This is an optimization exercise on Yosys and OpenROAD, whose aim is small area, a short achievable clock period and few clock cycles per item, not a production implementation. RTL that was checked went through simulation tests only; none was proved equivalent to the original. Not every run is shown, and edits may drop behaviour that the tests do not exercise. The RTL of runs 2 to 6 was laid out without a check of its function.

### design/flow/config.mk
export PLATFORM = sky130hd
export DESIGN_NAME = fpadder
export DESIGN_NICKNAME = fpadder
export VERILOG_FILES = /design/flow/design.v
export SDC_FILE = /design/flow/constraint.sdc
export NUM_CORES = 4
export LEC_CHECK = 0
export CAP_MARGIN = 20
export CORE_MARGIN = 2
export CORE_UTILIZATION = 40
export SLEW_MARGIN = 20
### design/flow/constraint.sdc
create_clock -name core_clock -period 5.0 [get_ports {clock}]
set_input_delay 1.0000 -clock core_clock [delete_from_list [all_inputs] [get_ports {clock}]]
set_output_delay 1.0000 -clock core_clock [all_outputs]
set_load 0.01 [all_outputs]
### design/flow/design.v
module fpadder (output logic [31:0] sum, output logic ready,
		 input logic [31:0] a, input logic clock, nreset);
logic signA, signB;
logic [7:0] expA, expB;
logic [23:0] mantissaA, mantissaB;
logic [24:0] denormSum;
logic [4:0] normalizeCounter;
enum {reset, start, loada, loadb, checkSpecial, denormalize, adding, subtracting, normalizeAdd1, normalizeAdd2, normalizeSub1, normalizeSub2} state;
always_ff @(posedge clock, negedge nreset)
begin: SEQ
if (~nreset)
state <= reset;
else
begin  
case(state)
reset: begin
  signA <= '0;
  signB <= '0;
  mantissaA <= '0;
  mantissaB <= '0;
  expA <= '0;
  expB <= '0;
  sum <= '0;
  denormSum <= '0;
  normalizeCounter <= '0;
  state <= start;
end
start: begin
  normalizeCounter <= '0;
  state <= loada;
  end
  loada: begin
  sum <= 0;
  signA <= a[31];
  expA <= a[30:23];
  mantissaA[23:1] <= a[22:0];
  state <= loadb;
  end
  loadb: begin
  signB <= a[31];
  expB <= a[30:23];
  mantissaB[23:1] <= a[22:0];
  state <= checkSpecial;
end
checkSpecial : begin        
  if((expA == 8'b11111111) && (mantissaA[23:1] != 23'b00000000000000000000000))
  begin
  sum <= 32'b11111111111111111111111111111111;  
  state <= start;
  end
  else if((expB == 8'b11111111) && (mantissaB[23:1] != 23'b00000000000000000000000))
  begin
  sum <= 32'b11111111111111111111111111111111;  
  state <= start;
  end
  else if((expA == 8'b11111111) && (expB == 8'b11111111) && (signA != signB))
  begin
  sum <= 32'b11111111111111111111111111111111;  
  state <= start;
  end
  else if(expA == 8'b11111111)
  begin
  sum <= {signA, 31'b1111111100000000000000000000000};  
  state <= start;
  end
  else if(expB == 8'b11111111)
  begin
  sum <= {signB, 31'b1111111100000000000000000000000};  
  state <= start;
  end
  else if({expA, mantissaA[23:1]} == '0) 
  begin
  sum <= {signB, expB, mantissaB[23:1]};
  state <= start;
  end
  else if({expB, mantissaB[23:1]} == '0)
  begin
  sum <= {signA, expA, mantissaA[23:1]};
  state <= start;
  end
  else
  state <= denormalize;
end
denormalize : begin
  if (expA < expB)
  begin
  mantissaA[23:0] <= {1'b1, mantissaA[23:1]} >> (expB-expA);
  mantissaB[23:0] <= {1'b1, mantissaB[23:1]};
  sum[30:23] <= expB;
  end
  else
  begin
  mantissaB[23:0] <= {1'b1, mantissaB[23:1]} >> (expA-expB);
  mantissaA[23:0] <= {1'b1, mantissaA[23:1]};
  sum[30:23] <= expA;
  end
  if(signA == signB)
  begin
  state <= adding;
  end
  else
  begin
  state <= subtracting;
  end
end
adding: begin
  denormSum[24:0] <= mantissaA[23:0] + mantissaB[23:0];  
  sum[31] <= signA;
  state <= normalizeAdd1;
end
normalizeAdd1: begin
  if(denormSum[24])
  begin
  sum[30:23] <= sum[30:23] + 1'b1;
  sum[22:0] <= denormSum[23:1];
  end
  else
  sum[22:0] <= denormSum[22:0];
  state <= normalizeAdd2;
end
normalizeAdd2: begin
  if(sum[30:23] == 8'b11111111)
  sum[30:0] <= 31'b1111111100000000000000000000000;
  state <= start;
end
subtracting: begin
  if(mantissaA[23:0] == '0)
  begin
  sum <= {signB, expB, mantissaB[22:0]};
  state <= start;
  end
  else if(mantissaB[23:0] == '0)
  begin
  sum <= {signA, expA, mantissaA[22:0]};
  state <= start;
  end
  else if(signA)
  begin
  denormSum <= {signA, (~mantissaA[23:0] + 1'b1)} + {signB, mantissaB[23:0]};
  state <= normalizeSub1;
  end
  else
  begin
  denormSum <= {signA, mantissaA[23:0]} + {signB, (~mantissaB[23:0] + 1'b1)};
  state <= normalizeSub1;
end
end
normalizeSub1: begin
  if(denormSum[23:0] == '0)
  begin
  sum <= 0;
  state <= start;
  end
  else 
  begin
  if (denormSum[24])
  begin
  denormSum[23:0] <= ~denormSum[23:0] + 1'b1;
  sum[31] <= denormSum[24];
  end
  state <= normalizeSub2;
  end
end
normalizeSub2: begin
  if(~denormSum[23])
  begin
  denormSum[23:0] <= denormSum[23:0] << 1;
  sum[30:23] <= sum[30:23] - 1'b1;
  normalizeCounter <= normalizeCounter + 1'b1;
  state <= normalizeSub2;
  end
  else
  begin
  sum[22:0] <= denormSum[22:0];
  state <= start;
  end
end
endcase
end
end
always_comb
begin: COM
  ready = '0;
  case(state)
  reset : begin
  ready = '0;
  end
  start : begin
  ready = '1;
  end
  default : begin
  ready = '0;
  end
  endcase
  end
endmodule
### design/flow/run.sh
#!/bin/bash
# synth_recipe.tcl (not shown) runs the flow's synth.tcl, then flattens the netlist and writes it again
# the make line also repeats each setting of config.mk as NAME=value (left out here)
make -C /OpenROAD-flow-scripts/flow DESIGN_CONFIG=/design/flow/config.mk WORK_HOME=/design/flow/orfs CLKGATE_MAP_FILE= SYNTH_SCRIPT=/design/flow/synth_recipe.tcl finish
### Cell sizes after repair, run 1

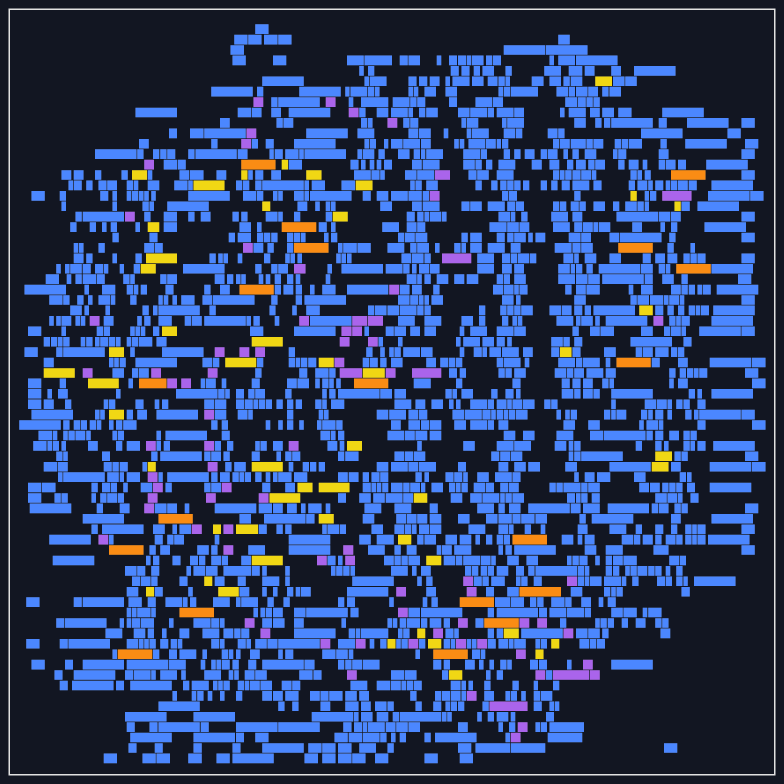
- yellow: drive 2 (cells 50; share 2.6%; most used mux2_2)
- blue: drive 1 or less (cells 1795; share 92%; most used a21oi_1)
- orange: drive 6 and up (cells 19; share 0.98%; most used clkbuf_16)
- purple: drive 3 to 4 (cells 82; share 4.2%; most used buf_4)

### Top view of the die, run 1

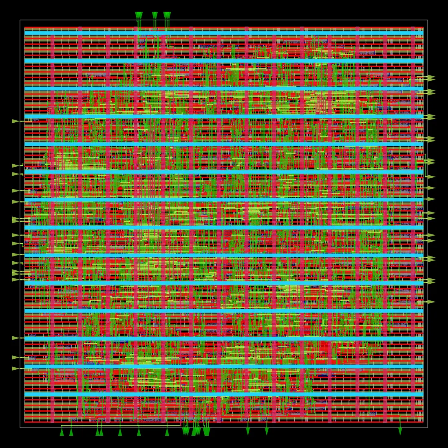
die area: 39800 µm²
Die X: 199 µm
post-layout util: 45.4%
Die Y: 199 µm
Rows: 71

==> summary.txt, run 1 <==
Initial Utilization ~40%; DR DRC count 0; I/O pins 67; Crit Reg-Reg Endpoint denormSum[24]$_DFFE_PP_; Final Hold Viols 0; Register Area 3790 µm²; Num CTS Buffers 17; top_reg_cell synth edfxtp_1; Crit. Startpoint mantissaB[4]$_DFFE_PP_; Synth Register Bits 127; Post-synth EDFFs 123; CTS Sinks around 130; Final Skew about 14 ps; fin crit period approximately 4500 ps; grt total ovfl 0; Fillers 3784; Setup Fix Bufs, Post-CTS 0; root buffer cell clkbuf_16; vias in the first global route 14477; fin. max-slew vios 0; Iteration-0 DRC Markers 1567; antenna violations before repair 0; area of the multi-input gates 10700 µm²; Hold Crit Class flop to flop; Routed WL 54700 µm; worst-skew pair later-pin latency 460 ps; setup TNS 0 ps; antenna cell count 0; Max Freq 0.221 GHz; r2r startpoint mantissaB[4]$_DFFE_PP_; Reg2Reg Depth 16; largest net degree at the start of global routing 60; synthesized netlist cell count 1928; Setup violations, final 0; First-pass DRT Iterations 5; period utilization between 90% and 100%; worst-margin pin slew 1070 ps; Yosys cell types 85; ANT nets after route 0; Seq/Total Area, Yosys 24.8%; Critical Path RT 5320 ps; Crit. End Element flop; Syn Nets 2072; HPWL after DPL 42100 µm; port bufs 66; critical path class flop to flop; CTS tree done; Slew Limit Headroom 28.3%; CTS Hold Buffers Added 0; share of layout cells above drive strength 1 7.76%; clock tree buffer depth 2; vias post-DR 15453; RSZ-0062 raised after global routing false; area of the mapped netlist 15300 µm²; number of nets in the layout 2077; most frequent cells in the layout a21oi_1, nand2_1, nor2_1; Async S/R FF share, synth 3.15%; outcome timing/DRC/antenna clean; critical path endpoint denormSum[24]$_DFFE_PP_; first-pass GRT wire length 84200 µm; CTS clock-pin slew for the worst setup and hold paths 70 ps; critical path startpoint category flop; GRT Overall Usage between 20% and 30%; Core Footprint 37700 µm²; Reg2Reg Setup Slack 480 ps; placer congestion estimate 0.992; htree depth 4; crit-path max FO 5; vias per cell 6.29; synth-to-layout area growth 12.0%; # Max-Cap Violations 0; Syn Area/Cell between 7 and 8 µm²; most common cell after layout, fill and taps aside a21oi_1; CP arrival ~4800 ps; WL/cell roughly 22 µm; yosys warns 1; cts repair resizes 0
Testbench counts for the RTL of run 1, summed over its fixed seeds: cycles 297,850, ops 32,000.
### Signal wires on met2, run 1

The bar under the picture is 50 µm long.
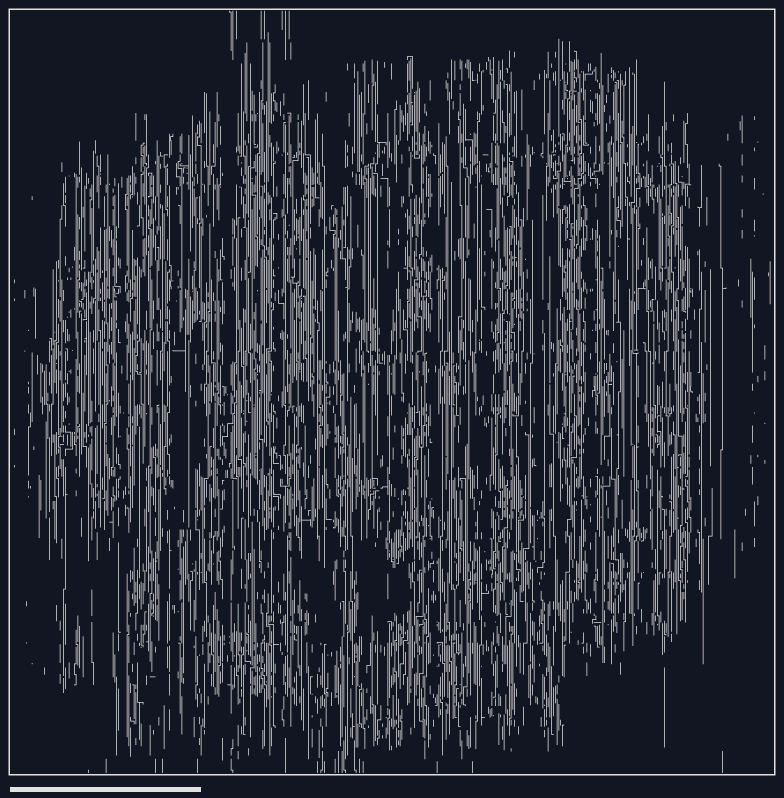
- wire length on this layer: 24.3 mm
- main direction: vertical

-- run 1: routing by layer --
metal | up-vias | share of wire, % | track usage (%)
met5 | - | 0 | 0
met4 | 0 | 2.8 | 9.14
met3 | 101 | 8.4 | 4.02
met2 | 743 | 45 | 44.0
met1 | 7363 | 44 | 38.3
li1 | 7246 | - | -
-- run 1: cell families after synthesis --
kind of cell | synth area share [%]
AO/OA/AOI/OAI | 28.5
AND/OR/NAND/NOR | 20.2
buffers and inverters | 5.23
flip-flops | 24.8
XOR/XNOR | 6.99
adder cells (fa/ha/maj) | 9.50
multiplexers | 4.76
-- run 1: final cells by class --
cell class / instances / area share (%)
Timing Repair Buffer: 135 / 6.96
Inverter: 58 / 1.27
Clock inverter: 12 / 0.563
Clock buffer: 20 / 2.55
Sequential cell: 127 / 22.2
Tap cell: 511 / 3.73
Multi-Input combinational cell: 1594 / 62.8
-- run 1: worst min-delay path by stage --
stage | cells past startpoint | from | slack (ps) | to
after global placement | 2 | denormSum[8]$_DFFE_PP_ | 710 | denormSum[9]$_DFFE_PP_
after detailed placement | 2 | denormSum[8]$_DFFE_PP_ | 710 | denormSum[9]$_DFFE_PP_
after CTS | 2 | denormSum[8]$_DFFE_PP_ | 730 | denormSum[9]$_DFFE_PP_
after floorplan | 2 | denormSum[0]$_DFFE_PP_ | 640 | sum[0]$_DFFE_PP_
after global routing | 2 | denormSum[8]$_DFFE_PP_ | 780 | denormSum[9]$_DFFE_PP_
final | 2 | denormSum[8]$_DFFE_PP_ | 730 | denormSum[9]$_DFFE_PP_
-- run 1: through the flow --
step / worst slack [ps] / instance area (µm²) / hold WS (ps) / instances / util [%]
final: 481 / 17100 / 725 / 2457 / 45.4
after global routing: 88.8 / 17100 / 776 / 2457 / 45.4
after CTS: 501 / 17100 / 731 / 2457 / 45.4
after detailed placement: 541 / 16600 / 709 / 2425 / 44.0
after global placement: 621 / 16600 / 713 / 2425 / 44.0
after floorplan: 363 / 15300 / 636 / 1928 / -
-- run 1: state kept, by name, indices dropped and copies added, names as in the netlist --
| signal | flops |
|---|---|
| state | 4 |
| denormSum | 25 |
| mantissaB | 24 |
| signA | 1 |
| expA | 8 |
| mantissaA | 24 |
| sum | 32 |
| expB | 8 |
| signB | 1 |
-- run 1: critical path, stage by stage, from the launching register on --
cell       delay, ps
edfxtp_1         390
nor3_1           350
nand2b_1         180
nor4_2           280
nand2_1          190
nor3_1           210
xnor2_1          150
ha_1             300
a21o_1           210
a21o_1           170
a211oi_1         220
o31ai_1          190
a32oi_1          380
o31ai_1          170
a2111oi_0        520
mux2_2           400
nand3_1           70
-- run 1: Yosys cell counts (all sizes together), types with 12 or more instances --
| cell | number | area (µm²) |
|---|---|---|
| a211oi | 25 | 188 |
| a21o | 36 | 270 |
| a21oi | 201 | 1010 |
| a22oi | 70 | 526 |
| a31oi | 23 | 144 |
| and2 | 23 | 144 |
| and3 | 16 | 100 |
| buf | 28 | 128 |
| clkbuf | 121 | 454 |
| edfxtp | 123 | 3690 |
| ha | 104 | 1300 |
| inv | 57 | 214 |
| mux2 | 12 | 135 |
| mux2i | 39 | 390 |
| nand2 | 159 | 597 |
| nand2b | 31 | 194 |
| nand3 | 35 | 175 |
| nand4 | 12 | 75.1 |
| nor2 | 159 | 597 |
| nor2b | 25 | 156 |
| nor3 | 58 | 307 |
| nor4 | 24 | 208 |
| o211ai | 19 | 143 |
| o21ai | 165 | 826 |
| o221ai | 16 | 140 |
| or3 | 32 | 205 |
| xnor2 | 73 | 639 |
| xor2 | 49 | 429 |
==> run 1 -> run 2 <==
==> design/flow/design.v (replaced) <==
module fpadder (output logic [31:0] sum, output logic ready,
		 input logic [31:0] a, input logic clock, nreset);
logic rs, sa, sb;         
logic zr;                 
logic [31:0] r;           
logic dc, fs, fnan, finf;  
assign ready = ~rs & ~sa & ~sb;
always_ff @(posedge clock, negedge nreset)
  if (~nreset) begin
    rs <= 1'b1;
    sa <= 1'b0;
    sb <= 1'b0;
    zr <= 1'b1;
  end else begin
    rs <= 1'b0;
    sa <= ready;
    sb <= sa;
    if (sb) zr <= 1'b0;
  end
logic [7:0] eA, eB, eL, eS, d;
logic [22:0] fA, fB;
logic [23:0] mL, mS, mSal;
logic [24:0] D;
logic swp, zs, sub, aNaN, bNaN, nan, inf, sgn;
always_comb begin
  eA = r[30:23]; fA = r[22:0];
  eB = a[30:23]; fB = a[22:0];
  swp = (r[30:0] <= a[30:0]);
  zs  = (r[30:0] == '0) | (a[30:0] == '0);
  eL  = swp ? eB : eA;
  eS  = swp ? eA : eB;
  d   = swp ? (eB - eA) : (eA - eB);
  mL  = {1'b1, swp ? fB : fA};
  mS  = {1'b1, swp ? fA : fB};
  mSal = (zs || d >= 8'd24) ? 24'd0 : (mS >> d[4:0]);
  sub = r[31] ^ a[31];
  D   = sub ? ({1'b0, mL} - {1'b0, mSal}) : ({1'b0, mL} + {1'b0, mSal});
  aNaN = (eA == 8'hff) && (fA != '0);
  bNaN = (eB == 8'hff) && (fB != '0);
  nan = aNaN | bNaN | ((eA == 8'hff) && (eB == 8'hff) && sub);
  inf = (eA == 8'hff) | (eB == 8'hff);
  sgn = (eA == 8'hff) ? r[31] : (eB == 8'hff) ? a[31] : (swp ? a[31] : r[31]);
end
always_ff @(posedge clock) begin
  if (sb) begin
    r    <= {eL, D[23:0]};
    dc   <= D[24];
    fs   <= sgn;
    fnan <= nan;
    finf <= inf;
  end else
    r <= a;
end
logic [7:0] E;
logic [23:0] M, N;
logic [4:0] lz;
always_comb begin
  E = r[31:24];
  M = r[23:0];
  lz = 5'd0;
  for (int i = 0; i < 24; i++)
    if (M[i]) lz = 5'(23 - i);
  N = M << lz;
  if (zr)
    sum = 32'd0;
  else if (fnan)
    sum = 32'hffffffff;
  else if (finf || (dc && E == 8'hfe))
    sum = {fs, 8'hff, 23'd0};
  else if (dc)
    sum = {fs, E + 8'd1, M[23:1]};
  else if (M == '0)
    sum = 32'd0;
  else
    sum = {fs, E - {3'd0, lz}, N[22:0]};
end
endmodule
### Cell sizes after repair, run 2

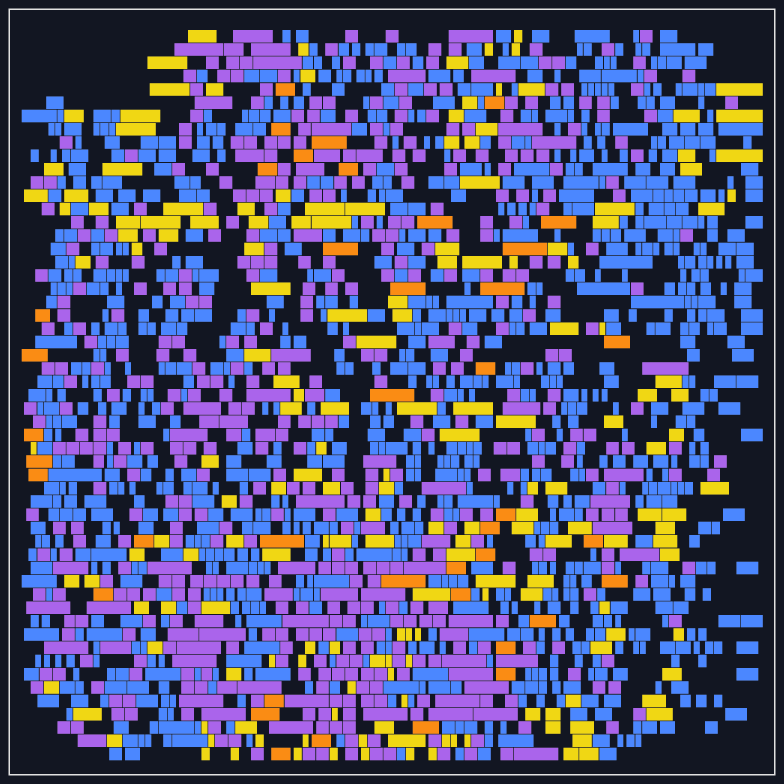
- orange: drive 6 and up (cells 40; share 2.3%; most used buf_6)
- purple: drive 3 to 4 (cells 541; share 31%; most used buf_4)
- yellow: drive 2 (cells 178; share 10%)
- blue: drive 1 or less (cells 994; share 57%; most used nor2_1)

==> run 2 against run 1 <==
Worst setup slack lost 2800 ps; the layout now fails its checks (setup timing); largest cell class unchanged; design area down 13%; worst hold slack worse by 340 ps; synthesized cell count decreased by 33%; critical path type is now primary input to flop; clock-buffer cell count shrank 14; critical path depth rose by 18.
==> summary.txt, run 2 <==
port bufs 66 (unchanged); CP arrival 7460 ps (+2620 ps); clock tree buffer depth 2 (unchanged); synthesized netlist cell count 1287 (-33%); worst-skew pair later-pin latency 310 ps (-150 ps); Largest register FFs 32 (unchanged); share of the synthesized area in the top cell type 9.84% (-14 points); XOR/XNOR share of the synthesized area 6.01% (-0.98 points); antenna cell count 0 (unchanged); top_reg_cell synth dfxtp_1; most common cell after layout, fill and taps aside buf_4; I/O pins 67 (unchanged); RSZ-0062 raised after global routing true; Hold Path End sb$_DFF_PN0_; critical path class primary input to flop; worst-margin pin slew 898 ps (-169 ps); yosys warns 1 (unchanged); worst hold margin 387 ps (-338 ps); Syn Nets 1398 (-33%); period utilization 146% (+55 points); outcome complete, but fails checks; Final Hold Viols 0 (unchanged); largest net degree at the start of global routing 70 (+17%); Critical Path Most Common Cell nand4_1; CTS tree done; Worst Setup Slack, final -2280 ps (-2760 ps); WHS Path Cells 0 (-2); slowest cell delay on critical path 400 ps (-120 ps); root buffer cell clkbuf_16; Initial Utilization 40.9% (+0.29 points); Final Skew 15.8 ps (+2.09 ps); Die X 156 µm (-22%); CTS clock-pin slew for the worst setup and hold paths 70 ps (about the same); most numerous cell in the Yosys netlist nor2_1; CTS Hold Buffers Added 0 (unchanged); Iteration-0 DRC Markers 916 (-42%); Reg2Reg Depth 32 (+16); dominant cells by area after synthesis ha_1, mux2i_1, dfxtp_1, o21ai_0, a21oi_1; # Max-Cap Violations 0 (unchanged); Routed WL 45700 µm (-16%); Async S/R FF share, synth 10.0% (+6.9 points); Fillers 1963 (-48%); fin crit period 7280 ps (+2760 ps); SO Viols setup timing; Slew Limit Headroom 39.5% (+11 points); Critical Path RT 5180 ps (-140 ps); antenna violations before repair 1 (+1); Synth Register Bits 40 (-69%); top cells by count, synth nor2_1, o21ai_0, nand2_1; Setup violations, final 24 (+24); r2r startpoint r[21]$_DFF_P_; Syn Area/Cell 7.21 µm² (-9.0%); die area 24400 µm² (-39%); Yosys cell types 99 (+16%); vias per cell 6.04 (-4.0%); Seq/Total Area, Yosys 9.30% (-16 points); Die Y 156 µm (-22%); Adder-Cell Fraction of Synth Area 10.7% (+1.2 points); slowest CP cell fa_2; HP Start sa$_DFF_PN0_; Top reg by flops r; setup TNS -33720 ps (-33720 ps)
### Metal layers overlaid, run 2

Only two layers are drawn.
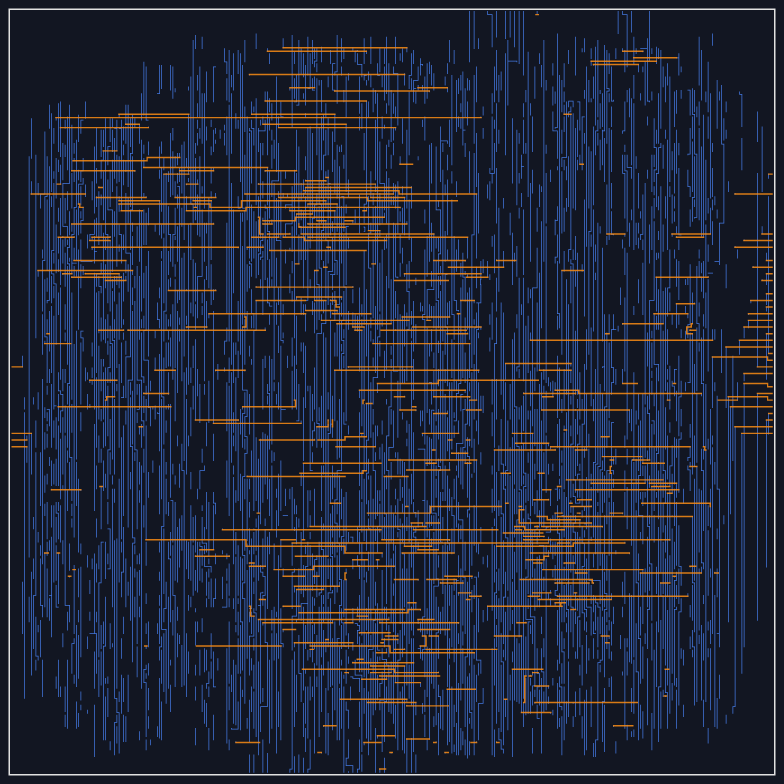
- orange: met3 (wire length 3270 µm)
- blue: met2 (wire length 21.4 mm)

## run 2: changes by cell type after synthesis, moves of 40 or more
cell,before,now
a21oi_1,201,105
a22oi_1,70,4
clkbuf_1,121,63
edfxtp_1,123,4
mux2i_1,39,85
nand2_1,159,112
xnor2_1,73,33
## run 2: timing repair
item	in CTS	in global routing
setup endpoints to repair	42	50
pin swaps	81	68
buffers inserted	56	27
gates resized for setup	213	139
## run 2: cell families (layout without fill, tap and decap cells)
logic type               after synthesis  in the layout
AND/OR/NAND/NOR                      410            410
buffers and inverters                167            633
other                                  1              1
flip-flops                            40             40
AO/OA/AOI/OAI                        405            405
adder cells (fa/ha/maj)               77             77
multiplexers                         128            128
XOR/XNOR                              59             59
## run 2: metal layers
metal / vias to the layer above / routed length (µm) / track usage, %
met5: - / 0 / 0
met1: 5800 / 18200 / 44.7
li1: 5693 / - / -
met4: 0 / 2740 / 19.3
met2: 634 / 21400 / 62.7
met3: 173 / 3270 / 4.07
## run 2: worst max-delay path: cells and delay by family
kind,cells,cell delay [ps]
adders and majority gates,3,960
and+or+nand+nor,7,1130
AOI/OAI and AO/OA,14,2540
buffers and inverters,7,1060
muxes,3,750
## run 2: worst max-delay path by stage
stage | from | endpoint | slack [ps] | cells after the start
after global placement | a[19] | dc$_DFFE_PP_ | -3030 | 32
after detailed placement | a[19] | dc$_DFFE_PP_ | -3120 | 34
final | a[7] | dc$_DFFE_PP_ | -2280 | 34
after floorplan | a[18] | dc$_DFFE_PP_ | -2120 | 31
after global routing | a[23] | dc$_DFFE_PP_ | -2450 | 33
after CTS | a[18] | dc$_DFFE_PP_ | -2270 | 34
## run 2: area by class of cell
cell class / instances / share of cell area (%)
clock buffers: 6 / 0.865
well taps: 285 / 2.39
repair buffers: 552 / 29.7
inverters: 73 / 2.01
clock inverters: 2 / 0.0840
flip-flops and latches: 40 / 5.87
multi-input cells: 1080 / 59.1
## run 2: metrics by stage
step	cell area (µm²)	setup slack [ps]	cells
after detailed placement	13200	-3120	1950
after global routing	14900	-2450	2038
final	14900	-2280	2038
after global placement	13200	-3030	1950
after floorplan	9550	-2120	1287
after CTS	14200	-2270	2012
==> run 2 -> run 3 <==
==> design/flow/design.v (replaced) <==
module fpadder (output logic [31:0] sum, output logic ready,
		 input logic [31:0] a, input logic clock, nreset);
typedef enum logic [2:0] {S_RST, S_RDY, S_LA, S_LB, S_AL, S_AD, S_RV, S_NR} st_t;
st_t st;
logic [31:0] X;           
logic        hx;          
logic [22:0] Y;           
logic        hy;          
logic [4:0]  d;           
logic        kill;        
logic        sub;         
logic        zr, fnan, finf, isgn;
assign ready = (st == S_RDY);
logic [7:0] eA, eB, dAB, dBA, dd;
logic       azero, bzero, swp;
always_comb begin
  eA = X[30:23];
  eB = a[30:23];
  azero = (X[30:0] == '0);
  bzero = (a[30:0] == '0);
  swp = (eA < eB) | azero;
  dAB = eA - eB;
  dBA = eB - eA;
  dd  = swp ? dBA : dAB;
end
logic [4:0] dlow;         
logic [23:0] ysh;
always_comb begin
  dlow = d & (~d + 5'd1);
  ysh = {hy, Y};
  case (1'b1)
    dlow[0]: ysh = {1'd0, hy, Y[22:1]};
    dlow[1]: ysh = {2'd0, hy, Y[22:2]};
    dlow[2]: ysh = {4'd0, hy, Y[22:4]};
    dlow[3]: ysh = {8'd0, hy, Y[22:8]};
    dlow[4]: ysh = {16'd0, hy, Y[22:16]};
    default: ;
  endcase
end
logic [23:0] p, q;
logic [24:0] r;
always_comb begin
  p = {hx, X[22:0]} ^ {24{st == S_RV}};
  q = {hy, Y} ^ {24{sub & (st != S_RV)}};
  r = {1'b0, p} + {1'b0, q} + {24'd0, sub};
end
logic [23:0] m, msh;
logic [7:0]  ek;
always_comb begin
  m = {hx, X[22:0]};
  if (m[23:8] == '0)       begin msh = {m[7:0], 16'd0}; ek = 8'd16; end
  else if (m[23:16] == '0) begin msh = {m[15:0], 8'd0}; ek = 8'd8; end
  else if (m[23:20] == '0) begin msh = {m[19:0], 4'd0}; ek = 8'd4; end
  else if (m[23:22] == '0) begin msh = {m[21:0], 2'd0}; ek = 8'd2; end
  else                     begin msh = {m[22:0], 1'd0}; ek = 8'd1; end
end
always_ff @(posedge clock, negedge nreset)
  if (~nreset)
    st <= S_RST;
  else
    case (st)
      S_RST: st <= S_RDY;
      S_RDY: st <= S_LA;
      S_LA:  st <= S_LB;
      S_LB:  st <= (eA == 8'hff || eB == 8'hff) ? S_RDY :
                    (dd == 8'd0 || azero || bzero) ? S_AD : S_AL;
      S_AL:  st <= (kill || (d & ~dlow) == 5'd0) ? S_AD : S_AL;
      S_AD:  st <= (sub && !r[24]) ? S_RV : (sub && !r[23]) ? S_NR : S_RDY;
      S_RV:  st <= r[23] ? S_RDY : S_NR;
      S_NR:  st <= (m == '0 || msh[23]) ? S_RDY : S_NR;
      default: st <= S_RDY;
    endcase
always_ff @(posedge clock, negedge nreset)
  if (~nreset)
    zr <= 1'b1;
  else if (st == S_LB)
    zr <= 1'b0;
  else if (st == S_NR && m == '0)
    zr <= 1'b1;
always_ff @(posedge clock) begin
  case (st)
    S_LB: begin
      if (swp) X <= a;
      hx <= 1'b1;
      Y  <= swp ? X[22:0] : a[22:0];
      hy <= ~(azero | bzero);
      if (azero | bzero) Y <= '0;
      d  <= dd[4:0];
      kill <= (dd[7:5] != 3'd0);
      sub  <= X[31] ^ a[31];
      fnan <= ((eA == 8'hff) && (X[22:0] != '0)) || ((eB == 8'hff) && (a[22:0] != '0))
              || ((eA == 8'hff) && (eB == 8'hff) && (X[31] ^ a[31]));
      finf <= (eA == 8'hff) || (eB == 8'hff);
      isgn <= (eA == 8'hff) ? X[31] : a[31];
    end
    S_AL: begin
      if (kill) {hy, Y} <= '0;
      else {hy, Y} <= ysh;
      d <= d & ~dlow;
    end
    S_AD: begin
      if (!sub) begin
        if (r[24]) begin
          {hx, X[22:0]} <= r[24:1];
          X[30:23] <= X[30:23] + 8'd1;
          if (X[30:23] == 8'hfe) begin
            finf <= 1'b1;
            isgn <= X[31];
          end
        end else
          {hx, X[22:0]} <= r[23:0];
      end else if (r[24])
        {hx, X[22:0]} <= r[23:0];
    end
    S_RV: begin
      {hx, X[22:0]} <= r[23:0];
      X[31] <= ~X[31];
    end
    S_NR: begin
      {hx, X[22:0]} <= msh;
      X[30:23] <= X[30:23] - ek;
    end
    default: X <= a;
  endcase
end
always_comb begin
  if (zr)
    sum = 32'd0;
  else if (fnan)
    sum = 32'hffffffff;
  else if (finf)
    sum = {isgn, 8'hff, 23'd0};
  else
    sum = X;
end
endmodule
### Cell sizes after repair, run 3

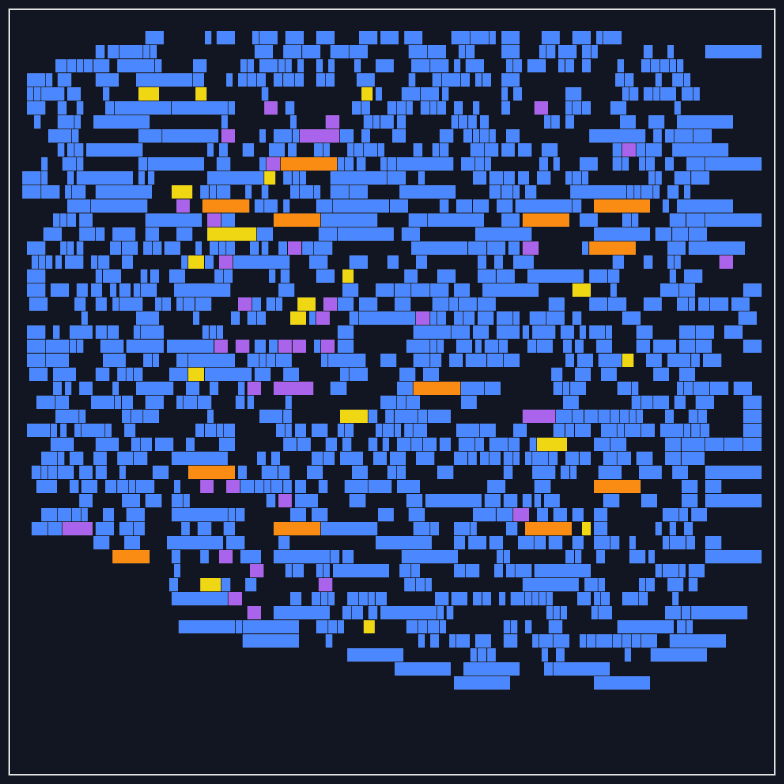
- blue: drive 1 or less (cells 1005; share 94%; most used nor2_1)
- yellow: drive 2 (cells 18; share 1.7%; most used or2_2)
- purple: drive 3 to 4 (cells 35; share 3.3%; most used buf_4)
- orange: drive 6 and up (cells 12; share 1.1%; most used clkbuf_16)

==> run 3 against run 2 <==
Now clean on timing, DRC and antenna; sequential cell count rose by 31; clock-buffer cell count rose by 3; final cell count down 34%; design area shrank 36%; critical path depth fell by 18; register-to-register slack improved by 2200 ps; clock skew fell by 5.6 ps.
==> summary.txt, run 3 <==
outcome timing/DRC/antenna clean; period utilization 92.2% (-53 points); worst-margin pin slew 967 ps (+68.6 ps); grt met1 use 34.4% (-10 points); Initial Utilization 41.0% (+0.087 points); vias in the first global route 7856; CTS Sinks slightly above 70; Die Y 148 µm (-5.2%); Top Usage Layer GRT met2; Max Freq roughly 0.22 GHz; XOR/XNOR share of the synthesized area 8.22% (+2.2 points); CP arrival 4680 ps (-2780 ps); clock tree buffer depth 2 (unchanged); crit-path max FO 23; Async S/R FF share, synth 5.63% (-4.4 points); first-pass GRT wire length 45100 µm; Setup Fix Bufs, Post-CTS 0 (-100%); # Max-Cap Violations 0 (unchanged); r2r startpoint st[2]$_DFF_PN0_; M2 GR Usage 42.8% (-20 points); HPWL after DPL between 20000 and 25000 µm; critical path class flop to flop; multiplexer share of the synthesized area around 4.6%; Synth Register Bits 71 (+78%); Num CTS Buffers 9; Post-Synth Simple-Gate Area 19.5%; fin crit period 4610 ps (-2670 ps); Seq/Total Area, Yosys 25.4% (+16 points); Adder-Cell Fraction of Synth Area 8.10% (-2.6 points); most common cell after layout, fill and taps aside nor2_1; Hold Crit Class flop to flop; top cells by count, synth a21oi_1, nor2_1, nand2_1; port bufs 66 (unchanged); vias post-DR 8285; Reg2Reg Depth 16 (-50%); Iteration-0 DRC Markers 892 (-2.6%); met3 GRT Util 5.31% (+1.2 points); vias per cell 6.18 (+2.4%); Yosys top cell by area edfxtp_1; top_reg_cell synth edfxtp_1; top flop regs X: 32 flops, Y: 23 flops, d: 5 flops; Yosys cell types 79 (-20%); dominant cells by area after synthesis edfxtp_1, xnor2_1, ha_1, a21oi_1, nor2_1; Crit. End Element flop; Slew Limit Headroom 35.5% (-3.9 points); WL/cell ~22 µm; worst hold margin 666 ps (+279 ps); placer congestion estimate around 0.96; root buffer cell clkbuf_16; setup TNS 0 ps (+33720 ps); Compound-Gate Fraction of Synth Area 27.5%; synthesized netlist cell count 1054 (-18%); number of nets in the layout 1149; First-pass DRT Iterations 5; Non-Filler Instances 1340 (-34%); Reg2Reg Setup Slack between 300 and 400 ps; Core Footprint 20300 µm²; Hold Path End st[0]$_DFF_PN0_; Final Hold Viols 0 (unchanged); CTS clock-pin slew for the worst setup and hold paths 60 ps (about the same); GRT Overall Usage 26.5%; largest net degree at the start of global routing 51 (-27%); Largest register FFs 32 (unchanged); share of the synthesized area in the top cell type 24.2% (+14 points); Critical Path RT 5070 ps (-110 ps); htree depth 3; RSZ-0062 raised after global routing false; Syn Nets 1138 (-19%); HP Start kill$_DFFE_PP_; Syn Area/Cell 7.89 µm² (+9.4%); antenna cell count 0 (unchanged); pre-CTS setup slack 254 ps (+3370 ps); Post-synth EDFFs 67; worst-skew pair later-pin latency 350 ps (+40 ps); Routed WL 29200 µm (-36%); CTS tree done; critical path startpoint category flop; WHS Path Cells 4 (+4); share of layout cells above drive strength 1 6.07%; main combinational cell family by area after synthesis compound AO/OA/AOI/OAI gates; Fillers 2024 (+3.1%); Setup violations, final 0 (-100%); Die X 148 µm (-5.2%); most frequent cells in the layout nor2_1, a21oi_1, nand2_1; DR DRC count 0; Top reg by flops X; fin. max-slew vios 0; grt total ovfl 0; Worst Setup Slack, final 388 ps (+2670 ps); I/O pins 67 (unchanged); ANT nets after route 0; synth-to-layout area growth 14.1%; Final Skew 10.3 ps (-5.58 ps); Inst Count DP 1324 (-32%); antenna violations before repair 0 (-1); Rows 52; CTS Hold Buffers Added 0 (unchanged); area of the mapped netlist between 8000 and 9000 µm²; Crit Reg-Reg Endpoint X[26]$_DFFE_PP_; yosys warns 1 (unchanged)
### Top view of the die, run 3

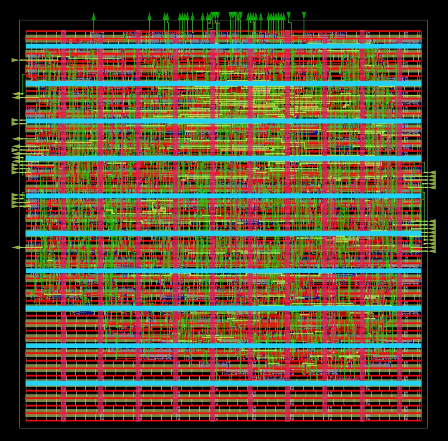
post-layout util: 46.7%
die area: 22000 µm²

## run 3: cell count changes after synthesis, moves of 15 or more
cell	previous run	this run
inv_1	72	44
a221o_1	3	20
mux2i_1	85	35
mux4_2	18	0
edfxtp_1	4	67
mux2_2	21	3
nand2_1	112	88
xnor2_1	33	67
o21ai_0	116	51
dfxtp_1	32	0
ha_1	73	45
nor3_1	40	20
o32ai_1	1	16
## run 3: worst max-delay path by stage
stage | from | to | slack (ps) | cells after the start
final | st[2]$_DFF_PN0_ | X[26]$_DFFE_PP_ | 390 | 16
after global routing | st[2]$_DFF_PN0_ | X[29]$_DFFE_PP_ | 30 | 16
after CTS | st[2]$_DFF_PN0_ | X[24]$_DFFE_PP_ | 220 | 16
after detailed placement | st[2]$_DFF_PN0_ | X[24]$_DFFE_PP_ | 250 | 16
after global placement | st[2]$_DFF_PN0_ | X[26]$_DFFE_PP_ | 390 | 16
after floorplan | st[1]$_DFF_PN0_ | X[23]$_DFFE_PP_ | 130 | 18
## run 3: area by class of cell
cell class | instances | area, µm² | share of cell area, %
clock buffer | 9 | 225 | 2.37
clock inverter | 7 | 97.6 | 1.03
inverter | 46 | 173 | 1.82
multi-input combinational | 843 | 5660 | 59.6
sequential | 71 | 2110 | 22.3
tap | 270 | 338 | 3.56
timing repair buffer | 94 | 883 | 9.31
## run 3: critical path, cell delays in order (launching register included)
cell and delay (ps):
dfrtp_1 350, clkinv_1 220, or3_1 460, nand2_1 110, buf_4 370, xnor2_1 200
inv_1 90, fa_1 440, nor2b_1 180, o2111ai_1 200, a211o_1 380, nand3_4 150
a31oi_4 150, o21ai_2 230, nand2_2 300, nor3_1 290, buf_4 200
## run 3: repair_timing
action,in CTS,in global routing
endpoints found under the hold margin,0,0
endpoints found under the setup margin,0,26
gates resized for setup,0,1
## run 3: cells by family after synthesis
logic type      count (synthesis)
compound gates                339
xor+xnor                       78
fa+ha+maj                      51
buf+inv                       140
flops                          71
mux                            38
simple gates                  337
## run 3: metrics by stage
stage | utilization [%] | instance area [µm²]
CTS | 46.7 | 9480
finish | 46.7 | 9490
global route | 46.7 | 9490
floorplan | - | 8320
detailed placement | 45.1 | 9160
global placement | 45.1 | 9160
## run 3: per-layer routing
metal,vias to the layer above,wire length [µm]
met5,-,0
met4,0,1290
met3,71,2100
met2,368,13600
met1,3922,12200
li1,3924,-
==> run 3 -> run 4 <==
==> design/flow/design.v (replaced) <==
module fpadder (output logic [31:0] sum, output logic ready,
		 input logic [31:0] a, input logic clock, nreset);
logic s_rst, s_rdy, s_la, s_lb, s_al, s_ad, s_rv, s_nr;
logic [31:0] X;           
logic        hx;          
logic        cx;          
logic [23:0] Y;           
logic [4:0]  d;           
logic        kill;        
logic        sub;         
assign ready = s_rdy;
assign sum = X;
logic [7:0] eA, eB, dd;
logic       azero, bzero, swp, aspec, bspec, nan, sgnI;
always_comb begin
  eA = X[30:23];
  eB = a[30:23];
  azero = (X[30:0] == '0);
  bzero = (a[30:0] == '0);
  swp = (eA < eB) | azero;
  dd  = swp ? (eB - eA) : (eA - eB);
  aspec = (eA == 8'hff);
  bspec = (eB == 8'hff);
  nan = (aspec && (X[22:0] != '0)) || (bspec && (a[22:0] != '0))
        || (aspec && bspec && (X[31] ^ a[31]));
  sgnI = aspec ? X[31] : a[31];
end
logic [4:0] dlow;         
logic [23:0] ysh;
always_comb begin
  dlow = d & (~d + 5'd1);
  ysh = Y;
  case (1'b1)
    dlow[0]: ysh = {1'd0, Y[23:1]};
    dlow[1]: ysh = {2'd0, Y[23:2]};
    dlow[2]: ysh = {4'd0, Y[23:4]};
    dlow[3]: ysh = {8'd0, Y[23:8]};
    dlow[4]: ysh = {16'd0, Y[23:16]};
    default: ;
  endcase
  if (kill) ysh = '0;
end
logic [23:0] p, q;
logic [24:0] r;
always_comb begin
  p = {hx, X[22:0]} ^ {24{s_rv}};
  q = Y ^ {24{sub & ~s_rv}};
  r = {1'b0, p} + {1'b0, q} + {24'd0, sub | s_rv};
end
logic [23:0] m, msh;
logic [7:0]  en;
logic        mz;
always_comb begin
  m = {hx, X[22:0]};
  mz = (m == '0);
  if (cx)                  begin msh = {1'b1, m[23:1]};  en = X[30:23] + 8'd1; end
  else if (m[23:8] == '0)  begin msh = {m[7:0], 16'd0}; en = X[30:23] - 8'd16; end
  else if (m[23:16] == '0) begin msh = {m[15:0], 8'd0}; en = X[30:23] - 8'd8; end
  else if (m[23:20] == '0) begin msh = {m[19:0], 4'd0}; en = X[30:23] - 8'd4; end
  else if (m[23:22] == '0) begin msh = {m[21:0], 2'd0}; en = X[30:23] - 8'd2; end
  else                     begin msh = {m[22:0], 1'd0}; en = X[30:23] - 8'd1; end
end
always_ff @(posedge clock, negedge nreset)
  if (~nreset) begin
    s_rst <= 1'b1;
    {s_rdy, s_la, s_lb, s_al, s_ad, s_rv, s_nr} <= '0;
  end else begin
    s_rst <= 1'b0;
    s_rdy <= s_rst
           | (s_lb & (aspec | bspec))
           | (s_ad & (sub ? (r[24] & r[23]) : ~r[24]))
           | (s_rv & r[23])
           | (s_nr & (cx | mz | msh[23]));
    s_la  <= s_rdy;
    s_lb  <= s_la;
    s_al  <= (s_lb & ~(aspec | bspec) & ~(dd == 8'd0 || azero || bzero))
           | (s_al & ~(kill || (d & ~dlow) == 5'd0));
    s_ad  <= (s_lb & ~(aspec | bspec) & (dd == 8'd0 || azero || bzero))
           | (s_al & (kill || (d & ~dlow) == 5'd0));
    s_rv  <= s_ad & sub & ~r[24];
    s_nr  <= (s_ad & (sub ? (r[24] & ~r[23]) : r[24]))
           | (s_rv & ~r[23])
           | (s_nr & ~(cx | mz | msh[23]));
  end
always_ff @(posedge clock) begin
  if (s_lb)
    Y <= (azero | bzero) ? 24'd0 : {1'b1, swp ? X[22:0] : a[22:0]};
  else if (s_al)
    Y <= ysh;
  else
    Y <= '0;
  if (s_lb) begin
    d    <= dd[4:0];
    kill <= (dd[7:5] != 3'd0);
    sub  <= X[31] ^ a[31];
  end else if (s_al)
    d <= d & ~dlow;
  if (s_rst)
    X <= '0;
  else if (s_lb) begin
    hx <= 1'b1;
    cx <= 1'b0;
    if (nan)
      X <= 32'hffffffff;
    else if (aspec | bspec)
      X <= {sgnI, 8'hff, 23'd0};
    else if (swp)
      X <= a;
  end else if (s_ad | s_rv) begin
    {hx, X[22:0]} <= r[23:0];
    cx <= r[24] & ~sub;
    if (s_rv) X[31] <= ~X[31];
  end else if (s_nr) begin
    cx <= 1'b0;
    if (mz)
      X <= '0;
    else if (cx && X[30:23] == 8'hfe)
      X[30:0] <= {8'hff, 23'd0};
    else begin
      {hx, X[22:0]} <= msh;
      X[30:23] <= en;
    end
  end else if (s_la | s_rdy)
    X <= a;
end
endmodule
### Metal layers overlaid, run 4

Only two layers are drawn.
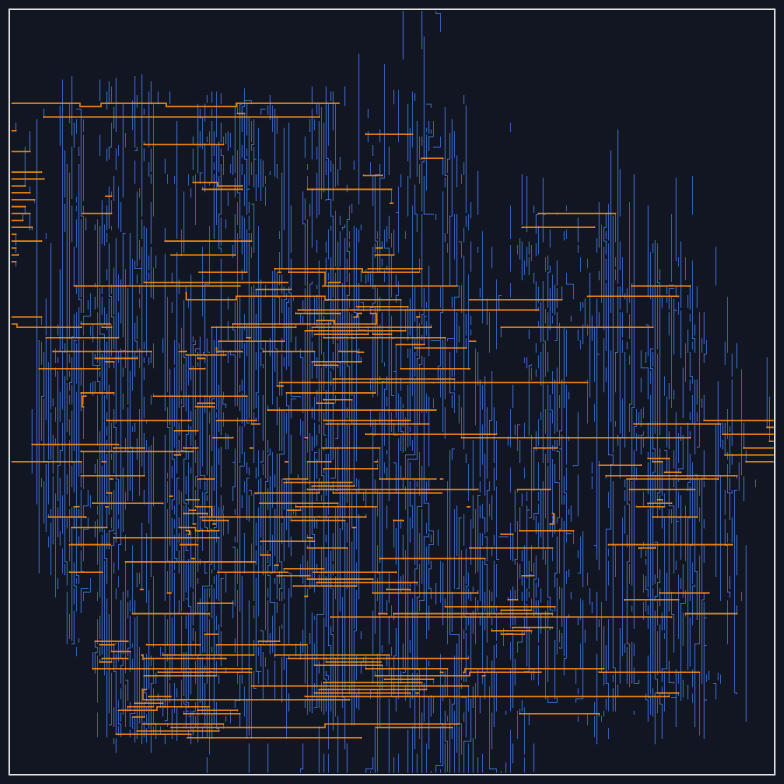
- blue: met2 (wire length 15200 µm)
- orange: met3 (wire length 3080 µm)

==> run 4 against run 3 <==
Still clean on timing, DRC and antenna; global-route usage up 3.8 points; first-iteration DRC count grew 8.6%; routed wire length is 17% higher.
==> summary.txt, run 4 <==
outcome timing/DRC/antenna clean; Top reg by flops X; first-pass GRT wire length 52500 µm (+17%); Reg2Reg Setup Slack 710 ps (+320 ps); crit-path leading delay family simple AND/OR/NAND/NOR gates; root buffer cell clkbuf_16; Slew Limit Headroom 33.1% (-2.4 points); Syn Area/Cell 7.47 µm² (-5.3%); Top Usage Layer GRT met2; HPWL after DPL 25600 µm (+17%); post-layout util 46.2% (-0.51 points); slowest CP cell clkdlybuf4s50_1; main combinational cell family by area after synthesis compound AO/OA/AOI/OAI gates; Hold Crit Class flop to flop; Post-synth EDFFs 33 (-51%); Syn Nets 1239 (+8.9%); Adder-Cell Fraction of Synth Area 8.24% (+0.14 points); Max Freq 0.226 GHz (+4.4%); DR DRC count 0 (unchanged); Compound-Gate Fraction of Synth Area 31.5% (+4.0 points); CP arrival 4650 ps (-30 ps); met3 GRT Util 6.18% (+0.88 points); die area 22700 µm² (+3.3%); yosys warns 1 (unchanged); Die Y 151 µm (+1.7%); XOR/XNOR share of the synthesized area 7.64% (-0.58 points); Final Skew 12.3 ps (+2.04 ps); dominant cells by area after synthesis edfxtp_1, dfxtp_1, ha_1, a21oi_1, nor2_1; Critical Path RT 5230 ps (+160 ps); vias post-DR 9259 (+12%); Worst Setup Slack, final 583 ps (+195 ps); pre-CTS setup slack 268 ps (+14.1 ps); share of the synthesized area in the top cell type 11.5% (-13 points); RSZ-0062 raised after global routing false; share of layout cells above drive strength 1 6.33% (+0.26 points); worst-skew pair later-pin latency 360 ps (about the same); htree depth 3 (unchanged); largest net degree at the start of global routing 42 (-18%); setup TNS 0 ps (unchanged); HP Start s_la$_DFF_PN0_; Die X 151 µm (+1.7%); Iteration-0 DRC Markers 969 (+8.6%); clock tree buffer depth 2 (unchanged); area of the mapped netlist 8600 µm² (+3.4%); Seq/Total Area, Yosys 21.3% (-4.1 points); Yosys top cell by area edfxtp_1; Synth Register Bits 73 (+2.8%); worst-margin pin slew 1000 ps (+32.8 ps); Largest register FFs 32 (unchanged); WL/cell 23.7 µm (+8.8%); vias in the first global route 8657 (+10%); grt met1 use 41.4% (+7.0 points); placer congestion estimate 0.982 (+1.8%); Setup violations, final 0 (unchanged); cts repair resizes 0 (unchanged); # Max-Cap Violations 0 (unchanged); Crit Reg-Reg Endpoint cx$_SDFFCE_PP0P_; CTS Sinks 73 (+2.8%); Async S/R FF share, synth 11.0% (+5.3 points); fin crit period 4420 ps (-195 ps); period utilization 88.3% (-3.9 points); Yosys cell types 79 (unchanged); GRT Overall Usage 30.3% (+3.8 points)
### Cell sizes after repair, run 4

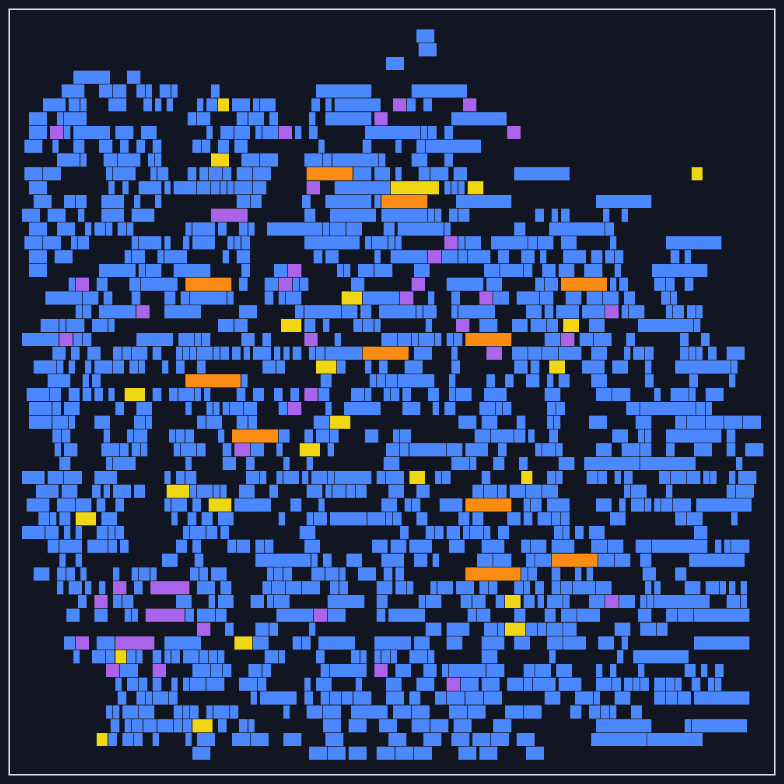
- blue: drive 1 or less (cells 1095; share 94%; most used nor2_1)
- purple: drive 3 to 4 (cells 39; share 3.3%; most used buf_4)
- yellow: drive 2 (cells 24; share 2.1%; most used o221a_2)
- orange: drive 6 and up (cells 11; share 0.94%; most used clkbuf_16)

-- run 4: changes by cell type after synthesis, sizes merged, moves of 9 or more --
| cell | previous run | this run |
|---|---|---|
| o221ai | 1 | 10 |
| nand2 | 88 | 109 |
| nor2b | 15 | 4 |
| a221o | 20 | 4 |
| xnor2 | 67 | 42 |
| edfxtp | 67 | 33 |
| xor2 | 11 | 33 |
| nor2 | 109 | 123 |
| o22ai | 9 | 33 |
| dfxtp | 0 | 32 |
-- run 4: worst max path at each step --
stage,to,cells past startpoint
floorplan,s_al$_DFF_PN0_,11
global placement,s_al$_DFF_PN0_,11
detailed placement,s_al$_DFF_PN0_,11
CTS,s_al$_DFF_PN0_,11
global route,s_rdy$_DFF_PN0_,11
finish,s_al$_DFF_PN0_,11
-- run 4: cell type report --
type                    instances  area, µm²
inverters                      44        165
well taps                     275        344
clock inverters                 6       92.6
repair buffers                 97        893
fillers                      2202      11300
multi-input cells             939       6190
clock buffers                  10        229
flip-flops and latches         73       1830
-- run 4: logic make-up (layout without fill, tap and decap cells) --
group / after synthesis / in the layout
compound gates: 404 / 404
simple gates: 368 / 368
buf+inv: 139 / 157
xor+xnor: 75 / 75
flops: 73 / 73
fa+ha+maj: 55 / 55
mux: 36 / 36
other cells: 1 / 1
-- run 4: metal layers --
| metal | routed length (µm) | up-vias | share of wire (%) |
|---|---|---|---|
| met5 | 0 | - | 0 |
| met4 | 1110 | 0 | 3.3 |
| met3 | 3080 | 76 | 9.0 |
| met2 | 15200 | 481 | 44 |
| met1 | 14800 | 4356 | 43 |
| li1 | - | 4346 | - |
-- run 4: worst reg2reg max path, cell delays in order, from the launching register on --
cell and delay (ps):
edfxtp_1 460, nand2_1 280, buf_4 270, xnor2_1 130, ha_1 370, a2111oi_0 860
o21ai_0 230, a31o_2 290, a221o_1 320, o22ai_1 220, o21ai_0 350, nor3b_1 250
-- run 4: per-stage QoR --
stage | hold WS (ps) | instances
global route | 446 | 1444
detailed placement | 405 | 1428
floorplan | 367 | 1151
finish | 431 | 1444
global placement | 416 | 1428
CTS | 439 | 1444
==> run 4 -> run 5 <==
--- a/design/flow/config.mk
+++ b/design/flow/config.mk
@@ -5,7 +5,9 @@
 export SDC_FILE = /design/flow/constraint.sdc
 export NUM_CORES = 4
 export LEC_CHECK = 0
+export ABC_CLOCK_PERIOD_IN_PS = 2800
 export CAP_MARGIN = 20
 export CORE_MARGIN = 2
 export CORE_UTILIZATION = 40
+export SETUP_SLACK_MARGIN = 2.2
 export SLEW_MARGIN = 20
### Cell sizes after repair, run 5

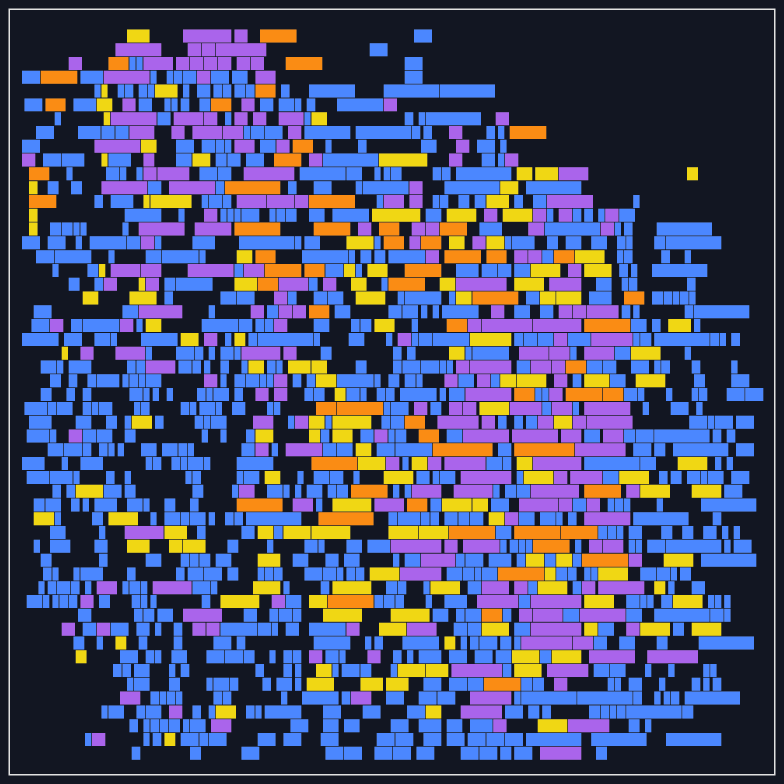
- yellow: drive 2 (cells 136; share 11%; most used a21oi_2)
- orange: drive 6 and up (cells 59; share 4.6%; most used buf_6)
- purple: drive 3 to 4 (cells 215; share 17%; most used buf_4)
- blue: drive 1 or less (cells 878; share 68%; most used nor2_1)

==> run 5 against run 4 <==
Still clean on timing, DRC and antenna; first-iteration DRC count is 16% higher; clock-buffer cell count did not move; fmax increased by 25%; global-route usage grew 3.2 points; worst hold slack better by 3.9 ps; area after synthesis stayed put; design area rose by 30%; via count increased by 13%; sequential cell count unchanged; core utilization grew 14 points.
==> summary.txt, run 5 <==
HPWL after DPL 25800 µm (+0.99%); Syn Area/Cell 7.47 µm² (unchanged); Top reg by flops X; pre-CTS setup slack 488 ps (+219 ps); share of layout cells above drive strength 1 31.8% (+26 points); first-pass GRT wire length 58200 µm (+11%); share of the synthesized area in the top cell type 11.5% (unchanged); vias per cell 6.67; Post-synth EDFFs 33 (unchanged); grt total ovfl 0; setup TNS 0 ps (unchanged); post-layout util 60.1% (+14 points); Seq/Total Area, Yosys 21.3% (unchanged); CP arrival 3760 ps (-890 ps); port bufs 66; vias in the first global route 9653 (+12%); Non-Filler Instances 1563 (+8.2%); Inst Count DP 1425 (-0.21%); yosys warns 1 (unchanged); most frequent cells in the layout nor2_1, buf_4, nand2_1; Iteration-0 DRC Markers 1123 (+16%); RSZ-0062 raised after global routing true; Async S/R FF share, synth 11.0% (unchanged); die area 22700 µm² (unchanged); largest net degree at the start of global routing 42 (unchanged); ANT nets after route 0; Final Skew 17.4 ps (+5.15 ps); worst-margin pin slew 1150 ps (+151 ps); Max Freq 0.284 GHz (+25%); Die Y 151 µm (unchanged); Yosys top cell by area edfxtp_1; placer congestion estimate 0.942 (-4.1%); most common cell after layout, fill and taps aside nor2_1; Largest register FFs 32 (unchanged); # Max-Cap Violations 0 (unchanged); top flop regs X: 32 flops, Y: 24 flops, d: 5 flops; worst-skew pair later-pin latency 360 ps (about the same); area of the mapped netlist 8600 µm² (unchanged); DR DRC count 0 (unchanged); Rows 53; dominant cells by area after synthesis edfxtp_1, dfxtp_1, ha_1, a21oi_1, nor2_1; Setup violations, final 0 (unchanged); Syn Nets 1239 (unchanged); Die X 151 µm (unchanged); root buffer cell clkbuf_16; Worst Setup Slack, final 1470 ps (+892 ps); htree depth 3 (unchanged); Yosys cell types 79 (unchanged); outcome timing/DRC/antenna clean; Core Footprint 21100 µm²; Fillers 1754 (-20%); Slew Limit Headroom 23.3% (-9.8 points); Synth Register Bits 73 (unchanged); CTS Sinks 73 (unchanged); fin crit period 3530 ps (-892 ps); most numerous cell in the Yosys netlist nor2_1; Critical Path RT 5240 ps (about the same); I/O pins 67; clock tree buffer depth 2 (unchanged); Hold Crit Class flop to flop; period utilization 70.5% (-18 points)
### Metal layers overlaid, run 5

Only two layers are drawn.
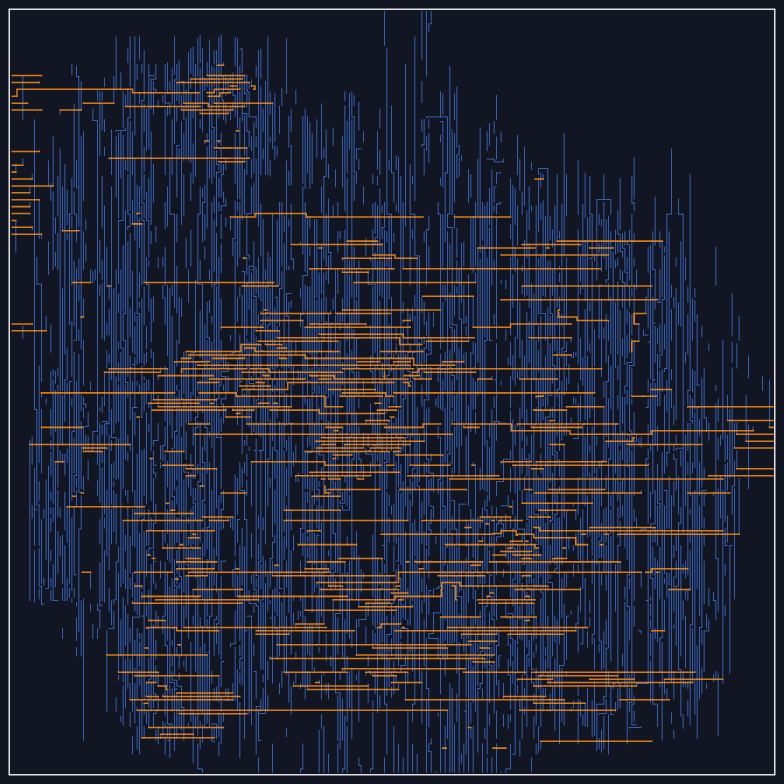
Routed WL: 40500 µm
vias post-DR: 10419
GRT Overall Usage: 33.6%
WL/cell: 25.9 µm

==> run 5: cell types whose count changed in the layout (fill, tap and decap cells not counted), sizes merged, moves of 3 or more <==
cell | before | now
buf | 31 | 149
clkbuf | 10 | 14
clkdlybuf4s50 | 66 | 52
dlygate4sd2 | 0 | 4
nand2 | 109 | 112
==> run 5: cell families after synthesis <==
logic type | synth area share (%)
simple gates | 20.4
xor+xnor | 7.64
other cells | 0.0436
mux | 4.22
compound gates | 31.5
fa+ha+maj | 8.24
buf+inv | 6.72
flops | 21.3
==> run 5: per-layer routing <==
metal	global-route usage (%)	vias to the layer above	part of all wire, %
met2	54.2	652	46
li1	-	4595	-
met5	0	-	0
met4	13.3	0	4.7
met1	43.4	5020	39
met3	7.76	152	9.6
==> run 5: final cells by class <==
class | instances | area (µm²) | share of cell area, %
clock inverter | 6 | 92.6 | 0.731
multi-input combinational | 942 | 7860 | 62.0
clock buffer | 10 | 229 | 1.81
timing repair buffer | 213 | 2110 | 16.7
sequential | 73 | 1850 | 14.6
inverter | 44 | 185 | 1.46
tap | 275 | 344 | 2.72
==> run 5: worst paths after layout <==
check,from,to,slack [ps],cells past startpoint
hold / removal,s_la$_DFF_PN0_,s_lb$_DFF_PN0_,440,0
max in group asynchronous,nreset,s_rst$_DFF_PN1_,3750,1
hold reg to reg,s_la$_DFF_PN0_,s_lb$_DFF_PN0_,440,0
min in group asynchronous,nreset,s_nr$_DFF_PN0_,930,1
setup / recovery,a[23],s_al$_DFF_PN0_,1470,12
setup reg to reg,X[23]$_SDFFE_PP0P_,s_al$_DFF_PN0_,1510,13
==> run 5: timing repair <==
action / CTS / global route
gates resized for setup: 235 / 135
endpoints found under the hold margin: 0 / 0
pin swaps: 83 / 99
endpoints found under the setup margin: 69 / 67
gates cloned: 4 / 6
buffers inserted: 69 / 43
==> run 5: critical path, cell delays in order <==
cell      delay [ps]
buf_8             90
ha_4             130
inv_2             30
fa_2             360
nand3_4           90
a21oi_4           80
or3_4            430
a221oi_4         350
o31ai_1          110
a311o_1          350
or4b_4           500
a32o_1           240
==> run 5: per-stage QoR <==
stage / hold slack, ps / cell area [µm²]
after detailed placement: 417 / 9620
after global routing: 452 / 12700
after global placement: 417 / 9620
after floorplan: 367 / 8880
final: 435 / 12700
after CTS: 435 / 11500
==> run 5 -> run 6 <==
==> design/flow/design.v (replaced) <==
module fpadder (output logic [31:0] sum, output logic ready,
		 input logic [31:0] a, input logic clock, nreset);
logic s_rst, s_z, s_a, s_b, s_c, s_v, s_n;
logic [31:0] R;           
logic [23:0] Q;           
logic        sub;         
logic        fnan, finf, isgn, flip;
logic [7:0]  eA, eB, dd;
logic        azero, bzero, swp, aspec, bspec;
logic [23:0] mS, mSal;
always_comb begin
  eA = R[30:23];
  eB = a[30:23];
  azero = (R[30:0] == '0);
  bzero = (a[30:0] == '0);
  swp = (eA < eB) | azero;
  dd  = swp ? (eB - eA) : (eA - eB);
  aspec = (eA == 8'hff);
  bspec = (eB == 8'hff);
  mS = {1'b1, swp ? R[22:0] : a[22:0]};
  mSal = (azero || bzero || dd >= 8'd24) ? 24'd0 : (mS >> dd[4:0]);
end
logic [23:0] p, q;
logic [24:0] D;
logic        sg;
always_comb begin
  p = {1'b1, R[22:0]} & {24{~s_v}};
  q = Q ^ {24{sub}};
  D = {1'b0, p} + {1'b0, q} + {24'd0, sub};
  sg = R[31] ^ s_v;
end
logic neg, far;
assign neg = sub & ~D[24] & s_c;
assign far = sub ? (D[24] | s_v) & D[23] : 1'b1;
logic [4:0]  lz;
logic [23:0] N;
always_comb begin
  lz = 5'd0;
  for (int i = 0; i < 24; i++)
    if (Q[i]) lz = 5'(23 - i);
  N = Q << lz;
end
assign ready = s_z | s_n | ((s_c | s_v) & ((finf | fnan) | (~neg & far)));
always_comb begin
  if (s_z)
    sum = 32'd0;
  else if (s_n)
    sum = (Q == '0) ? 32'd0 : {R[31] ^ flip, R[30:23] - {3'd0, lz}, N[22:0]};
  else if (fnan)
    sum = 32'hffffffff;
  else if (finf || (D[24] && !sub && R[30:23] == 8'hfe))
    sum = {finf ? isgn : R[31], 8'hff, 23'd0};
  else if (D[24] && !sub)
    sum = {R[31], R[30:23] + 8'd1, D[23:1]};
  else
    sum = {sg, R[30:23], D[22:0]};
end
always_ff @(posedge clock, negedge nreset)
  if (~nreset) begin
    s_rst <= 1'b1;
    {s_z, s_a, s_b, s_c, s_v, s_n} <= '0;
  end else begin
    s_rst <= 1'b0;
    s_z <= s_rst;
    s_a <= ready;
    s_b <= s_a;
    s_c <= s_b;
    s_v <= s_c & ~(finf | fnan) & neg;
    s_n <= (s_c | s_v) & ~(finf | fnan) & ~neg & ~far;
  end
always_ff @(posedge clock) begin
  if (s_b) begin
    if (swp) R <= a;
    Q    <= mSal;
    sub  <= R[31] ^ a[31];
    fnan <= (aspec && (R[22:0] != '0)) || (bspec && (a[22:0] != '0))
            || (aspec && bspec && (R[31] ^ a[31]));
    finf <= aspec | bspec;
    isgn <= aspec ? R[31] : a[31];
    flip <= 1'b0;
  end else if (s_c | s_v) begin
    Q <= D[23:0];
    if (s_v) flip <= 1'b1;
  end else if (s_a | s_z)
    R <= a;
end
endmodule
==> design/flow/config.mk (replaced) <==
export PLATFORM = sky130hd
export DESIGN_NAME = fpadder
export DESIGN_NICKNAME = fpadder
export VERILOG_FILES = /design/flow/design.v
export SDC_FILE = /design/flow/constraint.sdc
export NUM_CORES = 4
export LEC_CHECK = 0
export CAP_MARGIN = 20
export CORE_MARGIN = 2
export CORE_UTILIZATION = 40
export SLEW_MARGIN = 20
### Port wiring, run 6

The bar under the picture is 50 µm long.
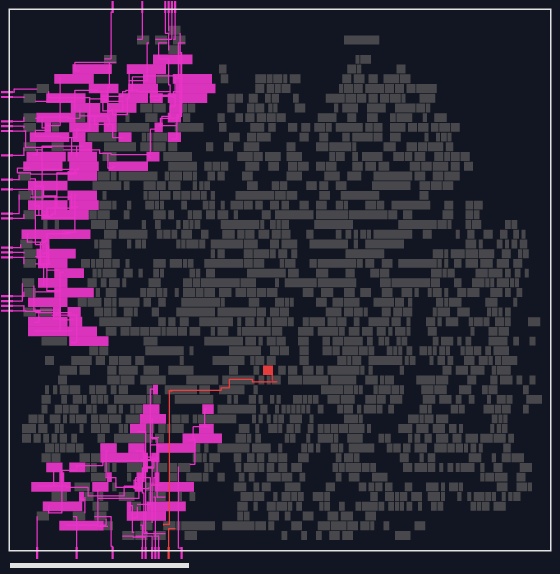
- magenta: a (bits 32; direction input; end cells 89; buffers 37; wire 1420 µm)
- red: ready (bits 1; direction output; end cells 1; buffers 2; wire 83.2 µm)

==> run 6 against run 5 <==
Now fails the layout checks on setup timing; area after synthesis up 0.76%; core utilization down 7.9 points; worst hold slack worse by 50 ps; die area up 0.74%; design area down 13%; first-iteration DRC count down 35%; clock skew down 9.0 ps; routed wire length down 23%; fmax down 30%; worst setup slack worse by 1500 ps; highest routed layer unchanged.
==> summary.txt, run 6 <==
outcome complete, but fails checks; SO Viols setup timing; Max Freq 0.198 GHz (-30%); area of the multi-input gates 6510 µm² (-17%); Yosys top cell by area edfxtp_1; post-layout util 52.2% (-7.9 points); worst-skew pair later-pin latency 350 ps (about the same); largest net degree at the start of global routing 31 (-26%); fin. max-slew vios 0; Core Footprint 21200 µm² (+0.31%); worst-margin pin slew 987 ps (-164 ps); Setup violations, final 2 (+2); dominant cells by area after synthesis edfxtp_1, mux2i_1, ha_1, mux4_2, nand2_1; port bufs 66 (unchanged); CTS Sinks 68 (-6.8%); worst hold margin 385 ps (-50.3 ps); worst path cell trace buf_4 > xor2_1 > ha_1 > nor2b_2 > o31a_1 > o41a_1 > nor4_4 > o31a_4 > o22ai_4 > a31o_4 > a21o_4 > or4_4 > a21oi_2 > buf_2; vias post-DR 8858 (-15%); top flop regs R: 32 flops, Q: 24 flops; Largest register FFs 32 (unchanged); WL/cell 21.2 µm (-18%); Iteration-0 DRC Markers 727 (-35%); grt total ovfl 0 (unchanged); yosys warns 1 (unchanged); Routed WL 31000 µm (-23%); GRT Overall Usage 26.9% (-6.6 points); clock tree buffer depth 2 (unchanged); # Max-Cap Violations 0 (unchanged); worst path bufs/invs 2 (unchanged); Seq/Total Area, Yosys 23.1% (+1.7 points); Fillers 1996 (+14%); Die Y 151 µm (+0.37%); die area 22900 µm² (+0.74%); CP arrival 4040 ps (+280 ps); HPWL after DPL 24700 µm (-4.5%); number of nets in the layout about 1300; Die X 151 µm (+0.37%); Post-synth EDFFs 60 (+82%); most common cell after layout, fill and taps aside buf_4; share of layout cells above drive strength 1 23.2% (-8.6 points); most numerous cell in the Yosys netlist nand2_1; area of the mapped netlist 8660 µm² (+0.76%); first-pass GRT wire length 46800 µm (-19%); Final Skew 8.46 ps (-8.98 ps); setup TNS -53.0 ps (-53.0 ps); period utilization 101% (+30 points); Worst Setup Slack, final -44.3 ps (-1520 ps); placer congestion estimate 0.953 (+1.2%); Yosys cell types 83 (+5.1%); Register Area 2000 µm² (+8.3%); Syn Area/Cell 8.44 µm² (+13%); Crit. End Element output pin; Syn Nets 1111 (-10%); slowest cell delay on critical path 530 ps (+30 ps); RSZ-0062 raised after global routing true; DR DRC count 0 (unchanged); Synth Register Bits 68 (-6.8%); fin crit period 5040 ps (+1520 ps); Hold Crit Class flop to flop; root buffer cell clkbuf_16; slowest CP cell or4_4; Async S/R FF share, synth 10.3% (-0.66 points); ANT nets after route 0 (unchanged); most frequent cells in the layout buf_4, nand2_1, nor2_1; vias per cell 6.05 (-9.2%); htree depth 3 (unchanged); top cells by count, synth nand2_1, nor2_1, a21oi_1; critical path class flop to output pin; I/O pins 67 (unchanged); Critical Path RT 4000 ps (-1240 ps); crit-path leading delay family compound AO/OA/AOI/OAI gates; Top reg by flops R; share of the synthesized area in the top cell type 20.8% (+9.3 points); Slew Limit Headroom 34.0% (+11 points); vias in the first global route 8319 (-14%); Rows 53 (unchanged)
### Metal layers overlaid, run 6

Only two layers are drawn.
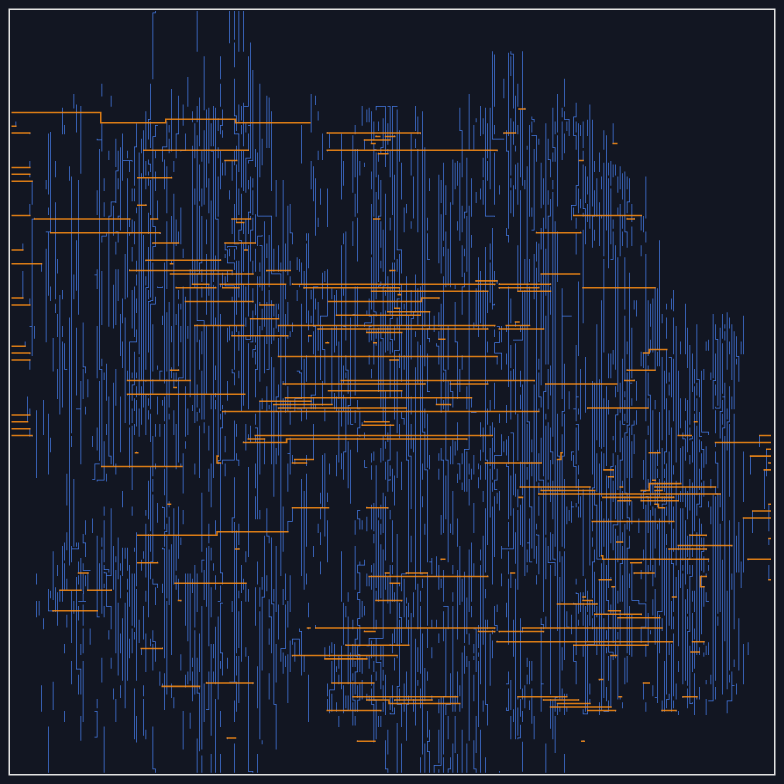
- orange: met3 (wire length 1890 µm)
- blue: met2 (wire length 14100 µm)

[run 6: path summary, 6_finish.rpt]
check | start | end | slack, ps | cells past startpoint
setup / recovery | sub$_DFFE_PP_ | sum[21] | -40 | 14
hold / removal | s_a$_DFF_PN0_ | s_b$_DFF_PN0_ | 380 | 0
setup reg to reg | R[23]$_DFFE_PP_ | Q[0]$_DFFE_PP_ | 780 | 14
hold reg to reg | s_a$_DFF_PN0_ | s_b$_DFF_PN0_ | 380 | 0
max in group asynchronous | nreset | s_rst$_DFF_PN1_ | 3770 | 1
min in group asynchronous | nreset | s_z$_DFF_PN0_ | 930 | 1
[run 6: routing by layer]
metal,vias up,share of wire (%),GRT usage [%]
met5,-,0,0
met2,363,45,43.0
li1,4147,-,-
met4,0,3.5,9.21
met1,4276,45,38.0
met3,72,6.1,2.80
[run 6: per-stage QoR]
| stage | worst slack [ps] | std cells | area, µm² |
|---|---|---|---|
| CTS | -142 | 1448 | 10800 |
| global route | -138 | 1463 | 11000 |
| finish | -44.3 | 1463 | 11000 |
| floorplan | 6.44 | 1027 | 8660 |
| global placement | -115 | 1425 | 10300 |
| detailed placement | -153 | 1425 | 10300 |
[run 6: cell families (layout without fill, tap and decap cells)]
family	Yosys count	count (layout)	synth area share, %
flops	68	68	23.1
other cells	1	1	0.0433
mux	114	114	16.7
compound gates	282	282	22.1
simple gates	348	348	19.4
buf+inv	104	265	4.92
fa+ha+maj	50	50	7.57
xor+xnor	60	60	6.15
[run 6: timing repair]
item	4_1_cts	5_1_grt
setup endpoints to repair	33	30
buffers inserted	7	14
endpoints found under the hold margin	0	0
gates resized for setup	59	83
pin swaps	6	32
cloned	0	1
[run 6: area by class of cell]
| type | count | share of cell area, % |
|---|---|---|
| Clock buffer | 9 | 2.04 |
| Clock inverter | 7 | 1.04 |
| Inverter | 42 | 1.43 |
| Multi-Input combinational cell | 855 | 58.9 |
| Sequential cell | 68 | 18.1 |
| Tap cell | 275 | 3.12 |
| Timing Repair Buffer | 207 | 15.3 |
==> run 6 -> run 7 <==
==> design/flow/design.v (replaced) <==
module fpadder (output logic [31:0] sum, output logic ready,
		 input logic [31:0] a, input logic clock, nreset);
logic s_a, s_b, s_c, s_v, s_n;
logic [31:0] R;           
logic [23:0] Q;           
logic        sub;         
logic        spec;        
logic        flip;        
logic [7:0]  eA, eB, dd;
logic        azero, bzero, swp, aspec, bspec, nan;
logic [23:0] mS, mSal;
always_comb begin
  eA = R[30:23];
  eB = a[30:23];
  azero = (R[30:0] == '0);
  bzero = (a[30:0] == '0);
  swp = (eA < eB) | azero;
  dd  = swp ? (eB - eA) : (eA - eB);
  aspec = (eA == 8'hff);
  bspec = (eB == 8'hff);
  nan = (aspec && (R[22:0] != '0)) || (bspec && (a[22:0] != '0))
        || (aspec && bspec && (R[31] ^ a[31]));
  mS = {1'b1, swp ? R[22:0] : a[22:0]};
  mSal = (azero || bzero || dd >= 8'd24) ? 24'd0 : (mS >> dd[4:0]);
end
logic [23:0] p, q;
logic [24:0] D;
logic        neg, far, cy, ovf;
always_comb begin
  p = {1'b1, R[22:0]} & {24{~s_v}};
  q = Q ^ {24{sub}};
  D = {1'b0, p} + {1'b0, q} + {24'd0, sub};
  neg = sub & ~D[24] & s_c;             
  far = sub ? (D[24] | s_v) & D[23] : 1'b1;
  cy  = ~sub & D[24];                   
  ovf = cy & (R[30:23] == 8'hfe);
end
logic [4:0]  lz;
logic [23:0] N;
always_comb begin
  lz = 5'd0;
  for (int i = 0; i < 24; i++)
    if (Q[i]) lz = 5'(23 - i);
  N = Q << lz;
end
assign ready = s_n | ((s_c | s_v) & ~spec & ~neg & far);
always_comb begin
  if (s_n)
    sum = {R[31] ^ flip, R[30:23] - {3'd0, lz}, N[22:0]};
  else if (cy)
    sum = {R[31], R[30:23] + 8'd1, D[23:1] & {23{~ovf}}};
  else
    sum = {R[31] ^ s_v, R[30:23], D[22:0]};
end
always_ff @(posedge clock, negedge nreset)
  if (~nreset) begin
    {s_a, s_b, s_c, s_v, s_n} <= '0;
  end else begin
    s_a <= ready;
    s_b <= s_a;
    s_c <= s_b;
    s_v <= s_c & ~spec & neg;
    s_n <= ((s_c | s_v) & (spec | (~neg & ~far))) | ~(s_a | s_b | s_c | s_v | s_n);
  end
always_ff @(posedge clock) begin
  flip <= 1'b0;
  if (~(s_a | s_b | s_c | s_v | s_n)) begin
    R <= '0;
    Q <= '0;
  end else if (s_b) begin
    if (aspec | bspec) begin
      R[31:23] <= {nan | (aspec ? R[31] : a[31]), 8'hff};
      Q <= {1'b1, {23{nan}}};
    end else begin
      if (swp) R <= a;
      Q <= mSal;
    end
    sub  <= R[31] ^ a[31];
    spec <= aspec | bspec;
  end else if ((s_c | s_v) & ~spec) begin
    Q <= D[23:0];
    flip <= s_v;
    if (s_c & sub & (D[23:0] == '0))
      R[31:23] <= '0;
  end else if (s_a | s_n)
    R <= a;
end
endmodule
==> design/flow/config.mk (replaced) <==
export PLATFORM = sky130hd
export DESIGN_NAME = fpadder
export DESIGN_NICKNAME = fpadder
export VERILOG_FILES = /design/flow/design.v
export SDC_FILE = /design/flow/constraint.sdc
export NUM_CORES = 4
export LEC_CHECK = 0
export CAP_MARGIN = 0
export CORE_MARGIN = 2
export CORE_UTILIZATION = 60
export CTS_BUF_LIST = sky130_fd_sc_hd__clkbuf_8
export SLEW_MARGIN = 0
### Port wiring, run 7

The bar under the picture is 20 µm long.
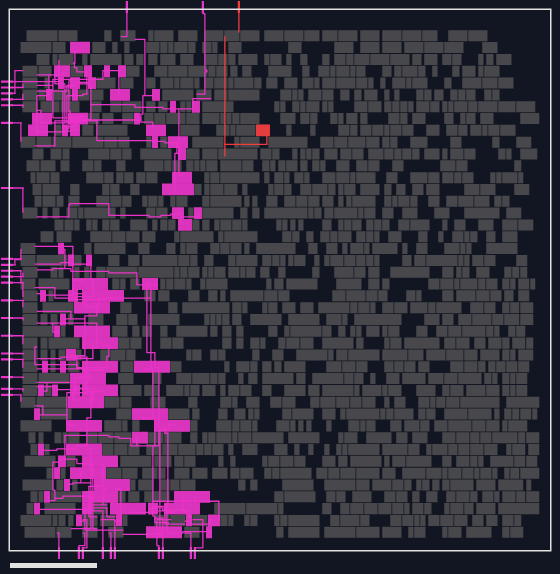
- red: ready (bits 1; direction output; end cells 1; buffers 1; wire 44.9 µm)
- magenta: a (bits 32; direction input; end cells 85; buffers 32; wire 1410 µm)

==> run 7 against run 6 <==
The layout still fails its checks (setup timing); die area down 32%; clock skew up 7.5 ps; final cell count down 3.1%; routed wire length up 3.8%; sequential cell count down 4; clock-buffer cell count up 1; highest routed layer unchanged; worst setup slack worse by 74 ps; fmax down 1.5%; register-to-register slack worse by 370 ps.
==> summary.txt, run 7 <==
number of nets in the layout 1316 (+3.9%); DR DRC count 0 (unchanged); Slew Limit Headroom 43.5% (+9.6 points); Crit. End Element output pin; most frequent cells in the layout nand2_1, a21oi_1, nor2_1; root buffer cell clkbuf_8; CTS Sinks 64 (-5.9%); share of layout cells above drive strength 1 17.5% (-5.7 points); Hold Crit Class flop to flop; die area 15400 µm² (-32%); share of the synthesized area in the top cell type 13.2% (-7.6 points); worst-margin pin slew 841 ps (-146 ps); port bufs 66 (unchanged); vias post-DR 9944 (+12%); Critical Path RT 4000 ps (about the same); outcome complete, but fails checks; Synth Register Bits 64 (-5.9%); most common cell after layout, fill and taps aside nand2_1; largest net degree at the start of global routing 30 (-3.2%); Syn Area/Cell 7.49 µm² (-11%); most numerous cell in the Yosys netlist nand2_1; Post-synth EDFFs 2 (-97%); grt total ovfl 0 (unchanged); Iteration-0 DRC Markers 1284 (+77%); Die Y 124 µm (-18%); WL/cell 22.7 µm (+7.1%); RSZ-0062 raised after global routing true; setup TNS -200 ps (-147 ps); Yosys top cell by area dfxtp_1; Core Footprint 14000 µm² (-34%); fin. max-slew vios 0 (unchanged); Design Area, Final 10400 µm² (-5.7%); SO Viols setup timing; area of the mapped netlist 8680 µm² (+0.14%); Async S/R FF share, synth 7.81% (-2.5 points); Max Freq 0.195 GHz (-1.5%); CP arrival 4120 ps (+80 ps); Yosys cell types 82 (-1.2%); Final Skew 16.0 ps (+7.50 ps); fin crit period 5120 ps (+74.2 ps); critical path class flop to output pin; Routed WL 32200 µm (+3.8%); top flop regs R: 32 flops, Q: 24 flops; Seq/Total Area, Yosys 15.3% (-7.8 points); Setup violations, final 2 (unchanged); vias per cell 7.01 (+16%); Rows 43 (-19%); I/O pins 67 (unchanged); Syn Nets 1242 (+12%); Worst Setup Slack, final -118 ps (-74.2 ps); Largest register FFs 32 (unchanged); HPWL after DPL 24600 µm (about the same); dominant cells by area after synthesis dfxtp_1, mux2i_1, ha_1, mux4_2, nand2_1; placer congestion estimate 1.16 (+21%); ANT nets after route 0 (unchanged); # Max-Cap Violations 0 (unchanged); period utilization 102% (+1.5 points); yosys warns 1 (unchanged); post-layout util 74.4% (+22 points); vias in the first global route 9087 (+9.2%); top cells by count, synth nand2_1, a21oi_1, nor2_1; Top reg by flops R; first-pass GRT wire length 49800 µm (+6.3%); clock tree buffer depth 2 (unchanged)
Testbench counts for the RTL of run 7, summed over its fixed seeds: cycles 106,173, ops 32,000.
### Metal layers overlaid, run 7

Only two layers are drawn.
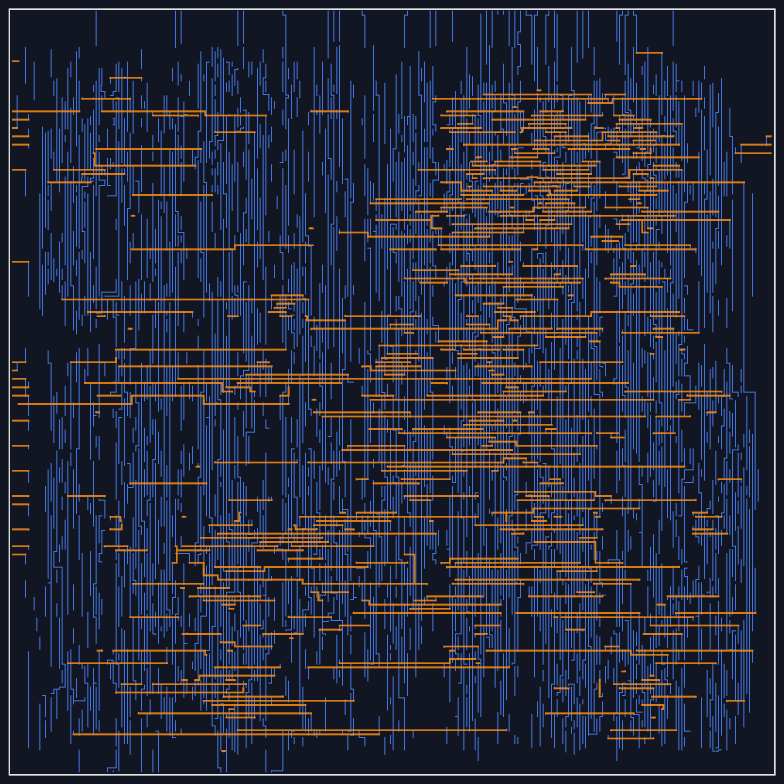
- blue: met2 (wire length 14300 µm)
- orange: met3 (wire length 3690 µm)

-- run 7: layout make-up --
| type | instances | area [µm²] |
|---|---|---|
| multi-input combinational | 969 | 7150 |
| tap | 180 | 225 |
| sequential | 64 | 1330 |
| fill | 1091 | 3570 |
| inverter | 45 | 169 |
| clock buffer | 10 | 138 |
| clock inverter | 6 | 43.8 |
| timing repair buffer | 144 | 1360 |
-- run 7: kinds of logic (layout without fill, tap and decap cells) --
kind of cell | Yosys count | in the layout | synth area share (%)
buf+inv | 126 | 205 | 5.84
flops | 64 | 64 | 15.3
compound gates | 366 | 366 | 28.6
simple gates | 402 | 402 | 22.4
mux | 95 | 95 | 14.6
fa+ha+maj | 49 | 49 | 7.41
xor+xnor | 57 | 57 | 5.84
-- run 7: critical path, cell delays in order (launching register included) --
cell and delay [ps]:
edfxtp_1 460, buf_6 190, xor2_1 160, ha_1 330
buf_4 180, o21a_1 180, a221o_1 370, nor3_2 170
o2bb2ai_2 160, o21ba_4 230, buf_4 130, buf_8 160
nor2b_1 220, a211oi_1 90, a31oi_1 150, clkdlybuf4s50_1 550
-- run 7: routing by layer --
layer	vias up	part of all wire (%)	routed length [µm]	GRT usage, %
li1	4477	-	-	-
met1	4609	39	12700	53.2
met2	731	44	14300	62.1
met3	127	11	3690	8.89
met4	0	4.7	1520	17.1
met5	-	0	0	0
-- run 7: stage by stage --
step,hold WS (ps),setup slack [ps],std cells
after floorplan,352,199,1159
after global placement,374,-90.7,1387
after detailed placement,369,-147,1387
after CTS,391,-38.0,1407
after global routing,408,-176,1418
final,395,-118,1418
-- run 7: path summary, 6_finish.rpt --
path,start,slack [ps],end,depth (start not counted)
setup / recovery,sub$_DFFE_PP_,-120,sum[18],15
hold / removal,s_a$_DFF_PN0_,390,s_b$_DFF_PN0_,0
max in group asynchronous,nreset,3820,s_b$_DFF_PN0_,1
setup reg to reg,sub$_DFFE_PP_,410,R[27]$_SDFFE_PP0P_,15
min in group asynchronous,nreset,910,s_v$_DFF_PN0_,1
hold reg to reg,s_a$_DFF_PN0_,390,s_b$_DFF_PN0_,0
-- run 7: what timing repair did --
item / 4_1_cts / 5_1_grt
hold buffers: 0 / 0
setup buffers: 4 / 10
endpoints found under the setup margin: 31 / 31
pin swaps: 3 / 12
gates cloned: 0 / 1
gates resized for setup: 36 / 66
==> run 7 -> run 8 <==
==> design/flow/config.mk (replaced) <==
export PLATFORM = sky130hd
export DESIGN_NAME = fpadder
export DESIGN_NICKNAME = fpadder
export VERILOG_FILES = /design/flow/design.v
export SDC_FILE = /design/flow/constraint.sdc
export NUM_CORES = 4
export LEC_CHECK = 0
export CAP_MARGIN = 20
export CORE_MARGIN = 2
export CORE_UTILIZATION = 40
export SLEW_MARGIN = 20
### Top view of the die, run 8

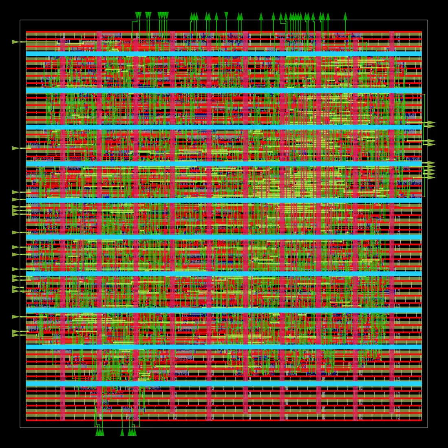
I/O pins: 67
Non-Filler Instances: 1523
Die X: 151 µm
die area: 22900 µm²
Routed WL: 33800 µm

==> run 8 against run 7 <==
The run now finishes clean; global-route usage is 11 points lower; via count shrank 1.9%; final cell count increased by 7.4%; worst hold slack lost 18 ps; design area grew 3.0%.
==> summary.txt, run 8 <==
vias per cell 6.41 (-8.6%); fin crit period 4860 ps (-261 ps); first-pass GRT wire length 52000 µm (+4.4%); Final Hold Viols 0; fin. max-slew vios 0 (unchanged); main combinational cell family by area after synthesis compound AO/OA/AOI/OAI gates; CTS tree done; port bufs 66 (unchanged); pre-CTS setup slack 53.2 ps (+200 ps); Critical Path RT 4000 ps (about the same); CTS Sinks 64 (unchanged); share of the synthesized area in the top cell type 13.2% (unchanged); area of the multi-input gates 7080 µm² (-0.96%); post-layout util 50.7% (-24 points); Post-Synth Simple-Gate Area 22.4% (unchanged); top_reg_cell synth dfxtp_1; Crit. End Element output pin; antenna cell count 0; root buffer cell clkbuf_16; placer congestion estimate 0.950 (-18%); top flop regs R: 32 flops, Q: 24 flops; Yosys cell types 82 (unchanged); Reg2Reg Depth 14 (-1); Hold Crit Class flop to flop; critical path class flop to output pin; # Max-Cap Violations 0 (unchanged); largest net degree at the start of global routing 32 (+6.7%); First-pass DRT Iterations 6; Final Skew 9.80 ps (-6.17 ps); most numerous cell in the Yosys netlist nand2_1; CTS clock-pin slew for the worst setup and hold paths ~60 ps; WL/cell 22.2 µm (-2.2%); critical path startpoint category flop; number of nets in the layout 1326 (+0.76%); XOR/XNOR share of the synthesized area 5.84% (unchanged); grt total ovfl 0 (unchanged); Iteration-0 DRC Markers 967 (-25%); HPWL after DPL 26500 µm (+7.5%); Reg2Reg Setup Slack 560 ps (+150 ps); Top reg by flops R; Crit Reg-Reg Endpoint R[25]$_SDFFE_PP0P_; Compound-Gate Fraction of Synth Area 28.6% (unchanged); Post-synth EDFFs 2 (unchanged); clock tree buffer depth 2 (unchanged); vias post-DR 9760 (-1.9%); dominant cells by area after synthesis dfxtp_1, mux2i_1, ha_1, mux4_2, nand2_1; GRT Overall Usage 29.3%; multiplexer share of the synthesized area 14.6% (unchanged); Rows 53 (+23%); Hold Path End s_b$_DFF_PN0_; antenna violations before repair 0; most common cell after layout, fill and taps aside nand2_1; Async S/R FF share, synth 7.81% (unchanged); Syn Area/Cell 7.49 µm² (unchanged); period utilization 97.2% (-5.2 points); Syn Nets 1242 (unchanged); Initial Utilization 41.0%; Slew Limit Headroom 40.1% (-3.5 points); synthesized netlist cell count 1159; WHS Path Cells 0 (unchanged); area of the mapped netlist 8680 µm² (unchanged); CP arrival 3860 ps (-260 ps); Max Freq 0.206 GHz (+5.4%); top cells by count, synth nand2_1, a21oi_1, nor2_1; Core Footprint 21200 µm² (+51%); outcome timing/DRC/antenna clean; worst-margin pin slew 899 ps (+58.2 ps); Synth Register Bits 64 (unchanged); DR DRC count 0 (unchanged); Adder-Cell Fraction of Synth Area 7.41% (unchanged); Yosys top cell by area dfxtp_1; r2r startpoint sub$_DFFE_PP_; Largest register FFs 32 (unchanged); yosys warns 1 (unchanged); most frequent cells in the layout nand2_1, a21oi_1, buf_4; Fillers 2104 (+93%); worst-skew pair later-pin latency 340 ps; Num CTS Buffers 9; CTS Hold Buffers Added 0 (unchanged); Register Area 1330 µm² (about the same); htree depth 3; vias in the first global route 8955 (-1.5%); ANT nets after route 0 (unchanged); crit-path max FO 22; HP Start s_a$_DFF_PN0_; Seq/Total Area, Yosys 15.3% (unchanged); Setup violations, final 0 (-2); share of layout cells above drive strength 1 16.7% (-0.86 points)
### Cell sizes after repair, run 8

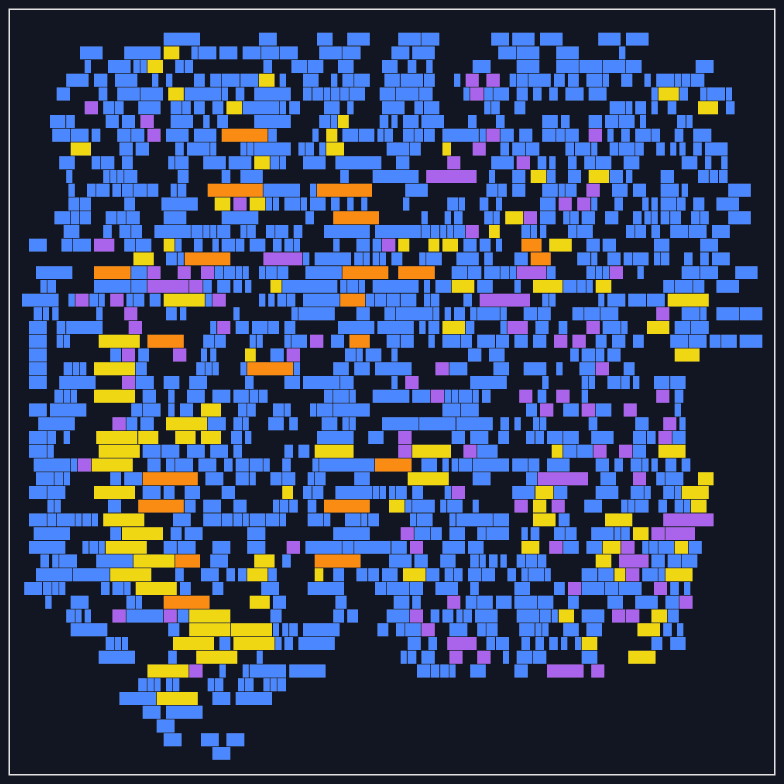
Buffers excl. clock: 154
synth-to-layout area growth: 23.6%
Worst Setup Slack, final: 142 ps
Design Area, Final: 10700 µm²

-- run 8: kinds of logic after synthesis --
kind of cell,count (synthesis)
flops,64
xor+xnor,57
compound gates,366
fa+ha+maj,49
simple gates,402
buf+inv,126
mux,95
-- run 8: worst max-delay path by stage --
stage	startpoint	end	slack, ps	cells past startpoint
2_1_floorplan	sub$_DFFE_PP_	sum[15]	200	15
3_3_place_gp	a[23]	Q[10]$_SDFFE_PP0N_	70	15
3_5_place_dp	a[23]	Q[10]$_SDFFE_PP0N_	50	15
4_1_cts	sub$_DFFE_PP_	ready	3	14
5_1_grt	sub$_DFFE_PP_	sum[29]	-0.4	16
6_report	sub$_DFFE_PP_	ready	140	15
-- run 8: worst max-delay path: stages (launching register included) --
cell and delay (ps):
edfxtp_1 410, buf_12 190, xor2_1 160, ha_1 340
buf_4 150, buf_4 150, and3_2 240, nand3_1 140
a311oi_2 50, buf_4 170, o32ai_1 270, buf_4 210
xnor2_4 150, a21boi_1 110, o21ai_1 190, clkdlybuf4s50_1 570
-- run 8: area by class of cell --
cell class / count / area share, %
Tap cell: 275 / 3.21
Clock inverter: 5 / 0.957
Multi-Input combinational cell: 969 / 66.1
Clock buffer: 11 / 2.36
Sequential cell: 64 / 12.4
Inverter: 45 / 1.59
Timing Repair Buffer: 154 / 13.4
-- run 8: what timing repair did --
item / 4_1_cts / 5_1_grt
endpoints found under the setup margin: 20 / 32
cloned: 0 / 1
buffers inserted: 0 / 7
pin swaps: 0 / 11
gates resized for setup: 24 / 54
hold endpoints to repair: 0 / 0
-- run 8: layer usage --
layer / part of all wire [%] / global-route usage [%]
met2: 45 / 45.4
met4: 3.9 / 11.2
met5: 0 / 0
met1: 43 / 40.9
met3: 7.8 / 4.58
-- run 8: stage by stage --
| stage | instances | cell area, µm² | TNS [ps] | hold slack (ps) |
|---|---|---|---|---|
| finish | 1523 | 10700 | 0 | 377 |
| global route | 1523 | 10700 | -0.431 | 387 |
| CTS | 1515 | 10500 | 0 | 383 |
| detailed placement | 1499 | 10000 | 0 | 374 |
| global placement | 1499 | 10000 | 0 | 367 |
| floorplan | 1159 | 8680 | 0 | 352 |
==> run 8 -> run 9 <==
==> design/flow/flow/run.sh (new file) <==
#!/bin/bash
# Standard layout (standard synthesis unchanged), except that the ports are
# buffered with plain buffers instead of the resizer's default pick (a delay
# cell).
set -euo pipefail
export BUFFER_PORTS_ARGS="-buffer_cell sky130_fd_sc_hd__buf_2"
bash standard.sh synth > synth.log 2>&1
bash standard.sh > layout.log 2>&1
==> design/flow/standard.sh (new file) <==
#!/bin/bash
# synth_recipe.tcl (not shown) runs the flow's synth.tcl, then flattens the netlist and writes it again
# the make line also repeats each setting of config.mk as NAME=value (left out here)
make -C /OpenROAD-flow-scripts/flow DESIGN_CONFIG=/design/flow/config.mk WORK_HOME=/design/flow/orfs CLKGATE_MAP_FILE= SYNTH_SCRIPT=/design/flow/synth_recipe.tcl "${@:-finish}"
--- a/design/flow/config.mk
+++ b/design/flow/config.mk
@@ -8,4 +8,6 @@
 export CAP_MARGIN = 20
 export CORE_MARGIN = 2
 export CORE_UTILIZATION = 40
+export SETUP_SLACK_MARGIN = 1.0
 export SLEW_MARGIN = 20
+export TNS_END_PERCENT = 10
removed: design/flow/run.sh
### Signal wires on met2, run 9

The bar under the picture is 50 µm long.
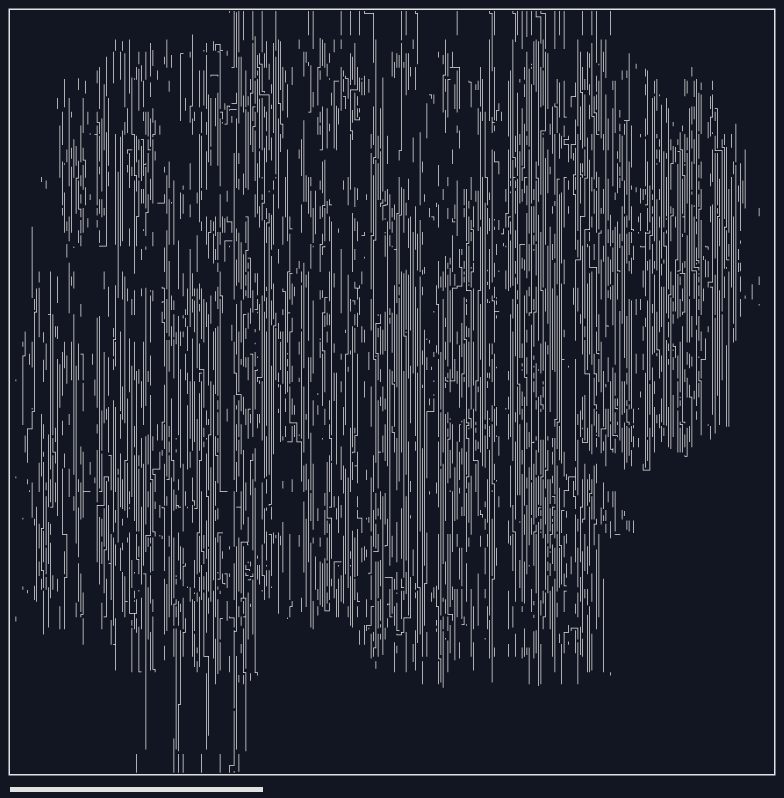
- wire length on this layer: 14900 µm
- longest straight run: 57.1 µm
- nets with wire on the layer: 1081
- share of all routed wire: 45%
- main direction: vertical

==> run 9 against run 8 <==
Clock skew up 0.83 ps; clock-buffer cell count down 1; die area unchanged; critical endpoint is now sum[29].
==> summary.txt, run 9 <==
top cells by count, synth nand2_1, a21oi_1, nor2_1; Crit. End Element output pin; critical path class flop to output pin; period utilization 91.6% (-5.5 points); Largest register FFs 32 (unchanged); Worst Setup Slack, final 419 ps (+277 ps); fin crit period 4580 ps (-277 ps); most common cell after layout, fill and taps aside nand2_1; RSZ-0062 raised after global routing true; antenna violations before repair 0 (unchanged); critical path startpoint category flop; CP arrival 3580 ps (-280 ps); Die Y around 150 µm; Die X 151 µm (unchanged); CTS clock-pin slew for the worst setup and hold paths 60 ps (about the same); DR DRC count 0 (unchanged); Yosys cell types 82 (unchanged); Inst Count DP 1461 (-2.5%); GRT Overall Usage 29.0% (-0.24 points); first-pass GRT wire length 50800 µm (-2.2%); die area 22900 µm² (unchanged); dominant cells by area after synthesis dfxtp_1, mux2i_1, ha_1, mux4_2, nand2_1; Iteration-0 DRC Markers 832 (-14%); Design Area, Final 10300 µm² (-3.6%); placer congestion estimate 0.951 (+0.12%); Top reg by flops R; grt total ovfl 0 (unchanged); largest net degree at the start of global routing 29 (-9.4%); # Max-Cap Violations 0 (unchanged); worst path bufs/invs 3 (-3); Final Hold Viols 0 (unchanged); port bufs 66 (unchanged); htree depth 3 (unchanged); Critical Path Most Common Cell buf_12; ANT nets after route 0 (unchanged); Max Freq 0.218 GHz (+6.0%); setup TNS 0 ps (unchanged); worst-margin pin slew 901 ps (+1.61 ps); top flop regs R: 32 flops, Q: 24 flops; Yosys top cell by area dfxtp_1; synthesized netlist cell count 1159 (unchanged); Critical Path RT 4000 ps (about the same); Non-Filler Instances 1496 (-1.8%); vias in the first global route 8915 (-0.45%); HPWL after DPL 25600 µm (-3.3%); vias post-DR 9536 (-2.3%); Syn Area/Cell 7.49 µm² (unchanged); Synth Register Bits 64 (unchanged); I/O pins 67 (unchanged); vias per cell 6.37 (-0.53%); Core Footprint 21200 µm² (unchanged); pre-CTS setup slack 285 ps (+231 ps); share of layout cells above drive strength 1 24.1% (+7.4 points); Initial Utilization 41.0% (unchanged); worst path cell trace buf_12 > xor2_1 > fa_2 > a211oi_4 > o21bai_1 > nand3_1 > a21bo_2 > o2bb2ai_4 > o21ba_4 > buf_12 > or2_2 > nor2_4 > a31oi_1 > xnor2_1 > buf_2; most frequent cells in the layout nand2_1, a21oi_1, nor2_1; yosys warns 1 (unchanged); slowest CP cell edfxtp_1; root buffer cell clkbuf_16; CTS Hold Buffers Added 0 (unchanged); placed inst area 9530 µm² (-5.1%); Setup violations, final 0 (unchanged); Final Skew 10.6 ps (+0.834 ps); Slew Limit Headroom 40.0% (-0.11 points); Seq/Total Area, Yosys 15.3% (unchanged); antenna cell count 0 (unchanged); crit-path leading delay family compound AO/OA/AOI/OAI gates; most numerous cell in the Yosys netlist nand2_1; clock tree buffer depth 2 (unchanged); share of the synthesized area in the top cell type 13.2% (unchanged); CTS Sinks 64 (unchanged); worst-skew pair later-pin latency 350 ps (about the same); synth-to-layout area growth 19.1%; outcome timing/DRC/antenna clean; slowest cell delay on critical path 410 ps (-160 ps); CTS tree done; Num CTS Buffers 9 (unchanged); Routed WL 33300 µm (-1.5%); WL/cell 22.3 µm (+0.27%); worst hold margin 385 ps (+7.92 ps); area of the mapped netlist 8680 µm² (unchanged); top_reg_cell synth dfxtp_1; Rows 53 (unchanged); First-pass DRT Iterations 6 (unchanged); Hold Crit Class flop to flop; number of nets in the layout 1299 (-2.0%); Post-synth EDFFs 2 (unchanged); crit-path max FO 23 (+4.5%); Syn Nets 1242 (unchanged); Async S/R FF share, synth 7.81% (unchanged); fin. max-slew vios 0 (unchanged)
### Metal layers overlaid, run 9

Only two layers are drawn.
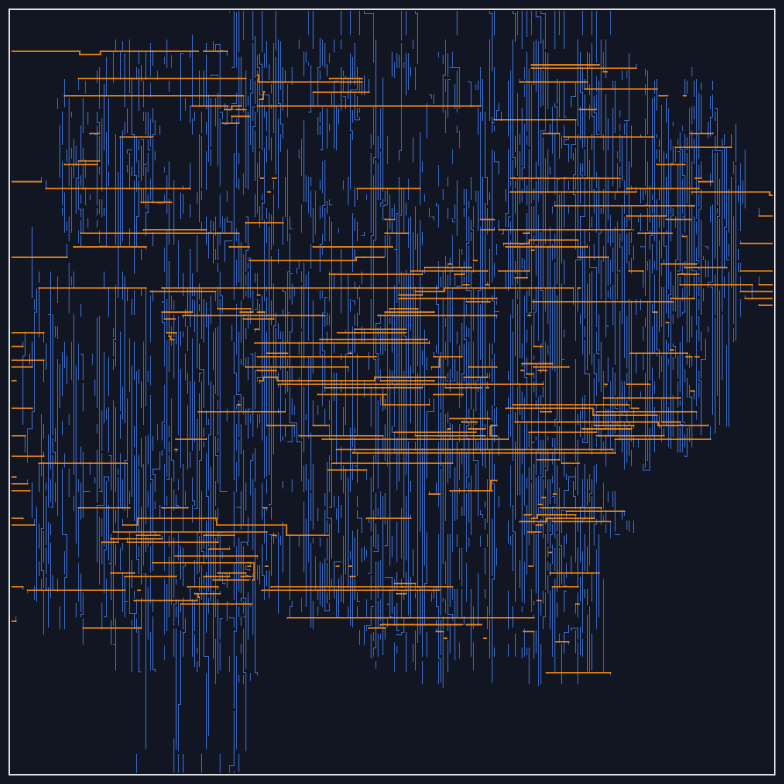
- orange: met3 (wire length 2590 µm)
- blue: met2 (wire length 14900 µm)

==> run 9: cell types whose count changed in the layout (fill, tap and decap cells not counted), sizes merged, moves of 2 or more <==
| cell | change |
|---|---|
| clkbuf | -2 |
| clkdlybuf4s50 | -38 |
| bufinv | -3 |
| dlygate4sd2 | -3 |
| dlymetal6s2s | -25 |
| inv | +3 |
| buf | +40 |
==> run 9: cells by family after synthesis <==
kind of cell / Yosys count / synth area share, %
AND/OR/NAND/NOR: 402 / 22.4
AO/OA/AOI/OAI: 366 / 28.6
buffers and inverters: 126 / 5.84
multiplexers: 95 / 14.6
flip-flops: 64 / 15.3
XOR/XNOR: 57 / 5.84
adder cells (fa/ha/maj): 49 / 7.41
==> run 9: area by class of cell <==
type	instances	area (µm²)
Clock buffer	10	229
Fill cell	2062	10800
Tap cell	275	344
Multi-Input combinational cell	969	7350
Inverter	45	170
Sequential cell	64	1340
Clock inverter	6	42.5
Timing Repair Buffer	127	861
==> run 9: per-layer routing <==
metal | up-vias | wire, µm | GRT usage, %
met5 | - | 0 | 0
met4 | 0 | 1580 | 13.4
met3 | 90 | 2590 | 4.01
met2 | 452 | 14900 | 44.7
met1 | 4547 | 14300 | 40.2
li1 | 4447 | - | -
==> run 9: what timing repair did <==
action                     CTS  global route
resized for setup           39            47
pin swaps                   15            20
setup buffers               11             8
setup endpoints to repair   63            66
==> run 9: worst paths after layout <==
kind | from | cells past startpoint | to | slack, ps
max | sub$_DFFE_PP_ | 15 | sum[29] | 420
min | s_a$_DFF_PN0_ | 0 | s_b$_DFF_PN0_ | 380
max reg2reg | sub$_DFFE_PP_ | 13 | R[29]$_SDFFE_PP0P_ | 620
min reg2reg | s_a$_DFF_PN0_ | 0 | s_b$_DFF_PN0_ | 380
max in group asynchronous | nreset | 1 | s_c$_DFF_PN0_ | 4370
min in group asynchronous | nreset | 1 | s_a$_DFF_PN0_ | 470
==> run 9: stage by stage <==
step | utilization, %
finish | 48.8
global route | 48.8
CTS | 47.7
detailed placement | 45.0
global placement | 45.0
floorplan | -
==> run 9 -> run 10 <==
--- a/design/flow/config.mk
+++ b/design/flow/config.mk
@@ -8,6 +8,5 @@
 export CAP_MARGIN = 20
 export CORE_MARGIN = 2
 export CORE_UTILIZATION = 40
-export SETUP_SLACK_MARGIN = 1.0
+export SETUP_SLACK_MARGIN = 0.5
 export SLEW_MARGIN = 20
-export TNS_END_PERCENT = 10
### Port wiring, run 10

The bar under the picture is 50 µm long.
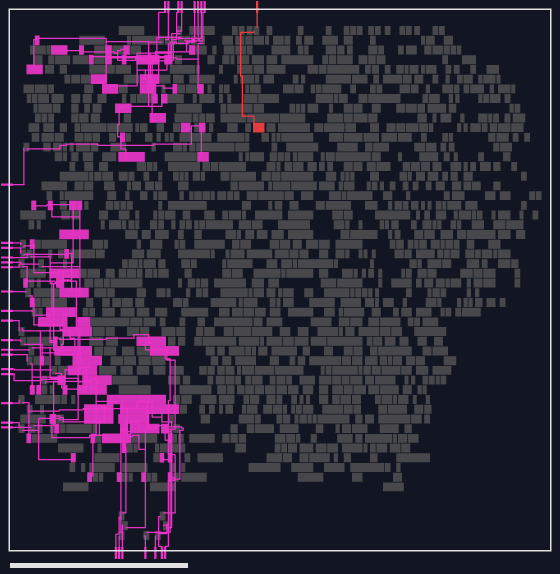
port bufs: 66

==> run 10 against run 9 <==
Non-clock buffer count up 37; synthesized cell count unchanged; largest cell class unchanged; die area unchanged; still clean; clock-buffer cell count up 3; design area up 5.7%; critical endpoint is now sum[16]; critical path type unchanged; core utilization up 2.8 points; sequential cell count unchanged; area after synthesis unchanged; via count up 3.0%.
==> summary.txt, run 10 <==
synth-to-layout area growth 25.9%; Reg2Reg Depth 16 (+3); critical path class flop to output pin; Synth Register Bits 64 (unchanged); CP arrival 3580 ps (about the same); Critical Path RT 4000 ps (about the same); Syn Nets 1242 (unchanged); Iteration-0 DRC Markers 1068 (+28%); grt total ovfl 0 (unchanged); vias per cell 6.41 (+0.53%); Die Y 151 µm (unchanged); DR DRC count 0 (unchanged); htree depth 3 (unchanged); critical path endpoint sum[16]; setup TNS 0 ps (unchanged); area of the multi-input gates 7500 µm² (+2.1%); critical path startpoint category flop; First-pass DRT Iterations 6 (unchanged); most numerous cell in the Yosys netlist nand2_1; Worst path depth 14 (-1); Yosys cell types 82 (unchanged); I/O pins 67 (unchanged); Max Freq 0.218 GHz (about the same); antenna cell count 0 (unchanged); worst path bufs/invs 3 (unchanged); Hold Crit Class flop to flop; Largest register FFs 32 (unchanged); WL/cell 22.3 µm (about the same); fin. max-slew vios 0 (unchanged); slowest CP cell edfxtp_1; GRT Overall Usage 29.1% (+0.066 points); root buffer cell clkbuf_16; multiplexer share of the synthesized area 14.6% (unchanged); dominant cells by area after synthesis dfxtp_1, mux2i_1, ha_1, mux4_2, nand2_1; Crit. Startpoint sub$_DFFE_PP_; synthesized netlist cell count 1159 (unchanged); Initial Utilization 41.0% (unchanged); Syn Area/Cell 7.49 µm² (unchanged); vias post-DR 9824 (+3.0%); Critical Path Most Common Cell a221o_1; Post-synth EDFFs 2 (unchanged); top flop regs R: 32 flops, Q: 24 flops; Final Skew 10.1 ps (-0.502 ps); Crit. End Element output pin; Core Footprint 21200 µm² (unchanged); period utilization 91.6% (about the same); area of the mapped netlist 8680 µm² (unchanged); vias in the first global route 8972 (+0.64%); crit-path leading delay family compound AO/OA/AOI/OAI gates; first-pass GRT wire length 51500 µm (+1.3%); Die X 151 µm (unchanged); Num CTS Buffers 9 (unchanged); RSZ-0062 raised after global routing true; Async S/R FF share, synth 7.81% (unchanged); WHS Path Cells 0 (unchanged); Routed WL 34100 µm (+2.4%); fin crit period 4580 ps (-3.58 ps); largest net degree at the start of global routing 31 (+6.9%); crit-path max FO 15 (-35%); Final Hold Viols 0 (unchanged); worst-skew pair later-pin latency 340 ps (about the same); XOR/XNOR share of the synthesized area 5.84% (unchanged); yosys warns 1 (unchanged); Crit Reg-Reg Endpoint R[24]$_SDFFE_PP0P_; outcome timing/DRC/antenna clean; most common cell after layout, fill and taps aside nand2_1; Post-Synth Simple-Gate Area 22.4% (unchanged); die area 22900 µm² (unchanged); Slew Limit Headroom 40.6% (+0.67 points); Reg2Reg Setup Slack 550 ps (-70 ps); HPWL after DPL 25500 µm (-0.26%); Setup violations, final 0 (unchanged); Adder-Cell Fraction of Synth Area 7.41% (unchanged); worst path cell trace buf_12 > xor2_2 > ha_1 > nand2_2 > o21ai_2 > a221o_1 > nor3_2 > o2bb2ai_4 > o21ba_4 > a21oi_2 > buf_6 > a221o_1 > and3_1 > buf_2; ANT nets after route 0 (unchanged); CTS clock-pin slew for the worst setup and hold paths 60 ps (about the same); Register Area 1340 µm² (about the same); CTS tree done; most frequent cells in the layout nand2_1, buf_4, a21oi_1; Yosys top cell by area dfxtp_1; share of layout cells above drive strength 1 27.6% (+3.5 points); Compound-Gate Fraction of Synth Area 28.6% (unchanged); worst-margin pin slew 891 ps (-10.0 ps); slowest cell delay on critical path 440 ps (+30 ps); placer congestion estimate 0.970 (+2.0%); top_reg_cell synth dfxtp_1; # Max-Cap Violations 0 (unchanged); Rows 53 (unchanged); number of nets in the layout 1336 (+2.8%); share of the synthesized area in the top cell type 13.2% (unchanged); r2r startpoint sub$_DFFE_PP_; CTS Sinks 64 (unchanged); main combinational cell family by area after synthesis compound AO/OA/AOI/OAI gates; top cells by count, synth nand2_1, a21oi_1, nor2_1; antenna violations before repair 0 (unchanged); clock tree buffer depth 2 (unchanged); Top reg by flops R; post-layout util 51.6% (+2.8 points); Seq/Total Area, Yosys 15.3% (unchanged)
### Cell sizes after repair, run 10

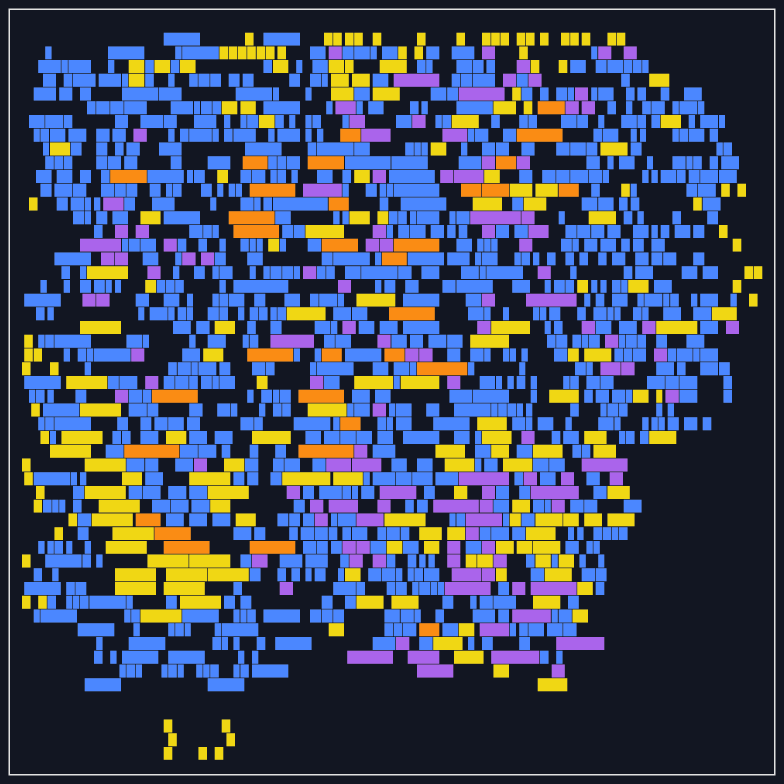
- orange: drive 6 and up (cells 32; share 2.5%; most used clkbuf_16)
- purple: drive 3 to 4 (cells 117; share 9.3%; most used buf_4)
- blue: drive 1 or less (cells 911; share 72%; most used nand2_1)
- yellow: drive 2 (cells 198; share 16%; most used buf_2)

-- run 10: cell counts after synthesis --
No cell type changed its count.
-- run 10: worst reg2reg max path, stage by stage (launching register included) --
cell and delay (ps):
edfxtp_1 440, buf_6 160, buf_16 140, xor2_1 140
ha_1 350, buf_4 180, a21o_4 220, o21ai_4 300
buf_6 150, nand3b_1 100, xor2_2 220, or4_1 510
or4_1 470, or4_4 530, a22oi_4 210, buf_12 160
o21ai_2 50
-- run 10: repair_timing --
action,4_1_cts,5_1_grt
endpoints found under the setup margin,34,41
setup buffers,22,33
pin swaps,31,40
hold buffers,0,0
cloned,1,2
gates resized for setup,75,73
-- run 10: logic make-up (layout without fill, tap and decap cells) --
group / Yosys count / after routing
simple gates: 402 / 402
compound gates: 366 / 366
buf+inv: 126 / 225
mux: 95 / 95
flops: 64 / 64
xor+xnor: 57 / 57
fa+ha+maj: 49 / 49
-- run 10: per-stage QoR --
| stage | instances | cell area [µm²] | hold slack (ps) | setup WS [ps] |
|---|---|---|---|---|
| finish | 1533 | 10900 | 376 | 422 |
| global route | 1533 | 10900 | 404 | 252 |
| CTS | 1498 | 10300 | 377 | 467 |
| detailed placement | 1459 | 9380 | 365 | 158 |
| global placement | 1459 | 9380 | 365 | 219 |
| floorplan | 1159 | 8690 | 352 | 589 |
-- run 10: worst min-delay path by stage --
stage | startpoint | to | slack (ps)
4_1_cts | s_a$_DFF_PN0_ | s_b$_DFF_PN0_ | 380
6_report | s_a$_DFF_PN0_ | s_b$_DFF_PN0_ | 380
3_3_place_gp | s_a$_DFF_PN0_ | s_b$_DFF_PN0_ | 360
5_1_grt | s_a$_DFF_PN0_ | s_b$_DFF_PN0_ | 400
3_5_place_dp | s_a$_DFF_PN0_ | s_b$_DFF_PN0_ | 360
2_1_floorplan | s_b$_DFF_PN0_ | s_c$_DFF_PN0_ | 350
-- run 10: final cells by class --
class,count,share of cell area [%]
clock buffer,13,2.67
inverter,45,1.57
sequential,64,12.3
multi-input combinational,969,68.7
timing repair buffer,164,11.0
clock inverter,3,0.630
tap,275,3.15
-- run 10: layer usage --
metal / GRT usage [%] / routed length [µm] / vias up
met4: 13.0 / 1420 / 0
met3: 3.19 / 2470 / 88
li1: - / - / 4519
met1: 40.9 / 14700 / 4747
met2: 44.8 / 15600 / 470
met5: 0 / 0 / -
==> run 10 -> run 11 <==
--- a/design/flow/config.mk
+++ b/design/flow/config.mk
@@ -5,8 +5,8 @@
 export SDC_FILE = /design/flow/constraint.sdc
 export NUM_CORES = 4
 export LEC_CHECK = 0
+export ABC_AREA = 1
 export CAP_MARGIN = 20
 export CORE_MARGIN = 2
 export CORE_UTILIZATION = 40
-export SETUP_SLACK_MARGIN = 0.5
 export SLEW_MARGIN = 20
### Top view of the die, run 11

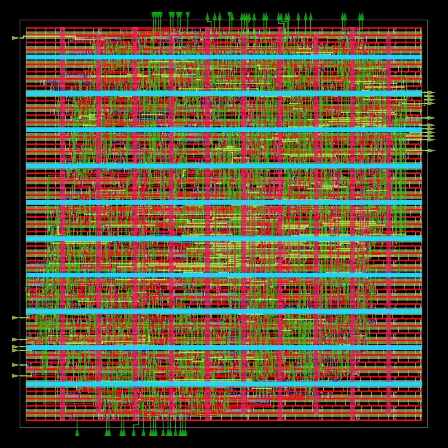
die area: 23300 µm²
Routed WL: 34900 µm
Die X: 153 µm

==> run 11 against run 10 <==
Largest cell class unchanged; clock skew is 5.0 ps higher; non-clock buffer count decreased by 70; still clean.
==> summary.txt, run 11 <==
top flop regs R: 32 flops, Q: 24 flops; worst-skew pair later-pin latency 350 ps (about the same); most numerous cell in the Yosys netlist nand2_1; top_reg_cell synth dfxtp_1; GRT Overall Usage 29.0% (-0.13 points); fin. max-slew vios 0 (unchanged); Worst Setup Slack, final 206 ps (-216 ps); number of nets in the layout 1655 (+24%); outcome timing/DRC/antenna clean; synthesized netlist cell count 1550 (+34%); worst-margin pin slew 953 ps (+62.3 ps); CTS tree done; DR DRC count 0 (unchanged); First-pass DRT Iterations 5 (-1); CTS clock-pin slew for the worst setup and hold paths 60 ps (about the same); CP arrival 3790 ps (+210 ps); WL/cell 18.8 µm (-16%); period utilization 95.9% (+4.3 points); Slew Limit Headroom 35.8% (-4.8 points); Largest register FFs 32 (unchanged); I/O pins 67 (unchanged); Yosys cell types 53 (-35%); Hold Crit Class flop to flop; most common cell after layout, fill and taps aside nand2_1; Rows 54 (+1.9%); Iteration-0 DRC Markers 1069 (+0.094%); crit-path max FO 23 (+8); most frequent cells in the layout nand2_1, nand3_1, inv_1; root buffer cell clkbuf_16; placer congestion estimate 1.01 (+3.6%); Syn Nets 1633 (+31%); share of the synthesized area in the top cell type 17.9% (+4.7 points); placed inst area 9340 µm² (-0.48%); share of layout cells above drive strength 1 9.89% (-18 points); antenna violations before repair 0 (unchanged); vias post-DR 10600 (+7.9%); CTS Hold Buffers Added 0 (unchanged); Core Footprint 21800 µm² (+2.8%); antenna cell count 0 (unchanged); Top reg by flops R; ANT nets after route 0 (unchanged); critical path startpoint category flop; Post-synth EDFFs 2 (unchanged); Setup Fix Bufs, Post-CTS 0 (-100%); fin crit period 4790 ps (+216 ps); top cells by count, synth nand2_1, nand3_1, inv_1; grt total ovfl 0 (unchanged); critical path class flop to output pin; Setup violations, final 0 (unchanged); Seq/Total Area, Yosys 15.0% (-0.27 points); Max Freq 0.209 GHz (-4.5%); Initial Utilization 40.6% (-0.42 points); yosys warns 1 (unchanged); Final Hold Viols 0 (unchanged); setup TNS 0 ps (unchanged); Yosys top cell by area nand2_1; vias in the first global route 9701 (+8.1%); Final Skew 15.2 ps (+5.04 ps); dominant cells by area after synthesis nand2_1, dfxtp_1, nand3_1, inv_1, ha_1; pre-CTS setup slack 258 ps (+99.8 ps); Num CTS Buffers 9 (unchanged); # Max-Cap Violations 0 (unchanged); synth-to-layout area growth 10.4%; Critical Path RT 4000 ps (about the same); Syn Area/Cell 5.70 µm² (-24%); port bufs 66 (unchanged); area of the mapped netlist 8830 µm² (+1.8%); Crit. End Element output pin; CTS Sinks 64 (unchanged); first-pass GRT wire length 54100 µm (+5.2%); Synth Register Bits 64 (unchanged); htree depth 3 (unchanged); Design Area, Final 9750 µm² (-11%); clock tree buffer depth 2 (unchanged); largest net degree at the start of global routing 47 (+52%); Async S/R FF share, synth 7.81% (unchanged); vias per cell 5.71 (-11%); HPWL after DPL 27400 µm (+7.3%)
### Port wiring, run 11

The bar under the picture is 50 µm long.
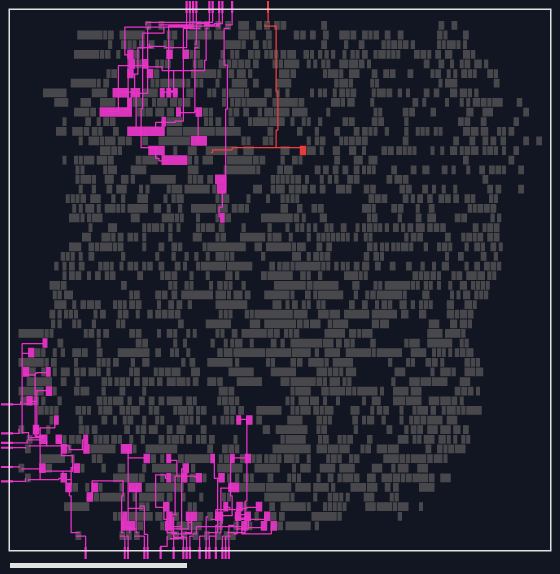
- magenta: a (bits 32; direction input; end cells 82; buffers 32; wire 1220 µm)
- red: ready (bits 1; direction output; end cells 1; buffers 1; wire 69.7 µm)

-- run 11: cell types whose count changed in the layout (fill, tap and decap cells not counted), moves of 20 or more --
cell / change
buf_4: -55
nor2_1: +27
o21ai_0: +58
nand3_1: +177
mux2i_1: -57
mux4_2: -24
xor2_1: +20
a21oi_1: +26
nor2b_1: -37
nand2_1: +284
inv_1: +119
a211oi_1: -22
-- run 11: path summary, 6_finish.rpt --
| kind | start | end | slack, ps | depth (start not counted) |
|---|---|---|---|---|
| min | s_a$_DFF_PN0_ | s_b$_DFF_PN0_ | 420 | 0 |
| max | sub$_DFFE_PP_ | sum[17] | 210 | 17 |
| min in group asynchronous | nreset | s_c$_DFF_PN0_ | 480 | 1 |
| min reg2reg | s_a$_DFF_PN0_ | s_b$_DFF_PN0_ | 420 | 0 |
| max reg2reg | sub$_DFFE_PP_ | R[24]$_SDFFE_PP0P_ | 790 | 17 |
| max in group asynchronous | nreset | s_b$_DFF_PN0_ | 4330 | 1 |
-- run 11: repair_timing --
action	4_1_cts	5_1_grt
setup endpoints to repair	5	33
resized for setup	2	21
hold endpoints to repair	0	0
pin swaps	0	0
-- run 11: metal layers --
layer	share of wire (%)	wire length (µm)	up-vias	track usage [%]
met5	0	0	-	0
met2	46	15900	416	47.8
met1	43	15100	4834	38.1
li1	-	-	5259	-
met4	4.7	1640	0	13.0
met3	6.2	2170	91	3.21
-- run 11: kinds of logic (layout without fill, tap and decap cells) --
kind of cell	count (synthesis)	count (layout)	synth area share, %
AND/OR/NAND/NOR	790	790	38.4
AO/OA/AOI/OAI	336	336	21.9
buffers and inverters	253	280	11.6
flip-flops	64	64	15.0
XOR/XNOR	58	58	5.84
adder cells (fa/ha/maj)	49	49	7.28
-- run 11: stage by stage --
step	instances	util (%)	hold WS (ps)
2_1_floorplan	1550	-	376
5_1_grt	1857	44.8	439
4_1_cts	1857	44.5	418
3_5_place_dp	1841	42.9	411
3_3_place_gp	1841	42.9	402
6_report	1857	44.8	421
-- run 11: layout make-up --
| type | instances | area (µm²) |
|---|---|---|
| clock buffers | 9 | 225 |
| clock inverters | 7 | 101 |
| fillers | 2383 | 12000 |
| inverters | 170 | 641 |
| multi-input cells | 1233 | 6560 |
| flip-flops and latches | 64 | 1330 |
| well taps | 280 | 350 |
| repair buffers | 94 | 552 |
-- run 11: critical path, cell delays in order (launching register included) --
cell	delay (ps)
edfxtp_1	370
buf_6	200
inv_1	120
o21ai_2	90
fa_1	440
nand2_1	90
nor2_1	60
a211oi_2	280
o21ai_2	140
a21oi_1	230
o21ai_1	150
a21oi_1	270
xor2_2	410
nand2_1	110
o211ai_1	100
o21ai_0	130
nor2_1	110
buf_2	130

[port drivers added, routing unchanged]
Ports are ideal in the flow. The routed layouts listed here were re-timed in OpenROAD. Step 1 sets driving cells, clkbuf_16 on the clock port and buf_2 on the other inputs (assumed; they add their load-dependent delay and slew). Step 2 adds t to the input delays and takes it off the output delays; t is the mean of the earliest and latest rising clock arrival at the registers after step 1. Input paths then give back, and output paths get back, about the clock's delay inside the block. a / b / c = ideal ports / drivers / drivers and shift; a / b = the first two.
run	shift t [ns]	setup slack, ns	cell pins on the clock port's net
run 1	0.497	0.481 / 0.481 / 0.481	1
run 2	0.344	-2.279 / -2.262 / -2.606	1
run 3	0.398	0.388 / 0.388 / 0.388	1
run 4	0.394	0.583 / 0.601 / 0.207	1
run 5	0.402	1.475 / 1.473 / 1.071	1
run 6	0.383	-0.044 / -0.085 / -0.029	1
run 7	0.393	-0.118 / -0.153 / -0.099	1
run 8	0.376	0.142 / 0.099 / -0.030	1
run 9	0.391	0.419 / 0.372 / 0.202	1
run 10	0.374	0.422 / 0.380 / 0.327	1
run 11	0.384	0.206 / 0.161 / 0.405	1
Met with ideal ports but missed after step 2: setup timing in run 8. For run 5, which loses most, drivers alone change the setup slack by -0.002 ns; drivers and shift together by -0.404 ns.
